What follows belongs to an exercise in optimizing a design on an open flow for small area, a short achievable clock period and few clock cycles per item; a production flow would make more cautious choices.
In this exercise RTL edits were held to simulation tests only and were not proved equivalent to the original.
Some runs may be left out. An edit can pass the tests and still lose a function that they never use.

**Run 1: placement by cell class**

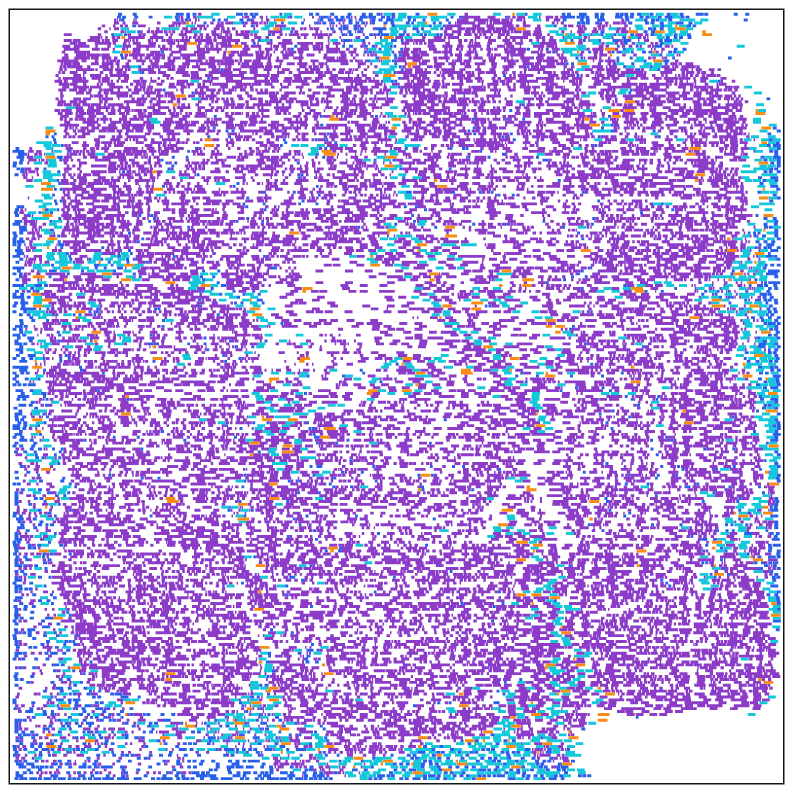
**Run 1: clock nets**

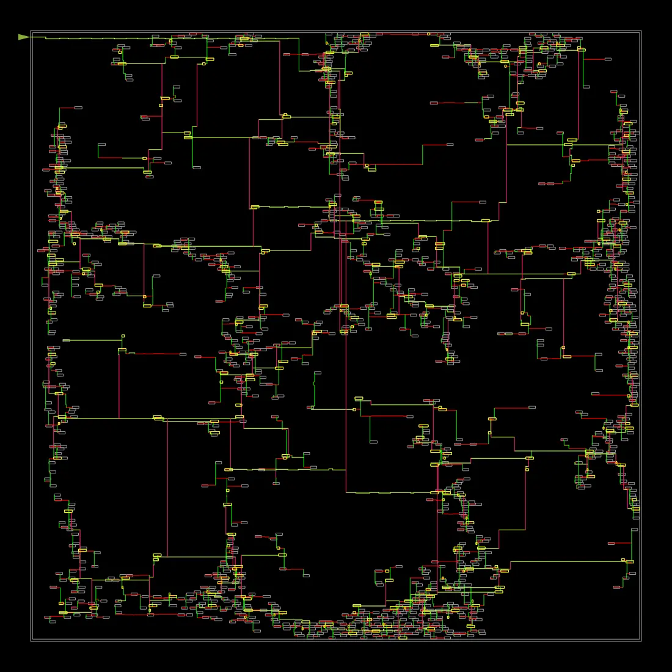
**Run 1: signal wires on met1**

Cells faint in the background.
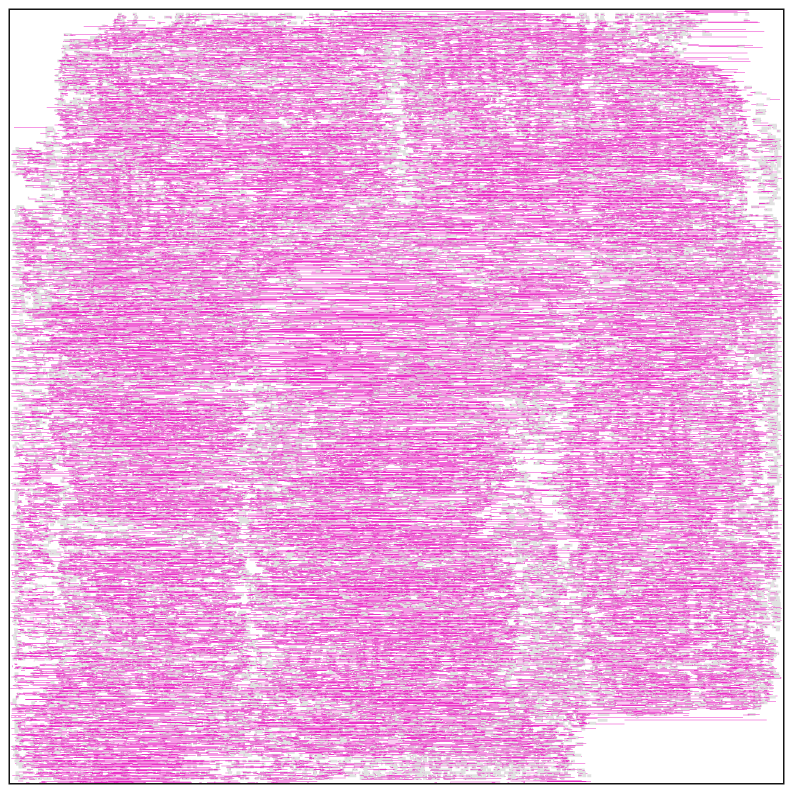
==> flow/design.v, too long to show whole: its modules and the start of the top module <==
// module fa: 4 lines
// module psel: 3 lines
// module pnor: 3 lines
// module xr: 3 lines
// module conv_krow: 3434 lines
// module conv_m1: 133 lines
// module conv_s2: 52 lines
// module conv_kc: 219 lines
// module conv_layer: 115 lines
module conv_layer # (parameter KERNEL_SIZE = 5,
                     parameter IMGCOL      = 10,
                     parameter IMGROW      = 10,
                     parameter DATA_WIDTH  = 8,
                     parameter KDATA_WIDTH = 8,
                     parameter ACTIVATION  = "RELU")
(
   input  logic                   clk,
   input  logic                   rst,
   input  logic [IMGROW*IMGCOL*DATA_WIDTH-1:0]           image,
   input  logic [KERNEL_SIZE*KERNEL_SIZE*KDATA_WIDTH-1:0] kernel,
   output logic [(IMGROW-KERNEL_SIZE+1)*(IMGCOL-KERNEL_SIZE+1)*DATA_WIDTH-1:0] conv_out,
   output logic                   layer_done_out
);
  // ...
==> flow/run.sh <==
#!/bin/bash
# synth_recipe.tcl (not shown) runs the flow's synth.tcl, then flattens the netlist and writes it again
# the make line also repeats each setting of config.mk as NAME=value (left out here)
make -C /OpenROAD-flow-scripts/flow DESIGN_CONFIG=/design/flow/config.mk WORK_HOME=/design/flow/orfs CLKGATE_MAP_FILE= SYNTH_SCRIPT=/design/flow/synth_recipe.tcl finish
==> flow/config.mk <==
export PLATFORM = sky130hd
export DESIGN_NAME = conv_layer
export DESIGN_NICKNAME = conv_layer
export VERILOG_FILES = /design/flow/design.v
export SDC_FILE = /design/flow/constraint.sdc
export NUM_CORES = 4
export LEC_CHECK = 0
export CAP_MARGIN = 20
export CORE_MARGIN = 2
export CORE_UTILIZATION = 45
export PLACE_DENSITY = 0.6
export SLEW_MARGIN = 20
export SYNTH_HIERARCHICAL = 1
==> flow/constraint.sdc <==
create_clock -name core_clock -period 30.0 [get_ports {clk}]
set_input_delay 6.0000 -clock core_clock [delete_from_list [all_inputs] [get_ports {clk}]]
set_output_delay 6.0000 -clock core_clock [all_outputs]
set_load 0.01 [all_outputs]
==> flow_summary.yaml, run 1 <==
worst_setup_path:
  required_ps: 30910
  crit_type: "reg -> reg"
  cp-start-kind: "flop"
  r2r.worst_path.cells: 21
  ff2ff_setup_slack_ps: 21130
  cp_max_fo: 20
  cp.arrival_ps: 9770
cts:
  post_cts_resized: 0
  tritoncts: "built"
  cts_hold_buf: 0
  cts_buffer_depth: 4
  postCtsSetupBuffers: 0
synthesis:
  yosysMostFrequentCell: "fa_1"
  netlist_instances: 20400
  synth_top_cell_area_share_pct: 47.90
  ys.flop_type: "dfxtp_1"
  yosysTopAreaCell: "fa_1"
  synth_common_cells: "5530 x fa_1, 4813 x xor2_1, 4361 x o22ai_1"
  syn-cell-area_um2: 231100
  synthTopCellsByArea: "fa_1 48%, xor2_1 18%, o22ai_1 12%"
  synth_edf_count: 0
timing:
  grt_setup_unrepaired: "false"
  tightest_slew_ps: 1437
  hold_violations: 0
  report.final.slew_viol_count: 0
  slew_headroom_pct: 4.094
  fin_setup_tns_ps: 0
  fmax_mhz: 112.8
  period_share_pct: 29.56
global_routing:
  grt_max_degree: 100
  grt_pass1_wl_um: 1822000
  antenna_found_initial: 232
  grtUsageMet3_pct: 30.80
  overflow: 0
  grt_usage_pct: 52.23
final_layout:
  largest_class: "multi-input combinational cells"
  seq_area_um2: 26560
  largest_reg_flops: 400
  n_all_inverters: 81
  fillers: 46760
  multi_input_area_share_pct: 76.45
  n_all_buffers: 2079
  clk_share_pct: 2.257
  num_antenna_cells: 272
  layout_common_cells: "5530 x fa_1, 4813 x xor2_1, 4361 x o22ai_1"
  multi_input_area_um2: 197100
  layout-drive-gt1-share_pct: 7.134
job:
  maxCapViolCount: 0
floorplanning:
  dieArea_um2: 519400
  tap_cells: 6757
drt:
  drt-met1-wl_um: 455100
  routedWlPerCell_um: 48.08
  dr_wl_met3_um: 240100
  vias_per_cell: 7.038
  drt_iter0_drc: 32130
  wl_met2_um: 518500
  highest_layer: "met5"
  firstDrtPassIters: 12
placement:
  hpwl_um: 1068000
  io_buffers: 1290
  place.gp.congestion: 1.101
run_status:
  status: "timing/DRC/antenna clean"
Testbench counts for the RTL of run 1, summed over its fixed seeds: cycles 768, frames 96.
-- 'placement by cell class' (at the start) --
[combinational and other logic] purple | cells: 17952 | share of their area: 79%
[sequential cells] cyan | cells: 1289 | share of their area: 11%
[clock drivers and dummy loads] orange | cells: 310 | share of their area: 2.3%
[remaining buffers and delay cells] blue | cells: 2079 | share of their area: 7.6%
post-route cell area: 257800 um^2
Core Region: 512400 um^2
Seq/total area: 10.30%
num rows: 263

-- 'clock nets' (at the start) --
Layout clock buffers: 226
num sequential: 1289

-- 'signal wires on met1' (at the start) --
longest straight run: 194 um
nets with wire on the layer: 25536
vias: 201700
final WL: 1378000 um
met1 usage: 59.66%

[run 1: metrics by stage]
step	instances	util, %	hold slack [ps]	setup WS, ps
after detailed placement	28080	49.04	334.4	21370
after CTS	28390	50.18	334.6	21320
after global placement	28070	49.02	332.2	21290
final	28660	50.32	335.4	21130
after floorplan	20400	-	381.7	21820
after global routing	28540	50.26	348.6	20970
[run 1: kinds of logic after synthesis]
kind of cell,after synthesis,share of synthesized area [%]
muxes,7,0.03032
adders and majority gates,5613,48.35
buffers and inverters,1239,3.636
xor gates and xnor gates,4909,18.61
and+or+nand+nor,2265,4.322
DFF,1289,11.17
AOI/OAI and AO/OA,5077,13.88
[run 1: worst max-delay path, cell delays in order (launching register included)]
cell and delay (ps):
dfxtp_2 680, buf_4 440, nor2b_1 520, fa_1 650
fa_1 620, fa_1 460, fa_1 440, fa_1 490
fa_1 440, fa_1 420, fa_1 390, fa_1 380
fa_1 610, and3_1 260, o21ai_0 140, xnor2_1 380
ha_1 310, nor2b_1 100, o2111ai_1 310, a31oi_2 230
nor4_2 330, xnor2_1 150
--- run 2: outline of the changes from run 1 ---
flow/design.v: 3966 -> 4129 lines; modules unchanged: 7
  conv_kc_a: new, 217 lines
  conv_kc_b: new, 160 lines
  conv_layer: edited, 115 -> 120 lines
  removed: conv_kc
==> module conv_kc_b as of run 2 <==
module conv_kc_b (
   input  logic [135:0] kp,
   output logic [20:0] kc
);
wire qs0, qc0, qs1, qc1, qs2, qc2, qs3, qc3, qs4, qc4, qs5, qc5, qs6, qc6, qs7, qc7;
wire qs8, qc8, qs9, qc9, qs10, qc10, qs11, qc11, qs12, qc12, qs13, qc13, qs14, qc14, qs15, qc15;
wire qs16, qc16, qs17, qc17, qs18, qc18, qs19, qc19, qs20, qc20, qs21, qc21, qs22, qc22, qs23, qc23;
wire qs24, qc24, qs25, qc25, qs26, qc26, qs27, qc27, qs28, qc28, qs29, qc29, qs30, qc30, qs31, qc31;
wire qs32, qc32, qs33, qc33, qs34, qc34, qs35, qc35, qs36, qc36, qs37, qc37, qs38, qc38, qs39, qc39;
wire qs40, qc40, qs41, qc41, qs42, qc42, qs43, qc43, qs44, qc44, qs45, qc45, qs46, qc46, qs47, qc47;
wire qs48, qc48, qs49, qc49, qs50, qc50, qs51, qc51, qs52, qc52, qs53, qc53, qs54, qc54, qs55, qc55;
wire qs56, qc56, qs57, qc57, qs58, qc58, qs59, qc59, qs60, qc60, qs61, qc61, qs62, qc62, qs63, qc63;
wire qs64, qc64, qs65, qc65, qs66, qc66, qs67, qc67, qs68, qc68, qs69, qc69, qs70, qc70, qs71, qc71;
wire qs72, qc72, qs73, qc73, qs74, qc74, qs75, qc75, qs76, qc76, qs77, qc77, qs78, qc78, qs79, qc79;
wire qs80, qc80, qs81, qc81, qs82, qc82, qs83, qc83, qs84, qc84, qs85, qc85, qs86, qc86, qs87, qc87;
wire qs88, qc88, qs89, qc89, qs90, qc90, qs91, qc91, qs92, qc92, qs93, qc93, qs94, qc94, qs95, qc95;
wire qs96, qc96, qs97, qc97, qs98, qc98, qs99, qc99, qs100, qc100, qs101, qc101, qs102, qc102, qs103, qc103;
wire qs104, qc104, qs105, qc105, qs106, qc106, qs107, qc107, qs108, qc108, qs109, qc109, qs110, qc110, qs111, qc111;
wire qs112, qc112, qs113, qc113, qs114, qc114, qs115, qc115, qs116, qc116, qs117, qc117, qs118, qc118;
fa u_qs0 (.a(kp[0]), .b(kp[1]), .c(kp[2]), .s(qs0), .co(qc0));
fa u_qs1 (.a(kp[3]), .b(kp[4]), .c(kp[5]), .s(qs1), .co(qc1));
fa u_qs2 (.a(kp[6]), .b(kp[7]), .c(kp[8]), .s(qs2), .co(qc2));
fa u_qs3 (.a(qs0), .b(qs1), .c(qs2), .s(qs3), .co(qc3));
fa u_qs4 (.a(kp[9]), .b(kp[10]), .c(kp[11]), .s(qs4), .co(qc4));
fa u_qs5 (.a(kp[12]), .b(kp[13]), .c(kp[14]), .s(qs5), .co(qc5));
fa u_qs6 (.a(kp[15]), .b(kp[16]), .c(kp[17]), .s(qs6), .co(qc6));
fa u_qs7 (.a(kp[18]), .b(kp[19]), .c(kp[20]), .s(qs7), .co(qc7));
fa u_qs8 (.a(kp[21]), .b(kp[22]), .c(kp[23]), .s(qs8), .co(qc8));
fa u_qs9 (.a(kp[24]), .b(kp[25]), .c(qc0), .s(qs9), .co(qc9));
fa u_qs10 (.a(qc1), .b(qc2), .c(qs4), .s(qs10), .co(qc10));
fa u_qs11 (.a(qs5), .b(qs6), .c(qs7), .s(qs11), .co(qc11));
fa u_qs12 (.a(qs8), .b(qc3), .c(qs9), .s(qs12), .co(qc12));
fa u_qs13 (.a(qs10), .b(qs11), .c(qs12), .s(qs13), .co(qc13));
fa u_qs14 (.a(kp[26]), .b(kp[27]), .c(kp[28]), .s(qs14), .co(qc14));
fa u_qs15 (.a(kp[29]), .b(kp[30]), .c(kp[31]), .s(qs15), .co(qc15));
fa u_qs16 (.a(kp[32]), .b(kp[33]), .c(kp[34]), .s(qs16), .co(qc16));
fa u_qs17 (.a(kp[35]), .b(kp[36]), .c(kp[37]), .s(qs17), .co(qc17));
fa u_qs18 (.a(kp[38]), .b(kp[39]), .c(kp[40]), .s(qs18), .co(qc18));
fa u_qs19 (.a(kp[41]), .b(kp[42]), .c(qc4), .s(qs19), .co(qc19));
fa u_qs20 (.a(qc5), .b(qc6), .c(qc7), .s(qs20), .co(qc20));
fa u_qs21 (.a(qc8), .b(qs14), .c(qs15), .s(qs21), .co(qc21));
fa u_qs22 (.a(qs16), .b(qs17), .c(qs18), .s(qs22), .co(qc22));
fa u_qs23 (.a(qc9), .b(qc10), .c(qc11), .s(qs23), .co(qc23));
fa u_qs24 (.a(qs19), .b(qs20), .c(qs21), .s(qs24), .co(qc24));
fa u_qs25 (.a(qs22), .b(qc12), .c(qs23), .s(qs25), .co(qc25));
fa u_qs26 (.a(qs24), .b(qc13), .c(qs25), .s(qs26), .co(qc26));
fa u_qs27 (.a(kp[43]), .b(kp[44]), .c(kp[45]), .s(qs27), .co(qc27));
fa u_qs28 (.a(kp[46]), .b(kp[47]), .c(kp[48]), .s(qs28), .co(qc28));
fa u_qs29 (.a(kp[49]), .b(kp[50]), .c(kp[51]), .s(qs29), .co(qc29));
fa u_qs30 (.a(kp[52]), .b(kp[53]), .c(kp[54]), .s(qs30), .co(qc30));
fa u_qs31 (.a(kp[55]), .b(kp[56]), .c(kp[57]), .s(qs31), .co(qc31));
fa u_qs32 (.a(kp[58]), .b(kp[59]), .c(qc14), .s(qs32), .co(qc32));
fa u_qs33 (.a(qc15), .b(qc16), .c(qc17), .s(qs33), .co(qc33));
fa u_qs34 (.a(qc18), .b(qs27), .c(qs28), .s(qs34), .co(qc34));
fa u_qs35 (.a(qs29), .b(qs30), .c(qs31), .s(qs35), .co(qc35));
fa u_qs36 (.a(qc19), .b(qc20), .c(qc21), .s(qs36), .co(qc36));
fa u_qs37 (.a(qc22), .b(qs32), .c(qs33), .s(qs37), .co(qc37));
fa u_qs38 (.a(qs34), .b(qs35), .c(qc23), .s(qs38), .co(qc38));
fa u_qs39 (.a(qc24), .b(qs36), .c(qs37), .s(qs39), .co(qc39));
fa u_qs40 (.a(qc25), .b(qs38), .c(qs39), .s(qs40), .co(qc40));
fa u_qs41 (.a(kp[60]), .b(kp[61]), .c(kp[62]), .s(qs41), .co(qc41));
fa u_qs42 (.a(kp[63]), .b(kp[64]), .c(kp[65]), .s(qs42), .co(qc42));
fa u_qs43 (.a(kp[66]), .b(kp[67]), .c(kp[68]), .s(qs43), .co(qc43));
fa u_qs44 (.a(kp[69]), .b(kp[70]), .c(kp[71]), .s(qs44), .co(qc44));
fa u_qs45 (.a(kp[72]), .b(kp[73]), .c(kp[74]), .s(qs45), .co(qc45));
fa u_qs46 (.a(kp[75]), .b(kp[76]), .c(qc27), .s(qs46), .co(qc46));
fa u_qs47 (.a(qc28), .b(qc29), .c(qc30), .s(qs47), .co(qc47));
fa u_qs48 (.a(qc31), .b(qs41), .c(qs42), .s(qs48), .co(qc48));
fa u_qs49 (.a(qs43), .b(qs44), .c(qs45), .s(qs49), .co(qc49));
fa u_qs50 (.a(qc32), .b(qc33), .c(qc34), .s(qs50), .co(qc50));
fa u_qs51 (.a(qc35), .b(qs46), .c(qs47), .s(qs51), .co(qc51));
fa u_qs52 (.a(qs48), .b(qs49), .c(qc36), .s(qs52), .co(qc52));
fa u_qs53 (.a(qc37), .b(qs50), .c(qs51), .s(qs53), .co(qc53));
fa u_qs54 (.a(qc38), .b(qc39), .c(qs52), .s(qs54), .co(qc54));
fa u_qs55 (.a(qs53), .b(qc40), .c(qs54), .s(qs55), .co(qc55));
fa u_qs56 (.a(kp[77]), .b(kp[78]), .c(kp[79]), .s(qs56), .co(qc56));
fa u_qs57 (.a(kp[80]), .b(kp[81]), .c(kp[82]), .s(qs57), .co(qc57));
fa u_qs58 (.a(kp[83]), .b(kp[84]), .c(kp[85]), .s(qs58), .co(qc58));
fa u_qs59 (.a(kp[86]), .b(kp[87]), .c(kp[88]), .s(qs59), .co(qc59));
fa u_qs60 (.a(kp[89]), .b(kp[90]), .c(kp[91]), .s(qs60), .co(qc60));
fa u_qs61 (.a(kp[92]), .b(kp[93]), .c(qc41), .s(qs61), .co(qc61));
fa u_qs62 (.a(qc42), .b(qc43), .c(qc44), .s(qs62), .co(qc62));
fa u_qs63 (.a(qc45), .b(qs56), .c(qs57), .s(qs63), .co(qc63));
fa u_qs64 (.a(qs58), .b(qs59), .c(qs60), .s(qs64), .co(qc64));
fa u_qs65 (.a(qc46), .b(qc47), .c(qc48), .s(qs65), .co(qc65));
fa u_qs66 (.a(qc49), .b(qs61), .c(qs62), .s(qs66), .co(qc66));
fa u_qs67 (.a(qs63), .b(qs64), .c(qc50), .s(qs67), .co(qc67));
fa u_qs68 (.a(qc51), .b(qs65), .c(qs66), .s(qs68), .co(qc68));
fa u_qs69 (.a(qc52), .b(qc53), .c(qs67), .s(qs69), .co(qc69));
fa u_qs70 (.a(qs68), .b(qc54), .c(qs69), .s(qs70), .co(qc70));
fa u_qs71 (.a(kp[94]), .b(kp[95]), .c(kp[96]), .s(qs71), .co(qc71));
fa u_qs72 (.a(kp[97]), .b(kp[98]), .c(kp[99]), .s(qs72), .co(qc72));
fa u_qs73 (.a(kp[100]), .b(kp[101]), .c(kp[102]), .s(qs73), .co(qc73));
fa u_qs74 (.a(kp[103]), .b(kp[104]), .c(kp[105]), .s(qs74), .co(qc74));
fa u_qs75 (.a(kp[106]), .b(kp[107]), .c(kp[108]), .s(qs75), .co(qc75));
fa u_qs76 (.a(kp[109]), .b(kp[110]), .c(qc56), .s(qs76), .co(qc76));
fa u_qs77 (.a(qc57), .b(qc58), .c(qc59), .s(qs77), .co(qc77));
fa u_qs78 (.a(qc60), .b(qs71), .c(qs72), .s(qs78), .co(qc78));
fa u_qs79 (.a(qs73), .b(qs74), .c(qs75), .s(qs79), .co(qc79));
fa u_qs80 (.a(qc61), .b(qc62), .c(qc63), .s(qs80), .co(qc80));
fa u_qs81 (.a(qc64), .b(qs76), .c(qs77), .s(qs81), .co(qc81));
fa u_qs82 (.a(qs78), .b(qs79), .c(qc65), .s(qs82), .co(qc82));
fa u_qs83 (.a(qc66), .b(qs80), .c(qs81), .s(qs83), .co(qc83));
fa u_qs84 (.a(qc67), .b(qc68), .c(qs82), .s(qs84), .co(qc84));
fa u_qs85 (.a(qs83), .b(qc69), .c(qs84), .s(qs85), .co(qc85));
fa u_qs86 (.a(kp[111]), .b(kp[112]), .c(kp[113]), .s(qs86), .co(qc86));
fa u_qs87 (.a(kp[114]), .b(kp[115]), .c(kp[116]), .s(qs87), .co(qc87));
fa u_qs88 (.a(kp[117]), .b(kp[118]), .c(kp[119]), .s(qs88), .co(qc88));
fa u_qs89 (.a(kp[120]), .b(kp[121]), .c(kp[122]), .s(qs89), .co(qc89));
fa u_qs90 (.a(kp[123]), .b(kp[124]), .c(kp[125]), .s(qs90), .co(qc90));
fa u_qs91 (.a(kp[126]), .b(kp[127]), .c(qc71), .s(qs91), .co(qc91));
fa u_qs92 (.a(qc72), .b(qc73), .c(qc74), .s(qs92), .co(qc92));
fa u_qs93 (.a(qc75), .b(qs86), .c(qs87), .s(qs93), .co(qc93));
fa u_qs94 (.a(qs88), .b(qs89), .c(qs90), .s(qs94), .co(qc94));
fa u_qs95 (.a(qc76), .b(qc77), .c(qc78), .s(qs95), .co(qc95));
fa u_qs96 (.a(qc79), .b(qs91), .c(qs92), .s(qs96), .co(qc96));
fa u_qs97 (.a(qs93), .b(qs94), .c(qc80), .s(qs97), .co(qc97));
fa u_qs98 (.a(qc81), .b(qs95), .c(qs96), .s(qs98), .co(qc98));
fa u_qs99 (.a(qc82), .b(qc83), .c(qs97), .s(qs99), .co(qc99));
fa u_qs100 (.a(qs98), .b(qc84), .c(qs99), .s(qs100), .co(qc100));
fa u_qs101 (.a(kp[128]), .b(kp[129]), .c(kp[130]), .s(qs101), .co(qc101));
fa u_qs102 (.a(kp[131]), .b(kp[132]), .c(kp[133]), .s(qs102), .co(qc102));
fa u_qs103 (.a(kp[134]), .b(kp[135]), .c(qc86), .s(qs103), .co(qc103));
fa u_qs104 (.a(qc87), .b(qc88), .c(qc89), .s(qs104), .co(qc104));
fa u_qs105 (.a(qc90), .b(qs101), .c(qs102), .s(qs105), .co(qc105));
fa u_qs106 (.a(qc91), .b(qc92), .c(qc93), .s(qs106), .co(qc106));
fa u_qs107 (.a(qc94), .b(qs103), .c(qs104), .s(qs107), .co(qc107));
fa u_qs108 (.a(qs105), .b(qc95), .c(qc96), .s(qs108), .co(qc108));
fa u_qs109 (.a(qs106), .b(qs107), .c(qc97), .s(qs109), .co(qc109));
fa u_qs110 (.a(qc98), .b(qs108), .c(qs109), .s(qs110), .co(qc110));
fa u_qs111 (.a(qc99), .b(qs110), .c(qc100), .s(qs111), .co(qc111));
fa u_qs112 (.a(qc101), .b(qc102), .c(qc103), .s(qs112), .co(qc112));
fa u_qs113 (.a(qc104), .b(qc105), .c(qc106), .s(qs113), .co(qc113));
fa u_qs114 (.a(qc107), .b(qs112), .c(qc108), .s(qs114), .co(qc114));
fa u_qs115 (.a(qs113), .b(qc109), .c(qs114), .s(qs115), .co(qc115));
fa u_qs116 (.a(qc110), .b(qs115), .c(qc111), .s(qs116), .co(qc116));
fa u_qs117 (.a(qc112), .b(qc113), .c(qc114), .s(qs117), .co(qc117));
fa u_qs118 (.a(qc115), .b(qs117), .c(qc116), .s(qs118), .co(qc118));
wire ls0, lc0, ls1, lc1, ls2, lc2, ls3, lc3, ls4, lc4, ls5, lc5, ls6, lc6, ls7, lc7;
wire ls8, lc8, ls9, lc9, ls10, lc10, ls11, lc11, ls12, lc12, ls13, lc13, ls14, lc14, ls15, lc15;
fa u_ls0 (.a(1'b1), .b(~qs3), .c(qs111), .s(ls0), .co(lc0));
fa u_ls1 (.a(1'b1), .b(1'b1), .c(~qs13), .s(ls1), .co(lc1));
fa u_ls2 (.a(ls1), .b(qs116), .c(lc0), .s(ls2), .co(lc2));
fa u_ls3 (.a(1'b1), .b(lc1), .c(~qs26), .s(ls3), .co(lc3));
fa u_ls4 (.a(ls3), .b(qs118), .c(lc2), .s(ls4), .co(lc4));
fa u_ls5 (.a(~qc26), .b(~qs40), .c(qc117), .s(ls5), .co(lc5));
fa u_ls6 (.a(lc3), .b(ls5), .c(qc118), .s(ls6), .co(lc6));
fa u_ls7 (.a(1'b1), .b(~qs55), .c(lc5), .s(ls7), .co(lc7));
fa u_ls8 (.a(~qc55), .b(~qs70), .c(lc7), .s(ls8), .co(lc8));
fa u_ls9 (.a(~qc70), .b(~qs85), .c(lc8), .s(ls9), .co(lc9));
fa u_ls10 (.a(~qc85), .b(~qs100), .c(lc9), .s(ls10), .co(lc10));
fa u_ls11 (.a(1'b1), .b(~qs111), .c(lc10), .s(ls11), .co(lc11));
fa u_ls12 (.a(1'b1), .b(~qs116), .c(lc11), .s(ls12), .co(lc12));
fa u_ls13 (.a(1'b1), .b(~qs118), .c(lc12), .s(ls13), .co(lc13));
fa u_ls14 (.a(~qc117), .b(~qc118), .c(lc13), .s(ls14), .co(lc14));
fa u_ls15 (.a(1'b1), .b(1'b1), .c(lc14), .s(ls15), .co(lc15));
wire [20:0] ra = {ls15, ls14, ls13, ls12, ls11, ls10, ls9, ls8, ls7, lc4, ls4, ls2, ls0, qc85, qc70, qc55, qs55, qc26, qs26, qs13, qs3};
wire [20:0] rb = {1'b0, 1'b0, 1'b0, 1'b0, 1'b0, 1'b0, 1'b0, 1'b0, lc6, ls6, 1'b0, 1'b0, 1'b0, qs100, qs85, qs70, 1'b0, qs40, 1'b0, 1'b0, 1'b0};
assign kc = ra + rb;
endmodule
**Run 2: clock nets**

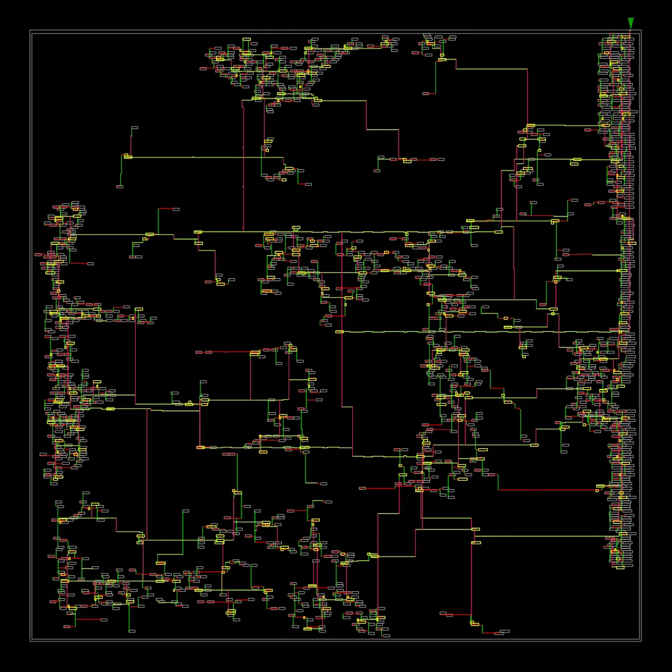
worst clock skew: 120.8 ps
CTS buffer count: 180
Clock Latency Late Sink: 1020 ps

**Run 2: wires after detailed routing**

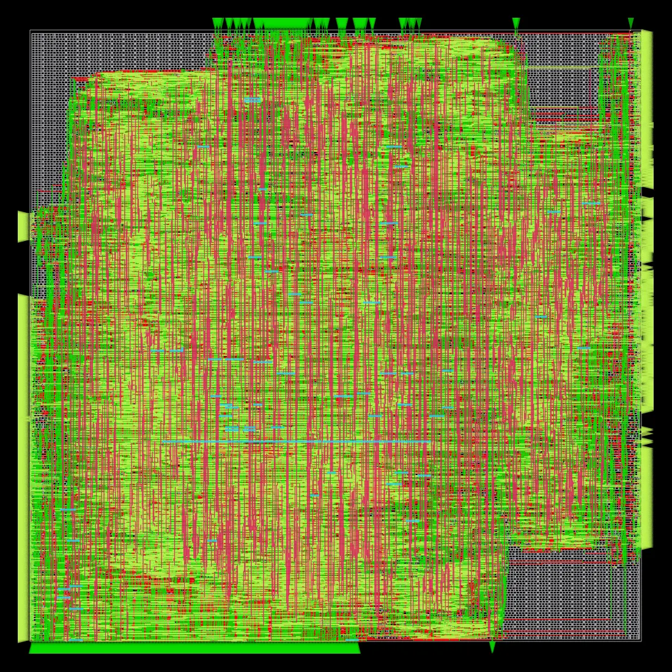
metal3 WL: 254900 um
vias: 204100

**Run 2: signal wires by layer**

The bar under the picture is 200 um long.
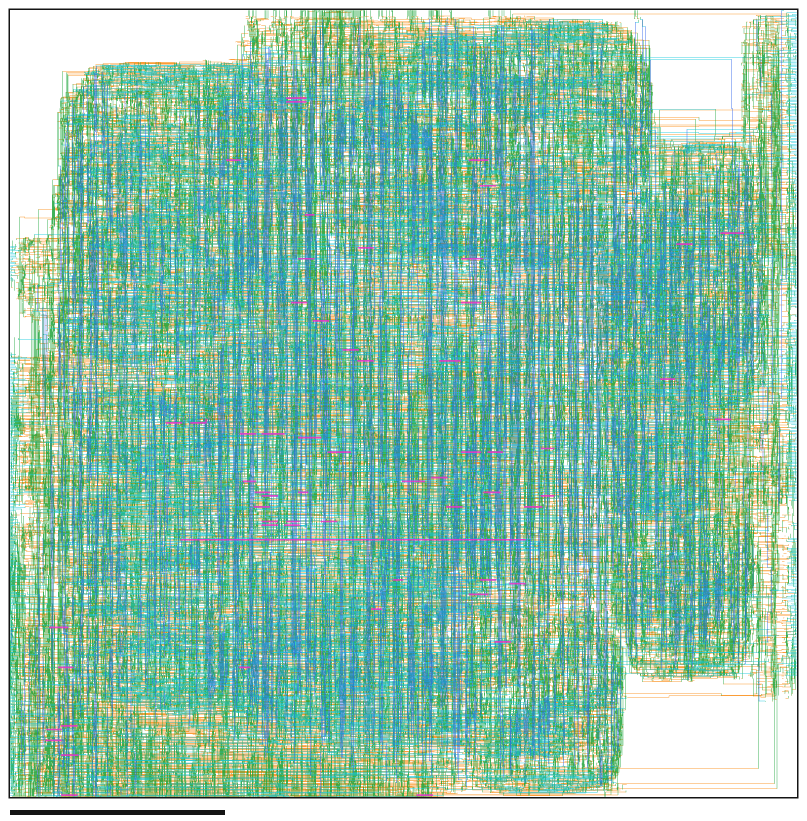
[metal 2] green | wire length: 515 mm
[metal 1] orange | wire length: 461 mm
[metal 4] blue | wire length: 139 mm
[metal 3] cyan | wire length: 255 mm
[metal 5] magenta | wire length: 1160 um
Tot GR Track Use: 50.16%
WL/cell: 47.58 um
final WL: 1371000 um

**Run 2: signal wires on met1**

Cells faint in the background.
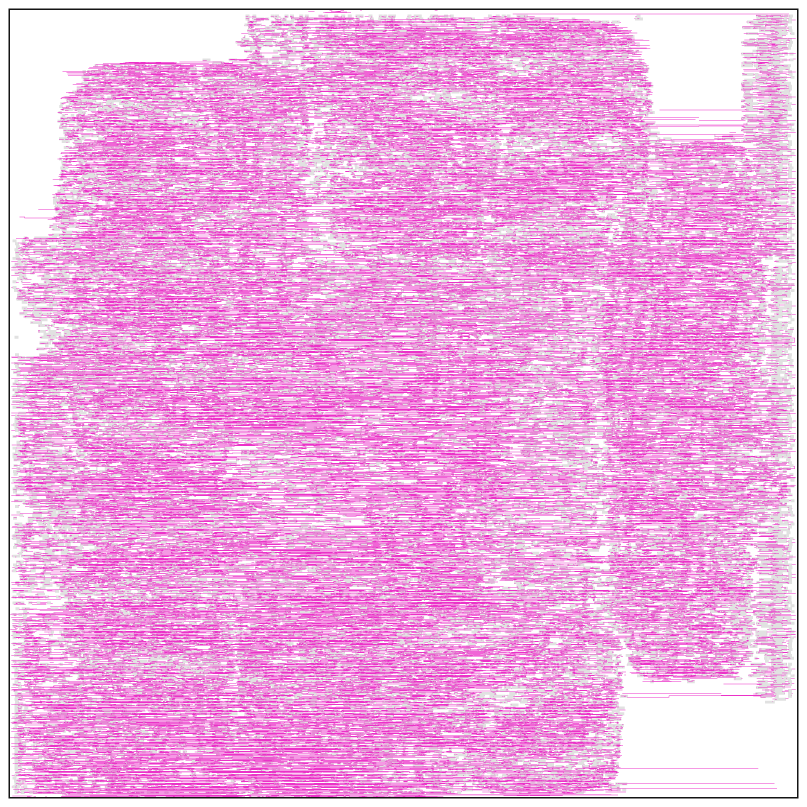
wire length on this layer: 461 mm
share of all routed wire: 34%
main direction: horizontal
longest straight run: 262 um
nets with wire on the layer: 25376
met1 usage: 59.53%

==> run 2 against run 1 <==
  * Routed wire length fell by 0.48%
  * Critical endpoint unchanged
  * Synthesized area increased by 3.5%
  * Hold slack better by 220 ps
  * Die area rose by 3.5%
  * Cell count rose by 0.57%
  * Register-to-register slack gained 890 ps
  * Worst setup slack gained 890 ps
  * Still clean on timing, DRC and antenna
==> flow_summary.yaml, run 2 <==
synthesis:
  async_reset_ff_share_pct: 0.2807
  post_synth.cell_area_avg_um2: 11.55
  synth_top_cell_area_share_pct: 46.38
  yosysTopAreaCell: "fa_1"
  ys.flop_type: "dfxtp_1"
  muxShareOfSynthArea_pct: 0.02509
  yosysMostFrequentCell: "fa_1"
  yosys_warnings: 7
  ys_seq_elements: 1425
  synth_top_family_by_area: "adder cells"
  synth_simple_gate_area_share_pct: 4.740
  synth_compound_area_share_pct: 13.41
  netlist_instances: 20730
  synth_xor_area_share_pct: 17.96
  synth_edf_count: 288
  yosys.cell_types.count: 62
  synthTopCellsByArea: "fa_1 46%, xor2_1 18%, o22ai_1 11%"
  synth_common_cells: "5545 x fa_1, 4815 x xor2_1, 4211 x o22ai_1"
  syn-cell-area_um2: 239300
  synth_fa_ha_area_share_pct: 46.80
  yosysSeqAreaShare_pct: 13.13
drt:
  ant_nets: 0
  highest_layer: "met5"
  drt_iter0_drc: 34080
  firstDrtPassIters: 9
  drt-met1-wl_um: 460900
  vias_per_cell: 7.081
  drc: 0
  wl_met2_um: 515000
timing:
  fin_setup_tns_ps: 0
  period_share_pct: 26.59
  slew_headroom_pct: 13.84
  tightest_slew_ps: 1291
  fmax_mhz: 125.3
  hold_violations: 0
  setup_viol: 0
  report.final.slew_viol_count: 0
  fin_crit_ps: 7978
  grt_setup_unrepaired: "false"
run_status:
  status: "timing/DRC/antenna clean"
cts:
  clkSinkCount: 1425
  post_cts_resized: 0
  htreeDepth: 4
  cts_hold_buf: 0
  postCtsSetupBuffers: 0
  cts_buffer_depth: 4
  ctsRootBufferMaster: "clkbuf_16"
  tritoncts: "built"
  clk_pin_slew_ps: 70
floorplanning:
  num_rows: 267
  dieHeight_um: 733.3
  io_pins: 1291
  coreArea_um2: 529200
  start_util_pct: 45.23
  fp.dieW_um: 733.3
  dieArea_um2: 537700
final_layout:
  final_common_cell: "fa_1"
  nets: 28170
  layout-drive-gt1-share_pct: 7.500
  layout_common_cells: "5545 x fa_1, 4815 x xor2_1, 4211 x o22ai_1"
  largest_reg_flops: 400
  fin_area_um2: 264300
  fillers: 48140
  stdcell_count: 28820
  areaGrowthSynthToFinish_pct: 10.43
  final_util_pct: 49.94
  seq_area_um2: 32200
  multi_input_area_um2: 198800
global_routing:
  grt_pass1_vias: 205900
  met2_usage_pct: 65.35
  grt_pass1_wl_um: 1825000
  grt_max_degree: 116
  antenna_found_initial: 183
  grt.busiest_layer: "met2"
  grtUsageMet3_pct: 30.42
  overflow: 0
worst_setup_path:
  cp_max_fo: 2
  required_ps: 30910
  worstSetupEndpointType: "flop"
  ff2ff_setup_slack_ps: 22020
  cp.arrival_ps: 8890
  crit_type: "reg -> reg"
  r2r.worst_path.cells: 17
  cp-start-kind: "flop"
placement:
  hpwl_um: 1050000
  place_inst: 28350
  io_buffers: 1290
  place.gp.congestion: 1.092
  placed_cell_area_um2: 257700
min_path:
  hold_path_class: "reg -> reg"
  hold_depth: 1
job:
  maxCapViolCount: 0
Testbench counts for the RTL of run 2, summed over its fixed seeds: cycles 768, frames 96.
run 2: worst max-delay path: stages, from the launching register on:
cell,delay (ps)
dfxtp_1,890
fa_1,640
fa_1,460
fa_1,470
fa_1,390
fa_1,400
fa_1,510
fa_1,430
fa_1,400
fa_1,400
fa_1,390
fa_1,400
fa_1,390
fa_1,380
fa_1,390
fa_1,390
fa_1,460
xnor2_1,130
run 2: layout make-up:
| type | count | area share (%) |
|---|---|---|
| Multi-Input combinational cell | 17930 | 75.23 |
| Sequential cell | 1425 | 12.18 |
| Timing Repair Buffer | 1911 | 6.670 |
| Tap cell | 6994 | 3.311 |
| Clock buffer | 244 | 1.931 |
| Clock inverter | 90 | 0.4176 |
| Antenna cell | 136 | 0.1288 |
| Inverter | 90 | 0.1278 |
run 2: metrics by stage:
| stage | hold WS [ps] | worst slack (ps) |
|---|---|---|
| floorplan | 460.2 | 22220 |
| global placement | 534.5 | 21410 |
| detailed placement | 545.4 | 21420 |
| CTS | 553.9 | 22050 |
| global route | 575.1 | 21890 |
| finish | 552.6 | 22020 |
==> run 3: too many edits to list; what changed since run 2 <==
flow/design.v: 4129 -> 4148 lines; modules unchanged: 5
  ha: new, 4 lines
  conv_m1: edited, 133 -> 132 lines
  conv_s2: edited, 52 -> 62 lines
  conv_kc_a: edited, 217 -> 223 lines
  conv_kc_b: edited, 160 -> 160 lines
  conv_layer: edited, 120 -> 120 lines
==> module conv_kc_a as of run 3 <==
module conv_kc_a (
   input  logic [99:0] neg_n,
   input  logic [99:0] one_n,
   input  logic [99:0] two_n,
   output logic [135:0] kp
);
wire [99:0] n1, n2;
genvar g;
generate
   for (g = 0; g < 100; g++) begin : g_n
      pnor u_n1 (.a_n(neg_n[g]), .b_n(one_n[g]), .m(n1[g]));
      pnor u_n2 (.a_n(neg_n[g]), .b_n(two_n[g]), .m(n2[g]));
   end
endgenerate
wire ks0, kc0, ks1, kc1, ks2, kc2, ks3, kc3, ks4, kc4, ks5, kc5, ks6, kc6, ks7, kc7;
wire ks8, kc8, ks9, kc9, ks10, kc10, ks11, kc11, ks12, kc12, ks13, kc13, ks14, kc14, ks15, kc15;
wire ks16, kc16, ks17, kc17, ks18, kc18, ks19, kc19, ks20, kc20, ks21, kc21, ks22, kc22, ks23, kc23;
wire ks24, kc24, ks25, kc25, ks26, kc26, ks27, kc27, ks28, kc28, ks29, kc29, ks30, kc30, ks31, kc31;
wire ks32, kc32, ks33, kc33, ks34, kc34, ks35, kc35, ks36, kc36, ks37, kc37, ks38, kc38, ks39, kc39;
wire ks40, kc40, ks41, kc41, ks42, kc42, ks43, kc43, ks44, kc44, ks45, kc45, ks46, kc46, ks47, kc47;
wire ks48, kc48, ks49, kc49, ks50, kc50, ks51, kc51, ks52, kc52, ks53, kc53, ks54, kc54, ks55, kc55;
wire ks56, kc56, ks57, kc57, ks58, kc58, ks59, kc59, ks60, kc60, ks61, kc61, ks62, kc62, ks63, kc63;
fa u_ks0 (.a(n1[0]), .b(n1[4]), .c(n1[8]), .s(ks0), .co(kc0));
fa u_ks1 (.a(n1[12]), .b(n1[16]), .c(n1[20]), .s(ks1), .co(kc1));
fa u_ks2 (.a(n1[24]), .b(n1[28]), .c(n1[32]), .s(ks2), .co(kc2));
fa u_ks3 (.a(n1[36]), .b(n1[40]), .c(n1[44]), .s(ks3), .co(kc3));
fa u_ks4 (.a(n1[48]), .b(n1[52]), .c(n1[56]), .s(ks4), .co(kc4));
fa u_ks5 (.a(n1[60]), .b(n1[64]), .c(n1[68]), .s(ks5), .co(kc5));
fa u_ks6 (.a(n1[72]), .b(n1[76]), .c(n1[80]), .s(ks6), .co(kc6));
fa u_ks7 (.a(n1[84]), .b(n1[88]), .c(n1[92]), .s(ks7), .co(kc7));
fa u_ks8 (.a(n2[0]), .b(n2[4]), .c(n2[8]), .s(ks8), .co(kc8));
fa u_ks9 (.a(n2[12]), .b(n2[16]), .c(n2[20]), .s(ks9), .co(kc9));
fa u_ks10 (.a(n2[24]), .b(n2[28]), .c(n2[32]), .s(ks10), .co(kc10));
fa u_ks11 (.a(n2[36]), .b(n2[40]), .c(n2[44]), .s(ks11), .co(kc11));
fa u_ks12 (.a(n2[48]), .b(n2[52]), .c(n2[56]), .s(ks12), .co(kc12));
fa u_ks13 (.a(n2[60]), .b(n2[64]), .c(n2[68]), .s(ks13), .co(kc13));
fa u_ks14 (.a(n2[72]), .b(n2[76]), .c(n2[80]), .s(ks14), .co(kc14));
fa u_ks15 (.a(n2[84]), .b(n2[88]), .c(n2[92]), .s(ks15), .co(kc15));
fa u_ks16 (.a(n1[1]), .b(n1[5]), .c(n1[9]), .s(ks16), .co(kc16));
fa u_ks17 (.a(n1[13]), .b(n1[17]), .c(n1[21]), .s(ks17), .co(kc17));
fa u_ks18 (.a(n1[25]), .b(n1[29]), .c(n1[33]), .s(ks18), .co(kc18));
fa u_ks19 (.a(n1[37]), .b(n1[41]), .c(n1[45]), .s(ks19), .co(kc19));
fa u_ks20 (.a(n1[49]), .b(n1[53]), .c(n1[57]), .s(ks20), .co(kc20));
fa u_ks21 (.a(n1[61]), .b(n1[65]), .c(n1[69]), .s(ks21), .co(kc21));
fa u_ks22 (.a(n1[73]), .b(n1[77]), .c(n1[81]), .s(ks22), .co(kc22));
fa u_ks23 (.a(n1[85]), .b(n1[89]), .c(n1[93]), .s(ks23), .co(kc23));
fa u_ks24 (.a(n2[1]), .b(n2[5]), .c(n2[9]), .s(ks24), .co(kc24));
fa u_ks25 (.a(n2[13]), .b(n2[17]), .c(n2[21]), .s(ks25), .co(kc25));
fa u_ks26 (.a(n2[25]), .b(n2[29]), .c(n2[33]), .s(ks26), .co(kc26));
fa u_ks27 (.a(n2[37]), .b(n2[41]), .c(n2[45]), .s(ks27), .co(kc27));
fa u_ks28 (.a(n2[49]), .b(n2[53]), .c(n2[57]), .s(ks28), .co(kc28));
fa u_ks29 (.a(n2[61]), .b(n2[65]), .c(n2[69]), .s(ks29), .co(kc29));
fa u_ks30 (.a(n2[73]), .b(n2[77]), .c(n2[81]), .s(ks30), .co(kc30));
fa u_ks31 (.a(n2[85]), .b(n2[89]), .c(n2[93]), .s(ks31), .co(kc31));
fa u_ks32 (.a(n1[2]), .b(n1[6]), .c(n1[10]), .s(ks32), .co(kc32));
fa u_ks33 (.a(n1[14]), .b(n1[18]), .c(n1[22]), .s(ks33), .co(kc33));
fa u_ks34 (.a(n1[26]), .b(n1[30]), .c(n1[34]), .s(ks34), .co(kc34));
fa u_ks35 (.a(n1[38]), .b(n1[42]), .c(n1[46]), .s(ks35), .co(kc35));
fa u_ks36 (.a(n1[50]), .b(n1[54]), .c(n1[58]), .s(ks36), .co(kc36));
fa u_ks37 (.a(n1[62]), .b(n1[66]), .c(n1[70]), .s(ks37), .co(kc37));
fa u_ks38 (.a(n1[74]), .b(n1[78]), .c(n1[82]), .s(ks38), .co(kc38));
fa u_ks39 (.a(n1[86]), .b(n1[90]), .c(n1[94]), .s(ks39), .co(kc39));
fa u_ks40 (.a(n2[2]), .b(n2[6]), .c(n2[10]), .s(ks40), .co(kc40));
fa u_ks41 (.a(n2[14]), .b(n2[18]), .c(n2[22]), .s(ks41), .co(kc41));
fa u_ks42 (.a(n2[26]), .b(n2[30]), .c(n2[34]), .s(ks42), .co(kc42));
fa u_ks43 (.a(n2[38]), .b(n2[42]), .c(n2[46]), .s(ks43), .co(kc43));
fa u_ks44 (.a(n2[50]), .b(n2[54]), .c(n2[58]), .s(ks44), .co(kc44));
fa u_ks45 (.a(n2[62]), .b(n2[66]), .c(n2[70]), .s(ks45), .co(kc45));
fa u_ks46 (.a(n2[74]), .b(n2[78]), .c(n2[82]), .s(ks46), .co(kc46));
fa u_ks47 (.a(n2[86]), .b(n2[90]), .c(n2[94]), .s(ks47), .co(kc47));
fa u_ks48 (.a(n1[3]), .b(n1[7]), .c(n1[11]), .s(ks48), .co(kc48));
fa u_ks49 (.a(n1[15]), .b(n1[19]), .c(n1[23]), .s(ks49), .co(kc49));
fa u_ks50 (.a(n1[27]), .b(n1[31]), .c(n1[35]), .s(ks50), .co(kc50));
fa u_ks51 (.a(n1[39]), .b(n1[43]), .c(n1[47]), .s(ks51), .co(kc51));
fa u_ks52 (.a(n1[51]), .b(n1[55]), .c(n1[59]), .s(ks52), .co(kc52));
fa u_ks53 (.a(n1[63]), .b(n1[67]), .c(n1[71]), .s(ks53), .co(kc53));
fa u_ks54 (.a(n1[75]), .b(n1[79]), .c(n1[83]), .s(ks54), .co(kc54));
fa u_ks55 (.a(n1[87]), .b(n1[91]), .c(n1[95]), .s(ks55), .co(kc55));
fa u_ks56 (.a(n2[3]), .b(n2[7]), .c(n2[11]), .s(ks56), .co(kc56));
fa u_ks57 (.a(n2[15]), .b(n2[19]), .c(n2[23]), .s(ks57), .co(kc57));
fa u_ks58 (.a(n2[27]), .b(n2[31]), .c(n2[35]), .s(ks58), .co(kc58));
fa u_ks59 (.a(n2[39]), .b(n2[43]), .c(n2[47]), .s(ks59), .co(kc59));
fa u_ks60 (.a(n2[51]), .b(n2[55]), .c(n2[59]), .s(ks60), .co(kc60));
fa u_ks61 (.a(n2[63]), .b(n2[67]), .c(n2[71]), .s(ks61), .co(kc61));
fa u_ks62 (.a(n2[75]), .b(n2[79]), .c(n2[83]), .s(ks62), .co(kc62));
fa u_ks63 (.a(n2[87]), .b(n2[91]), .c(n2[95]), .s(ks63), .co(kc63));
assign kp[0] = n1[96];    
assign kp[1] = ks0;    
assign kp[2] = ks1;    
assign kp[3] = ks2;    
assign kp[4] = ks3;    
assign kp[5] = ks4;    
assign kp[6] = ks5;    
assign kp[7] = ks6;    
assign kp[8] = ks7;    
assign kp[9] = n2[96];    
assign kp[10] = kc0;    
assign kp[11] = kc1;    
assign kp[12] = kc2;    
assign kp[13] = kc3;    
assign kp[14] = kc4;    
assign kp[15] = kc5;    
assign kp[16] = kc6;    
assign kp[17] = kc7;    
assign kp[18] = ks8;    
assign kp[19] = ks9;    
assign kp[20] = ks10;    
assign kp[21] = ks11;    
assign kp[22] = ks12;    
assign kp[23] = ks13;    
assign kp[24] = ks14;    
assign kp[25] = ks15;    
assign kp[26] = n1[97];    
assign kp[27] = kc8;    
assign kp[28] = kc9;    
assign kp[29] = kc10;    
assign kp[30] = kc11;    
assign kp[31] = kc12;    
assign kp[32] = kc13;    
assign kp[33] = kc14;    
assign kp[34] = kc15;    
assign kp[35] = ks16;    
assign kp[36] = ks17;    
assign kp[37] = ks18;    
assign kp[38] = ks19;    
assign kp[39] = ks20;    
assign kp[40] = ks21;    
assign kp[41] = ks22;    
assign kp[42] = ks23;    
assign kp[43] = n2[97];    
assign kp[44] = kc16;    
assign kp[45] = kc17;    
assign kp[46] = kc18;    
assign kp[47] = kc19;    
assign kp[48] = kc20;    
assign kp[49] = kc21;    
assign kp[50] = kc22;    
assign kp[51] = kc23;    
assign kp[52] = ks24;    
assign kp[53] = ks25;    
assign kp[54] = ks26;    
assign kp[55] = ks27;    
assign kp[56] = ks28;    
assign kp[57] = ks29;    
assign kp[58] = ks30;    
assign kp[59] = ks31;    
assign kp[60] = n1[98];    
assign kp[61] = kc24;    
assign kp[62] = kc25;    
assign kp[63] = kc26;    
assign kp[64] = kc27;    
assign kp[65] = kc28;    
assign kp[66] = kc29;    
assign kp[67] = kc30;    
assign kp[68] = kc31;    
assign kp[69] = ks32;    
assign kp[70] = ks33;    
assign kp[71] = ks34;    
assign kp[72] = ks35;    
assign kp[73] = ks36;    
assign kp[74] = ks37;    
assign kp[75] = ks38;    
assign kp[76] = ks39;    
assign kp[77] = n2[98];    
assign kp[78] = kc32;    
assign kp[79] = kc33;    
assign kp[80] = kc34;    
assign kp[81] = kc35;    
assign kp[82] = kc36;    
assign kp[83] = kc37;    
assign kp[84] = kc38;    
assign kp[85] = kc39;    
assign kp[86] = ks40;    
assign kp[87] = ks41;    
assign kp[88] = ks42;    
assign kp[89] = ks43;    
assign kp[90] = ks44;    
assign kp[91] = ks45;    
assign kp[92] = ks46;    
assign kp[93] = ks47;    
assign kp[94] = n1[99];    
assign kp[95] = kc40;    
assign kp[96] = kc41;    
assign kp[97] = kc42;    
assign kp[98] = kc43;    
assign kp[99] = kc44;    
assign kp[100] = kc45;    
assign kp[101] = kc46;    
assign kp[102] = kc47;    
assign kp[103] = ks48;    
assign kp[104] = ks49;    
assign kp[105] = ks50;    
assign kp[106] = ks51;    
assign kp[107] = ks52;    
assign kp[108] = ks53;    
assign kp[109] = ks54;    
assign kp[110] = ks55;    
assign kp[111] = n2[99];    
assign kp[112] = kc48;    
assign kp[113] = kc49;    
assign kp[114] = kc50;    
assign kp[115] = kc51;    
assign kp[116] = kc52;    
assign kp[117] = kc53;    
assign kp[118] = kc54;    
assign kp[119] = kc55;    
assign kp[120] = ks56;    
assign kp[121] = ks57;    
assign kp[122] = ks58;    
assign kp[123] = ks59;    
assign kp[124] = ks60;    
assign kp[125] = ks61;    
assign kp[126] = ks62;    
assign kp[127] = ks63;    
assign kp[128] = kc56;    
assign kp[129] = kc57;    
assign kp[130] = kc58;    
assign kp[131] = kc59;    
assign kp[132] = kc60;    
assign kp[133] = kc61;    
assign kp[134] = kc62;    
assign kp[135] = kc63;    
endmodule
==> module ha as of run 3 <==
module ha (input logic a, input logic b, output logic s, output logic co);
   assign s  = a ^ b;
   assign co = a & b;
endmodule
==> module conv_layer as of run 3 <==
module conv_layer # (parameter KERNEL_SIZE = 5,
                     parameter IMGCOL      = 10,
                     parameter IMGROW      = 10,
                     parameter DATA_WIDTH  = 8,
                     parameter KDATA_WIDTH = 8,
                     parameter ACTIVATION  = "RELU")
(
   input  logic                   clk,
   input  logic                   rst,
   input  logic [IMGROW*IMGCOL*DATA_WIDTH-1:0]           image,
   input  logic [KERNEL_SIZE*KERNEL_SIZE*KDATA_WIDTH-1:0] kernel,
   output logic [(IMGROW-KERNEL_SIZE+1)*(IMGCOL-KERNEL_SIZE+1)*DATA_WIDTH-1:0] conv_out,
   output logic                   layer_done_out
);
localparam OR   = IMGROW-KERNEL_SIZE+1;    
localparam OC   = IMGCOL-KERNEL_SIZE+1;    
localparam RW   = IMGCOL*DATA_WIDTH;       
localparam OW   = OC*DATA_WIDTH;           
localparam NT   = KERNEL_SIZE*KERNEL_SIZE;
localparam NB1  = 23;                     
localparam NKP  = 136;                     
localparam NB   = 55;      
localparam LAST = OR+1;                    
logic [2:0] cnt;
logic       done;
always_ff @(posedge clk or negedge rst) begin
   if (~rst) begin
      cnt  <= 3'd0;
      done <= 1'b0;
   end else begin
      cnt  <= (cnt == LAST) ? 3'd0 : cnt + 3'd1;
      done <= (cnt == LAST);
   end
end
assign layer_done_out = done;
logic [KERNEL_SIZE-1:0][RW-1:0] win_n;
logic [RW-1:0] next_row;
always_comb begin
   case (cnt)
      3'd1:    next_row = image[5*RW +: RW];
      3'd2:    next_row = image[6*RW +: RW];
      3'd3:    next_row = image[7*RW +: RW];
      3'd4:    next_row = image[8*RW +: RW];
      3'd5:    next_row = image[9*RW +: RW];
      default: next_row = image[4*RW +: RW];
   endcase
end
always_ff @(posedge clk) begin
   for (int i = 0; i < KERNEL_SIZE-1; i++)
      win_n[i] <= (cnt == 3'd0) ? ~image[i*RW +: RW] : win_n[i+1];
   win_n[KERNEL_SIZE-1] <= ~next_row;
end
logic [4*NT-1:0] one_d, two_d, neg_d, one_n, two_n, neg;
always_comb begin
   for (int t = 0; t < NT; t++) begin
      logic [7:0] k;
      logic [8:0] e;
      k = kernel[t*8 +: 8];
      if (k == 8'h80) k = 8'h00;
      e = {k, 1'b0};
      for (int j = 0; j < 4; j++) begin
         one_d[t*4+j] = ~(e[2*j+1] ^ e[2*j]);
         two_d[t*4+j] = ~((e[2*j+2] & ~e[2*j+1] & ~e[2*j]) | (~e[2*j+2] & e[2*j+1] & e[2*j]));
         neg_d[t*4+j] = e[2*j+2] & ~(e[2*j+1] & e[2*j]);
      end
   end
end
always_ff @(posedge clk) begin
   one_n <= one_d;
   two_n <= two_d;
   neg   <= neg_d;
end
logic [NKP-1:0] kp, kpreg;
logic [20:0] kc, kcreg;
conv_kc_a u_kc_a (.neg_n(~neg_d), .one_n(one_d), .two_n(two_d), .kp(kp));
conv_kc_b u_kc_b (.kp(kpreg), .kc(kc));
always_ff @(posedge clk) begin
   kpreg <= kp;
   kcreg <= kc;
end
logic [KERNEL_SIZE-1:0][OC*NB1-1:0] ps;
genvar i, c;
generate
   for (i = 0; i < KERNEL_SIZE; i++) begin : g_krow
      conv_krow u_krow (
         .pn    (win_n[i]),
         .one_n (one_n[i*20 +: 20]),
         .two_n (two_n[i*20 +: 20]),
         .neg   (neg[i*20 +: 20]),
         .ps    (ps[i])
      );
   end
endgenerate
logic [OW-1:0] row_out;
logic [OC-1:0][NB-1:0] mid, midreg;
generate
   for (c = 0; c < OC; c++) begin : g_col
      conv_m1 u_m1 (
         .ps0 (ps[0][c*NB1 +: NB1]),
         .ps1 (ps[1][c*NB1 +: NB1]),
         .ps2 (ps[2][c*NB1 +: NB1]),
         .ps3 (ps[3][c*NB1 +: NB1]),
         .ps4 (ps[4][c*NB1 +: NB1]),
         .mid (mid[c])
      );
      conv_s2 u_s2 (
         .mid     (midreg[c]),
         .kc      (kcreg),
         .feature (row_out[c*DATA_WIDTH +: DATA_WIDTH])
      );
   end
endgenerate
always_ff @(posedge clk) midreg <= mid;
logic [OR-1:0][OW-1:0] oreg;
always_ff @(posedge clk) begin
   for (int r = 0; r < OR; r++)
      if (cnt == r+2) oreg[r] <= row_out;
end
assign conv_out = oreg;
endmodule
==> run 3 against run 2 <==
  * Synthesized area is 0.20% higher
  * Die area is 0.20% higher
  * Clock-buffer cell count is 10 lower
  * Maximum frequency is 0.99% lower
  * Via count is 1.9% higher
  * Sequential share of layout area is 0.39 points higher
  * Hold slack better by 8.7 ps
  * Synthesized cell count is 1.8% higher
  * Routed wire length is 0.72% higher
  * Critical path type is now in -> reg
==> flow_summary.yaml, run 3 <==
run_status:
  status: "timing/DRC/antenna clean"
cts:
  cts_hold_buf: 0
  tritoncts: "built"
  ctsRootBufferMaster: "clkbuf_16"
  clk_pin_slew_ps: 60
  htreeDepth: 4
  post_cts_resized: 0
  cts_buffer_depth: 4
  postCtsSetupBuffers: 0
synthesis:
  syn-cell-area_um2: 239800
  synth_common_cells: "5480 x fa_1, 4821 x xor2_1, 4201 x o22ai_1"
  muxShareOfSynthArea_pct: 0.004174
  yosysTopAreaCell: "fa_1"
  synth_compound_area_share_pct: 13.62
  synth_top_cell_area_share_pct: 45.75
  synthTopCellsByArea: "fa_1 46%, xor2_1 18%, o22ai_1 11%"
  synth_edf_count: 288
  netlist_instances: 21100
  synth_simple_gate_area_share_pct: 3.769
  yosysMostFrequentCell: "fa_1"
  yosys.cell_types.count: 75
  ys.flop_type: "dfxtp_1"
  synth_fa_ha_area_share_pct: 46.84
  yosys_warnings: 7
  ys_seq_elements: 1479
  yosysSeqAreaShare_pct: 13.56
  async_reset_ff_share_pct: 0.2705
timing:
  fin_setup_tns_ps: 0
  slew_headroom_pct: 7.291
  tightest_slew_ps: 1391
  holdWs_ps: 561.3
  period_share_pct: 26.86
  fin_crit_ps: 8058
  grt_setup_unrepaired: "false"
  layout_setup_ws_ps: 21940
  hold_violations: 0
  setup_viol: 0
  fmax_mhz: 124.1
global_routing:
  grt_pass1_vias: 209200
  grt_pass1_wl_um: 1832000
  antenna_found_initial: 188
  overflow: 0
final_layout:
  fillers: 48490
  seq_area_um2: 33240
  areaGrowthSynthToFinish_pct: 10.29
  fin_area_um2: 264500
  multi_input_area_um2: 197000
  stdcell_count: 29200
  final_common_cell: "fa_1"
  nets: 28550
drt:
  ant_nets: 0
  drt_iter0_drc: 35210
  drc: 0
  firstDrtPassIters: 13
worst_setup_path:
  worstSetupEndpointType: "flop"
  max_stage_delay_ps: 980
  r2r.worst_path.cells: 12
  cp_max_fo: 3
  ff2ff_setup_slack_ps: 22250
  cp.arrival_ps: 8910
  cp_common_cell: "nor2_1"
  cp-start-kind: "primary input"
  crit_type: "in -> reg"
  required_ps: 30860
job:
  maxCapViolCount: 0
min_path:
  hold_depth: 1
placement:
  place_inst: 28690
  io_buffers: 1290
  placed_cell_area_um2: 257400
  preCtsSetupSlack_ps: 21170
  hpwl_um: 1058000
  place.gp.congestion: 1.134
floorplanning:
  dieHeight_um: 734.0
  fp.dieW_um: 734.0
  io_pins: 1291
  coreArea_um2: 531800
  start_util_pct: 45.09
  num_rows: 268
  dieArea_um2: 538700
Testbench counts for the RTL of run 3, summed over its fixed seeds: cycles 768, frames 96.
## run 3: changes by cell type in the layout (fill, tap and decap cells not counted), sizes merged, moves of 41 or more
cell	before	now
inv	112	261
dfxtp	1133	1187
ha	80	210
a31o	45	1
fa	5545	5480
nor2b	204	2
o21ai	345	463
a221oi	16	64
a22o	44	1
nor2	1335	1550
o211ai	0	41
## run 3: layer usage
| metal | vias to the layer above | global-route usage [%] | wire length, um |
|---|---|---|---|
| met5 | - | 3.554 | 3342 |
| met1 | 105100 | 57.61 | 452500 |
| met4 | 138 | 41.67 | 156500 |
| met2 | 22120 | 63.76 | 503000 |
| li1 | 74860 | - | - |
| met3 | 5684 | 32.95 | 265800 |
## run 3: layout make-up
class / count / share of cell area, %
Antenna cell: 166 / 0.1571
Clock buffer: 234 / 1.949
Sequential cell: 1479 / 12.57
Tap cell: 7020 / 3.321
Inverter: 230 / 0.3264
Timing Repair Buffer: 1906 / 6.636
Clock inverter: 110 / 0.5431
Multi-Input combinational cell: 18060 / 74.50
## run 3: worst max-delay path, delay by kind of cell
family / cells / cell delay [ps]
adders and majority gates: 1 / 510
buffers and inverters: 1 / 980
AOI/OAI and AO/OA: 1 / 640
and+or+nand+nor: 3 / 740
**Run 3: clock nets**

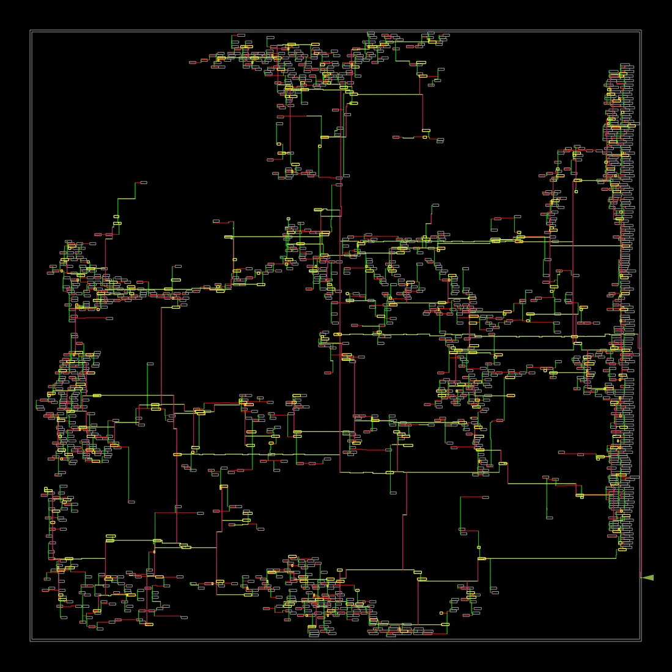
clock sink total: 1479
CTS buffer count: 187
num sequential: 1479
worst clock skew: 94.63 ps

**Run 3: signal wires on met1**

Cells faint in the background.
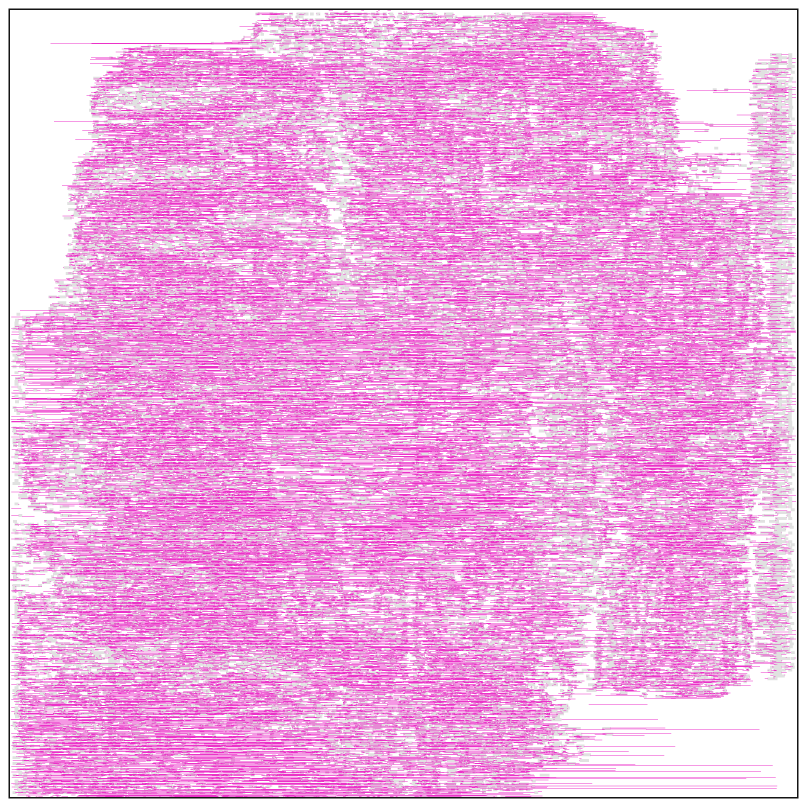
longest straight run: 252 um
nets with wire on the layer: 25789
main direction: horizontal
wire length on this layer: 453 mm
final WL: 1381000 um
met1 usage: 57.61%
vias: 207900

**Run 3: clock network drawn from the DEF**

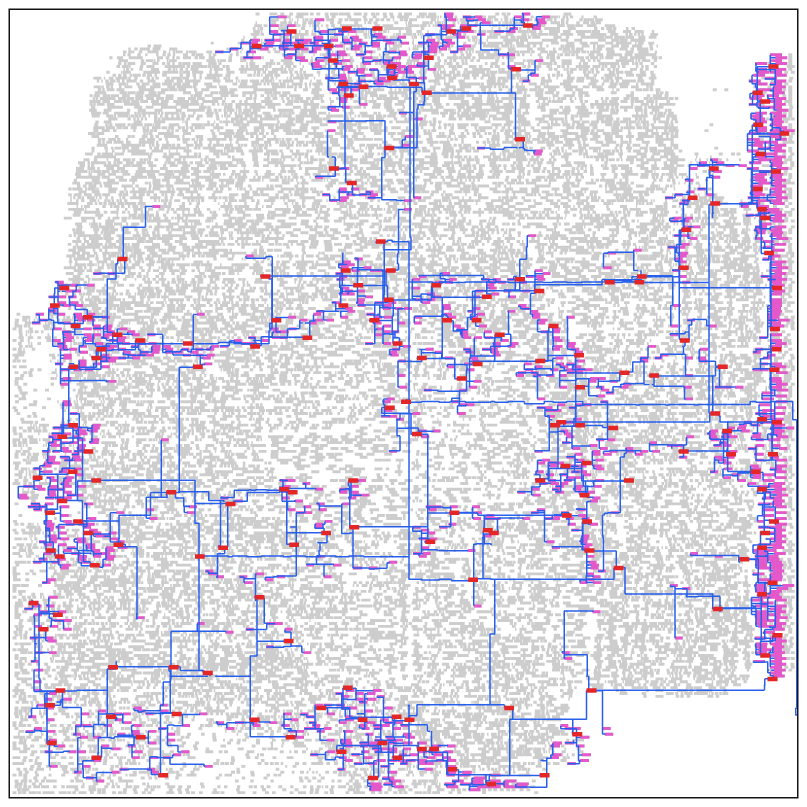
[flip-flops] magenta | count: 1479
[clock drivers] red | count: 187
[clock wires] blue | length: 25.7 mm
flops lie: all over the die

**Run 3: wires after detailed routing**

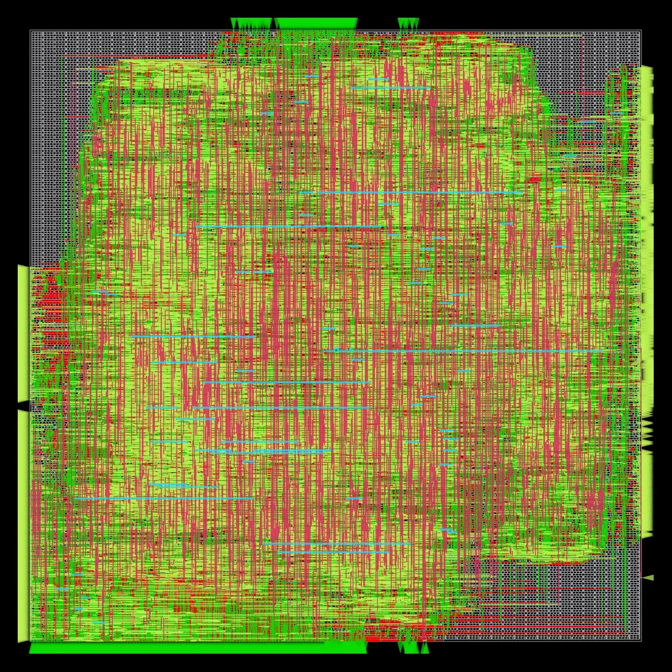
Tot GR Track Use: 50.27%
DR WL met2: 503000 um
WL/cell: 47.30 um
routed length on met1: 452500 um

## Run 4: large edit since run 3, in outline
flow/design.v: 4148 -> 4098 lines; modules unchanged: 6
  conv_s2: edited, 62 -> 62 lines
  conv_kc_a: edited, 223 -> 222 lines
  conv_kc_b: edited, 160 -> 115 lines
  conv_layer: edited, 120 -> 120 lines
  removed: ha
==> module conv_layer as of run 4 <==
module conv_layer # (parameter KERNEL_SIZE = 5,
                     parameter IMGCOL      = 10,
                     parameter IMGROW      = 10,
                     parameter DATA_WIDTH  = 8,
                     parameter KDATA_WIDTH = 8,
                     parameter ACTIVATION  = "RELU")
(
   input  logic                   clk,
   input  logic                   rst,
   input  logic [IMGROW*IMGCOL*DATA_WIDTH-1:0]           image,
   input  logic [KERNEL_SIZE*KERNEL_SIZE*KDATA_WIDTH-1:0] kernel,
   output logic [(IMGROW-KERNEL_SIZE+1)*(IMGCOL-KERNEL_SIZE+1)*DATA_WIDTH-1:0] conv_out,
   output logic                   layer_done_out
);
localparam OR   = IMGROW-KERNEL_SIZE+1;    
localparam OC   = IMGCOL-KERNEL_SIZE+1;    
localparam RW   = IMGCOL*DATA_WIDTH;       
localparam OW   = OC*DATA_WIDTH;           
localparam NT   = KERNEL_SIZE*KERNEL_SIZE;
localparam NB1  = 23;                     
localparam NKP  = 96;                     
localparam NB   = 55;      
localparam LAST = OR+1;                    
logic [2:0] cnt;
logic       done;
always_ff @(posedge clk or negedge rst) begin
   if (~rst) begin
      cnt  <= 3'd0;
      done <= 1'b0;
   end else begin
      cnt  <= (cnt == LAST) ? 3'd0 : cnt + 3'd1;
      done <= (cnt == LAST);
   end
end
assign layer_done_out = done;
logic [KERNEL_SIZE-1:0][RW-1:0] win_n;
logic [RW-1:0] next_row;
always_comb begin
   case (cnt)
      3'd1:    next_row = image[5*RW +: RW];
      3'd2:    next_row = image[6*RW +: RW];
      3'd3:    next_row = image[7*RW +: RW];
      3'd4:    next_row = image[8*RW +: RW];
      3'd5:    next_row = image[9*RW +: RW];
      default: next_row = image[4*RW +: RW];
   endcase
end
always_ff @(posedge clk) begin
   for (int i = 0; i < KERNEL_SIZE-1; i++)
      win_n[i] <= (cnt == 3'd0) ? ~image[i*RW +: RW] : win_n[i+1];
   win_n[KERNEL_SIZE-1] <= ~next_row;
end
logic [4*NT-1:0] one_d, two_d, neg_d, one_n, two_n, neg;
always_comb begin
   for (int t = 0; t < NT; t++) begin
      logic [7:0] k;
      logic [8:0] e;
      k = kernel[t*8 +: 8];
      if (k == 8'h80) k = 8'h00;
      e = {k, 1'b0};
      for (int j = 0; j < 4; j++) begin
         one_d[t*4+j] = ~(e[2*j+1] ^ e[2*j]);
         two_d[t*4+j] = ~((e[2*j+2] & ~e[2*j+1] & ~e[2*j]) | (~e[2*j+2] & e[2*j+1] & e[2*j]));
         neg_d[t*4+j] = e[2*j+2] & ~(e[2*j+1] & e[2*j]);
      end
   end
end
always_ff @(posedge clk) begin
   one_n <= one_d;
   two_n <= two_d;
   neg   <= neg_d;
end
logic [NKP-1:0] kp, kpreg;
logic [20:0] kc, kcreg;
conv_kc_a u_kc_a (.neg(neg_d), .one_n(one_d), .two_n(two_d), .kp(kp));
conv_kc_b u_kc_b (.kp(kpreg), .kc(kc));
always_ff @(posedge clk) begin
   kpreg <= kp;
   kcreg <= kc;
end
logic [KERNEL_SIZE-1:0][OC*NB1-1:0] ps;
genvar i, c;
generate
   for (i = 0; i < KERNEL_SIZE; i++) begin : g_krow
      conv_krow u_krow (
         .pn    (win_n[i]),
         .one_n (one_n[i*20 +: 20]),
         .two_n (two_n[i*20 +: 20]),
         .neg   (neg[i*20 +: 20]),
         .ps    (ps[i])
      );
   end
endgenerate
logic [OW-1:0] row_out;
logic [OC-1:0][NB-1:0] mid, midreg;
generate
   for (c = 0; c < OC; c++) begin : g_col
      conv_m1 u_m1 (
         .ps0 (ps[0][c*NB1 +: NB1]),
         .ps1 (ps[1][c*NB1 +: NB1]),
         .ps2 (ps[2][c*NB1 +: NB1]),
         .ps3 (ps[3][c*NB1 +: NB1]),
         .ps4 (ps[4][c*NB1 +: NB1]),
         .mid (mid[c])
      );
      conv_s2 u_s2 (
         .mid     (midreg[c]),
         .kc      (kcreg),
         .feature (row_out[c*DATA_WIDTH +: DATA_WIDTH])
      );
   end
endgenerate
always_ff @(posedge clk) midreg <= mid;
logic [OR-1:0][OW-1:0] oreg;
always_ff @(posedge clk) begin
   for (int r = 0; r < OR; r++)
      if (cnt == r+2) oreg[r] <= row_out;
end
assign conv_out = oreg;
endmodule
==> module conv_s2 as of run 4 <==
module conv_s2 (
   input  logic [54:0]  mid,
   input  logic [20:0]  kc,     
   output logic [7:0]   feature
);
wire bs0, bc0, bs1, bc1, bs2, bc2, bs3, bc3, bs4, bc4, bs5, bc5, bs6, bc6, bs7, bc7;
wire bs8, bc8, bs9, bc9, bs10, bc10, bs11, bc11, bs12, bc12, bs13, bc13, bs14, bc14, bs15, bc15;
wire bs16, bc16, bs17, bc17, bs18, bc18, bs19, bc19, bs20, bc20, bs21, bc21, bs22, bc22, bs23, bc23;
wire bs24, bc24, bs25, bc25, bs26, bc26, bs27, bc27, bs28, bc28, bs29, bc29, bs30, bc30, bs31, bc31;
wire bs32, bc32, bs33, bc33, bs34, bc34, bs35, bc35, bs36, bc36, bs37, bc37, bs38, bc38, bs39, bc39;
wire bs40, bc40, bs41, bc41, bs42, bc42, bs43, bc43, bs44, bc44, bs45, bc45;
fa u_bs0 (.a(mid[2]), .b(mid[3]), .c(kc[2]), .s(bs0), .co(bc0));
fa u_bs1 (.a(mid[4]), .b(kc[3]), .c(bc0), .s(bs1), .co(bc1));
fa u_bs2 (.a(mid[5]), .b(mid[6]), .c(kc[4]), .s(bs2), .co(bc2));
fa u_bs3 (.a(mid[7]), .b(mid[8]), .c(kc[5]), .s(bs3), .co(bc3));
fa u_bs4 (.a(mid[9]), .b(kc[6]), .c(bc3), .s(bs4), .co(bc4));
fa u_bs5 (.a(mid[10]), .b(mid[11]), .c(kc[7]), .s(bs5), .co(bc5));
fa u_bs6 (.a(mid[12]), .b(mid[13]), .c(mid[14]), .s(bs6), .co(bc6));
fa u_bs7 (.a(mid[15]), .b(kc[8]), .c(bc5), .s(bs7), .co(bc7));
fa u_bs8 (.a(mid[16]), .b(mid[17]), .c(mid[18]), .s(bs8), .co(bc8));
fa u_bs9 (.a(mid[19]), .b(kc[9]), .c(bc6), .s(bs9), .co(bc9));
fa u_bs10 (.a(bs8), .b(bc7), .c(bs9), .s(bs10), .co(bc10));
fa u_bs11 (.a(mid[20]), .b(mid[21]), .c(mid[22]), .s(bs11), .co(bc11));
fa u_bs12 (.a(mid[23]), .b(mid[24]), .c(mid[25]), .s(bs12), .co(bc12));
fa u_bs13 (.a(mid[26]), .b(kc[10]), .c(bc8), .s(bs13), .co(bc13));
fa u_bs14 (.a(bs11), .b(bs12), .c(bc9), .s(bs14), .co(bc14));
fa u_bs15 (.a(bs13), .b(bc10), .c(bs14), .s(bs15), .co(bc15));
fa u_bs16 (.a(mid[27]), .b(mid[28]), .c(mid[29]), .s(bs16), .co(bc16));
fa u_bs17 (.a(mid[30]), .b(mid[31]), .c(kc[11]), .s(bs17), .co(bc17));
fa u_bs18 (.a(bc11), .b(bc12), .c(bs16), .s(bs18), .co(bc18));
fa u_bs19 (.a(bs17), .b(bc13), .c(bs18), .s(bs19), .co(bc19));
fa u_bs20 (.a(bc14), .b(bs19), .c(bc15), .s(bs20), .co(bc20));
fa u_bs21 (.a(mid[32]), .b(mid[33]), .c(mid[34]), .s(bs21), .co(bc21));
fa u_bs22 (.a(mid[35]), .b(mid[36]), .c(mid[37]), .s(bs22), .co(bc22));
fa u_bs23 (.a(kc[12]), .b(bc16), .c(bc17), .s(bs23), .co(bc23));
fa u_bs24 (.a(bs21), .b(bs22), .c(bc18), .s(bs24), .co(bc24));
fa u_bs25 (.a(bs23), .b(bc19), .c(bs24), .s(bs25), .co(bc25));
fa u_bs26 (.a(mid[38]), .b(mid[39]), .c(mid[40]), .s(bs26), .co(bc26));
fa u_bs27 (.a(kc[13]), .b(bc21), .c(bc22), .s(bs27), .co(bc27));
fa u_bs28 (.a(bs26), .b(bc23), .c(bs27), .s(bs28), .co(bc28));
fa u_bs29 (.a(bc24), .b(bs28), .c(bc25), .s(bs29), .co(bc29));
fa u_bs30 (.a(mid[41]), .b(mid[42]), .c(mid[43]), .s(bs30), .co(bc30));
fa u_bs31 (.a(mid[44]), .b(kc[14]), .c(bc26), .s(bs31), .co(bc31));
fa u_bs32 (.a(bs30), .b(bc27), .c(bs31), .s(bs32), .co(bc32));
fa u_bs33 (.a(bc28), .b(bs32), .c(bc29), .s(bs33), .co(bc33));
fa u_bs34 (.a(mid[45]), .b(mid[46]), .c(mid[47]), .s(bs34), .co(bc34));
fa u_bs35 (.a(kc[15]), .b(bc30), .c(bs34), .s(bs35), .co(bc35));
fa u_bs36 (.a(bc31), .b(bs35), .c(bc32), .s(bs36), .co(bc36));
fa u_bs37 (.a(mid[48]), .b(mid[49]), .c(mid[50]), .s(bs37), .co(bc37));
fa u_bs38 (.a(kc[16]), .b(bc34), .c(bs37), .s(bs38), .co(bc38));
fa u_bs39 (.a(bc35), .b(bs38), .c(bc36), .s(bs39), .co(bc39));
fa u_bs40 (.a(mid[51]), .b(mid[52]), .c(mid[53]), .s(bs40), .co(bc40));
fa u_bs41 (.a(kc[17]), .b(bc37), .c(bs40), .s(bs41), .co(bc41));
fa u_bs42 (.a(bc38), .b(bs41), .c(bc39), .s(bs42), .co(bc42));
fa u_bs43 (.a(mid[54]), .b(kc[18]), .c(bc40), .s(bs43), .co(bc43));
fa u_bs44 (.a(bc41), .b(bs43), .c(bc42), .s(bs44), .co(bc44));
fa u_bs45 (.a(kc[19]), .b(bc43), .c(bc44), .s(bs45), .co(bc45));
wire [20:0] ra = {kc[20], bs45, bs44, bs42, bs39, bs36, bs33, bs29, bs25, bs20, bs15, bs10, bs6, bs5, bs4, bc2, bs2, bs1, bs0, mid[1], mid[0]};
wire [20:0] rb = {bc45, 1'b0, 1'b0, 1'b0, 1'b0, bc33, 1'b0, 1'b0, bc20, 1'b0, 1'b0, 1'b0, bs7, bc4, 1'b0, bs3, bc1, 1'b0, 1'b0, kc[1], kc[0]};
wire [20:0] sum = ra + rb;
assign feature = sum[20] ? 8'd0 : sum[13:6];
endmodule
**Run 4: clock network drawn from the DEF**

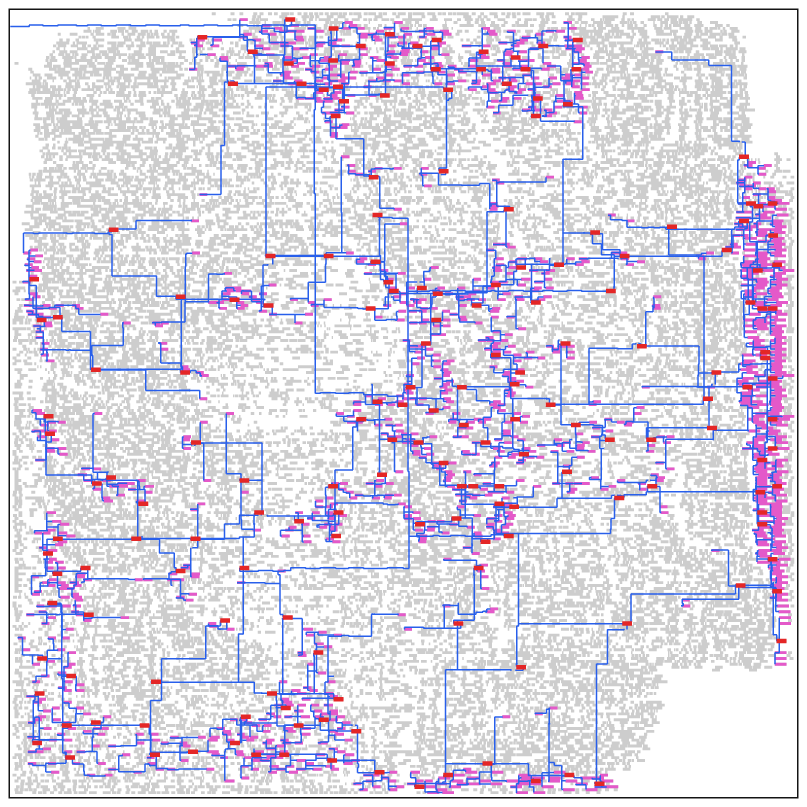
[clock wires] blue | length: 27.1 mm
[flip-flops] magenta | count: 1439
[clock drivers] red | count: 186
flops lie: all over the die
routed clock nets: 187

**Run 4: wires after detailed routing**

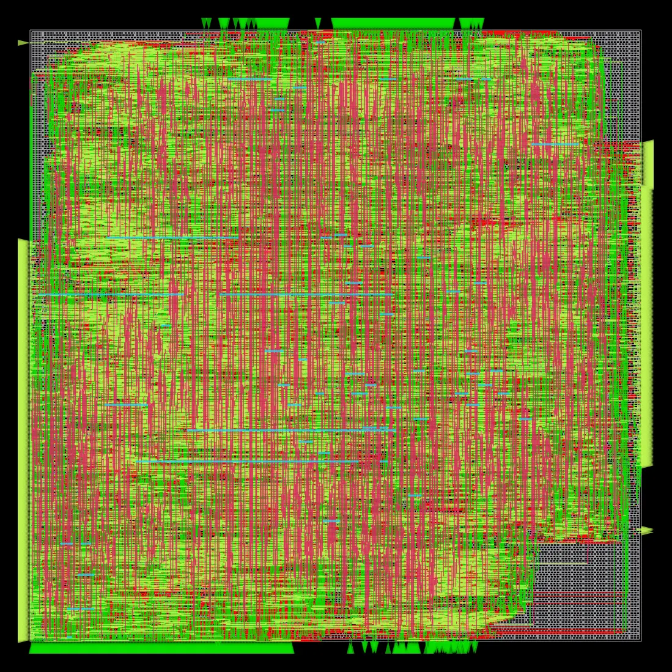
DR WL met2: 543400 um
highest routed layer: met5

==> run 4 against run 3 <==
  * Still clean on timing, DRC and antenna
  * First-iteration DRC count down 8.8%
  * Sequential share of layout area is 0.31 points lower
  * Die area barely moved
  * Clock-buffer cell count grew 8
  * Flip-flop and latch count is 40 lower
  * Critical path type unchanged
  * Critical endpoint is now kpreg[72]
  * Highest routed layer unchanged
==> flow_summary.yaml, run 4 <==
timing:
  slew_headroom_pct: 8.050
  fin_setup_tns_ps: 0
  hold_violations: 0
  period_share_pct: 29.30
  report.final.slew_viol_count: 0
  tightest_slew_ps: 1379
  setup_viol: 0
  fmax_mhz: 113.7
  fin_crit_ps: 8792
  skew_ps: 150.9
  holdWs_ps: 486.6
  grt_setup_unrepaired: "false"
  layout_setup_ws_ps: 21210
synthesis:
  synth_xor_area_share_pct: 17.93
  ys_seq_elements: 1439
  yosysSeqAreaShare_pct: 13.23
  synth_simple_gate_area_share_pct: 4.732
  netlist_instances: 20750
  ys.flop_type: "dfxtp_1"
  yosysMostFrequentCell: "fa_1"
  muxShareOfSynthArea_pct: 0.02505
  yosys_warnings: 7
  async_reset_ff_share_pct: 0.2780
  synth_top_cell_area_share_pct: 46.31
  synth_edf_count: 288
  yosys.cell_types.count: 62
  synth_top_family_by_area: "adder cells"
  synth_compound_area_share_pct: 13.39
  synth_common_cells: "5545 x fa_1, 4815 x xor2_1, 4211 x o22ai_1"
  synthTopCellsByArea: "fa_1 46%, xor2_1 18%, o22ai_1 11%"
  synth_fa_ha_area_share_pct: 46.73
  post_synth.cell_area_avg_um2: 11.55
  yosysTopAreaCell: "fa_1"
  syn-cell-area_um2: 239700
drt:
  vias_per_cell: 7.120
  ant_nets: 0
  firstDrtPassIters: 10
  routedWlPerCell_um: 49.26
  drc: 0
  drt_iter0_drc: 32120
floorplanning:
  fp.dieW_um: 733.9
  start_util_pct: 45.10
  dieArea_um2: 538500
  coreArea_um2: 531500
  io_pins: 1291
  num_rows: 268
  dieHeight_um: 733.9
global_routing:
  grt_pass1_vias: 209800
  antenna_found_initial: 232
  grt_usage_pct: 52.04
  grt_max_degree: 142
  overflow: 0
  grt_pass1_wl_um: 1880000
run_status:
  status: "timing/DRC/antenna clean"
cts:
  cts_buffer_depth: 4
  clk_pin_slew_ps: 60
  ctsRootBufferMaster: "clkbuf_16"
  postCtsSetupBuffers: 0
  clkSinkCount: 1439
  tritoncts: "built"
  cts_hold_buf: 0
  clkLatencyLatePin_ps: 1070
  htreeDepth: 4
worst_setup_path:
  worstSetupEndpointType: "flop"
  crit_type: "in -> reg"
  ff2ff_setup_slack_ps: 22310
  max_stage_delay_ps: 1310
  path_cells: "clkdlybuf4s50_1 -> or4_1 -> o41ai_1 -> nor2_1 -> nor2b_4 -> fa_1 -> fa_1"
  cp-start-kind: "primary input"
  r2r.worst_path.cells: 12
  cp_max_fo: 7
  cp.arrival_ps: 9710
  required_ps: 30920
  crit_family: "adder cells"
  cp_common_cell: "fa_1"
  cp_num_cells: 7
  crit_buf_inv: 1
  crit_slowest_cell: "fa_1"
final_layout:
  layout-drive-gt1-share_pct: 7.417
  final_util_pct: 49.82
  stdcell_count: 28920
  nets: 28190
  layout_common_cells: "5542 x fa_1, 4815 x xor2_1, 4211 x o22ai_1"
  largest_reg_flops: 400
  areaGrowthSynthToFinish_pct: 10.46
  final_common_cell: "fa_1"
placement:
  io_buffers: 1290
  place_inst: 28390
  placed_cell_area_um2: 257900
  place.gp.congestion: 1.105
  hpwl_um: 1089000
  preCtsSetupSlack_ps: 20200
min_path:
  hold_depth: 2
  hold_path_class: "reg -> reg"
job:
  maxCapViolCount: 0
Testbench counts for the RTL of run 4, summed over its fixed seeds: cycles 768, frames 96.
**Run 4: signal wires on met1**

Cells faint in the background.
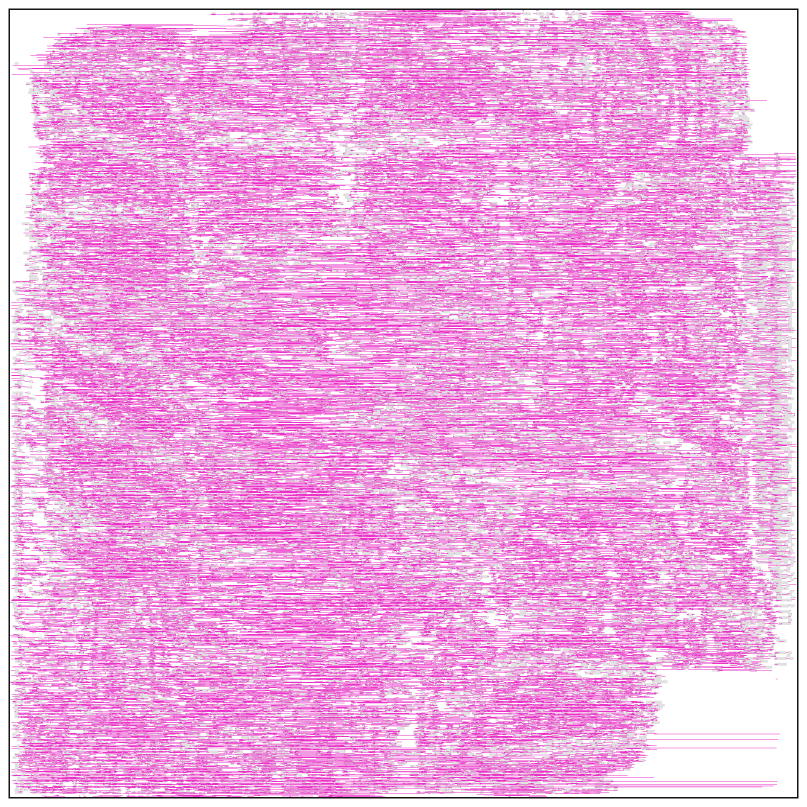
nets with wire on the layer: 25426
main direction: horizontal
share of all routed wire: 33%
wire length on this layer: 467 mm
longest straight run: 248 um
met1 usage: 59.16%
vias: 205900
final WL: 1424000 um

**Run 4: clock nets**

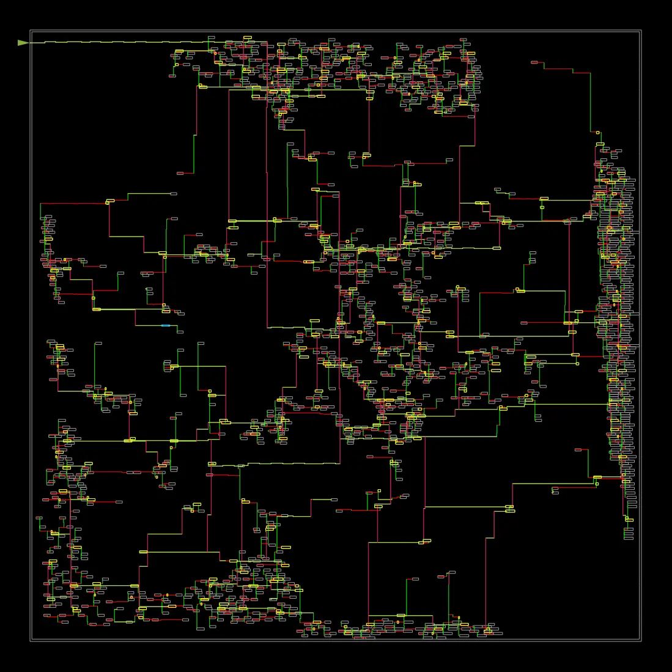
Layout clock buffers: 242
CTS buffer count: 186

-- run 4: cell type report --
class	instances	area, um^2
clock buffers	242	5174
well taps	7020	8783
repair buffers	1916	17660
clock inverters	101	1197
inverters	90	337.8
diodes	176	440.4
flip-flops and latches	1439	32450
fillers	48570	266700
multi-input cells	17930	198700
-- run 4: routing by layer --
| metal | vias to the layer above | global-route usage [%] | part of all wire [%] |
|---|---|---|---|
| li1 | 73870 | - | - |
| met1 | 105500 | 59.16 | 33 |
| met2 | 20650 | 68.44 | 38 |
| met3 | 5795 | 28.22 | 17 |
| met4 | 116 | 49.19 | 12 |
| met5 | - | 2.169 | 0.13 |
-- run 4: kinds of logic (layout without fill, tap and decap cells) --
family          after synthesis  after routing
buf+inv                    1391           2349
flops                      1439           1439
mux                           6              6
other cells                   1            186
fa+ha+maj                  5625           5625
compound gates             5077           5077
simple gates               2307           2307
xor+xnor                   4907           4907

==> notes/layouts.md <==
Pictures saved along the way, in no particular order.

Signal wires by layer.
The bar under the picture is 200 um long.
image #1
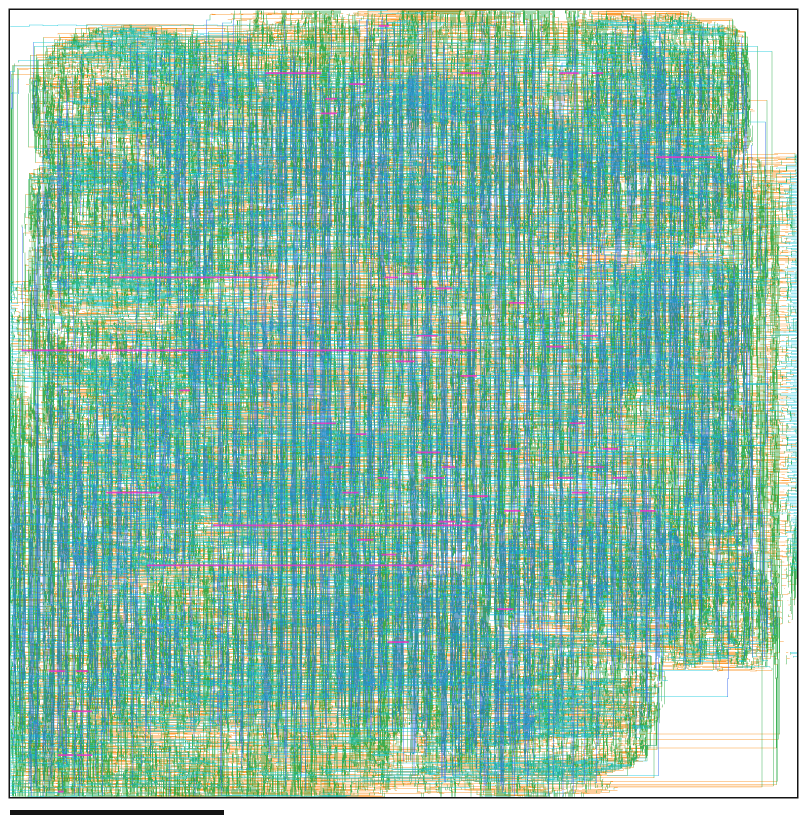
image #2
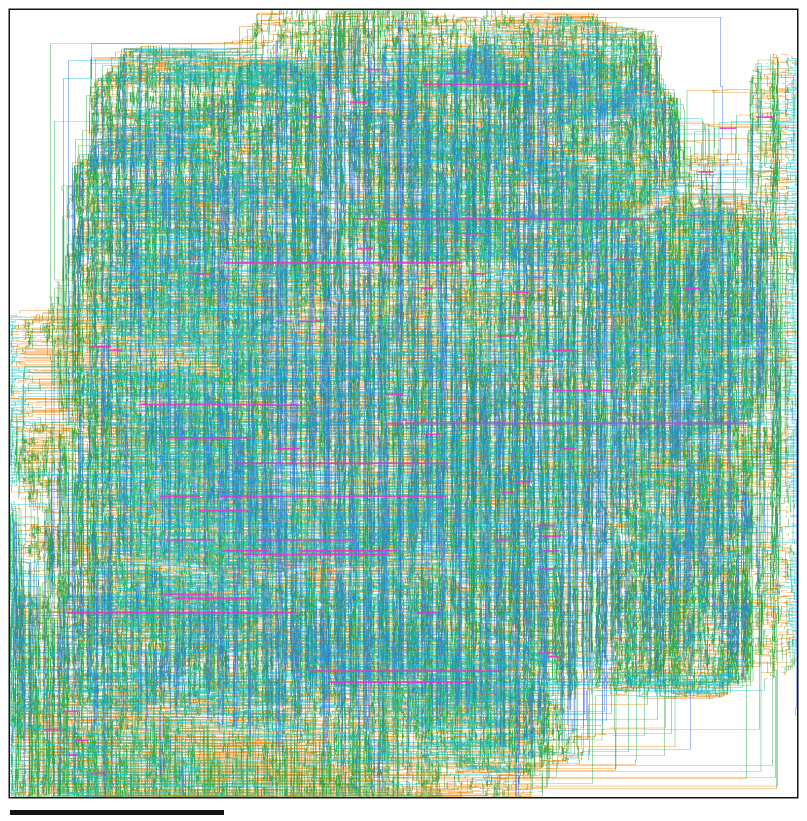
| from | picture |
|---|---|
| run 4 | image #1 |
| run 3 | image #2 |

Key to image #1:
[metal 4] blue | wire length: 177 mm
[metal 3] cyan | wire length: 235 mm
[metal 5] magenta | wire length: 1850 um
[metal 1] orange | wire length: 467 mm
[metal 2] green | wire length: 543 mm

port drivers added, routing unchanged:
The results above use ideal ports. As a check the final layouts listed here were re-extracted and re-timed, cells and wires unchanged. Step 1 sets driving cells, clkbuf_16 on the clock port and buf_2 on the other inputs (assumed; they add their load-dependent delay and slew). Step 2, shift: input delay + t, output delay - t, t = (earliest + latest rising clock arrival at the registers) / 2. This alone moves slack from input paths to output paths. Three values: no drivers, after step 1, after step 2; two values: the first two.
run | shift t [ns] | setup WS [ns] | latest minus earliest clock arrival (ns) | worst register clock-pin slew, ns
run 1 | 1.112 | 21.132 / 21.132 / 21.132 | 0.092 / 0.092 | 0.08 / 0.08
run 2 | 1.109 | 22.022 / 21.937 / 21.117 | 0.122 / 0.121 | 0.08 / 0.08
run 3 | 1.114 | 21.942 / 21.939 / 20.937 | 0.104 / 0.104 | 0.08 / 0.08
run 4 | 1.137 | 21.208 / 21.325 / 20.187 | 0.154 / 0.153 | 0.10 / 0.10
After both steps setup and hold are still met in every run listed. The setup slack of run 4, which loses most, moves by +0.117 ns with the drivers and by -1.021 ns with both steps.
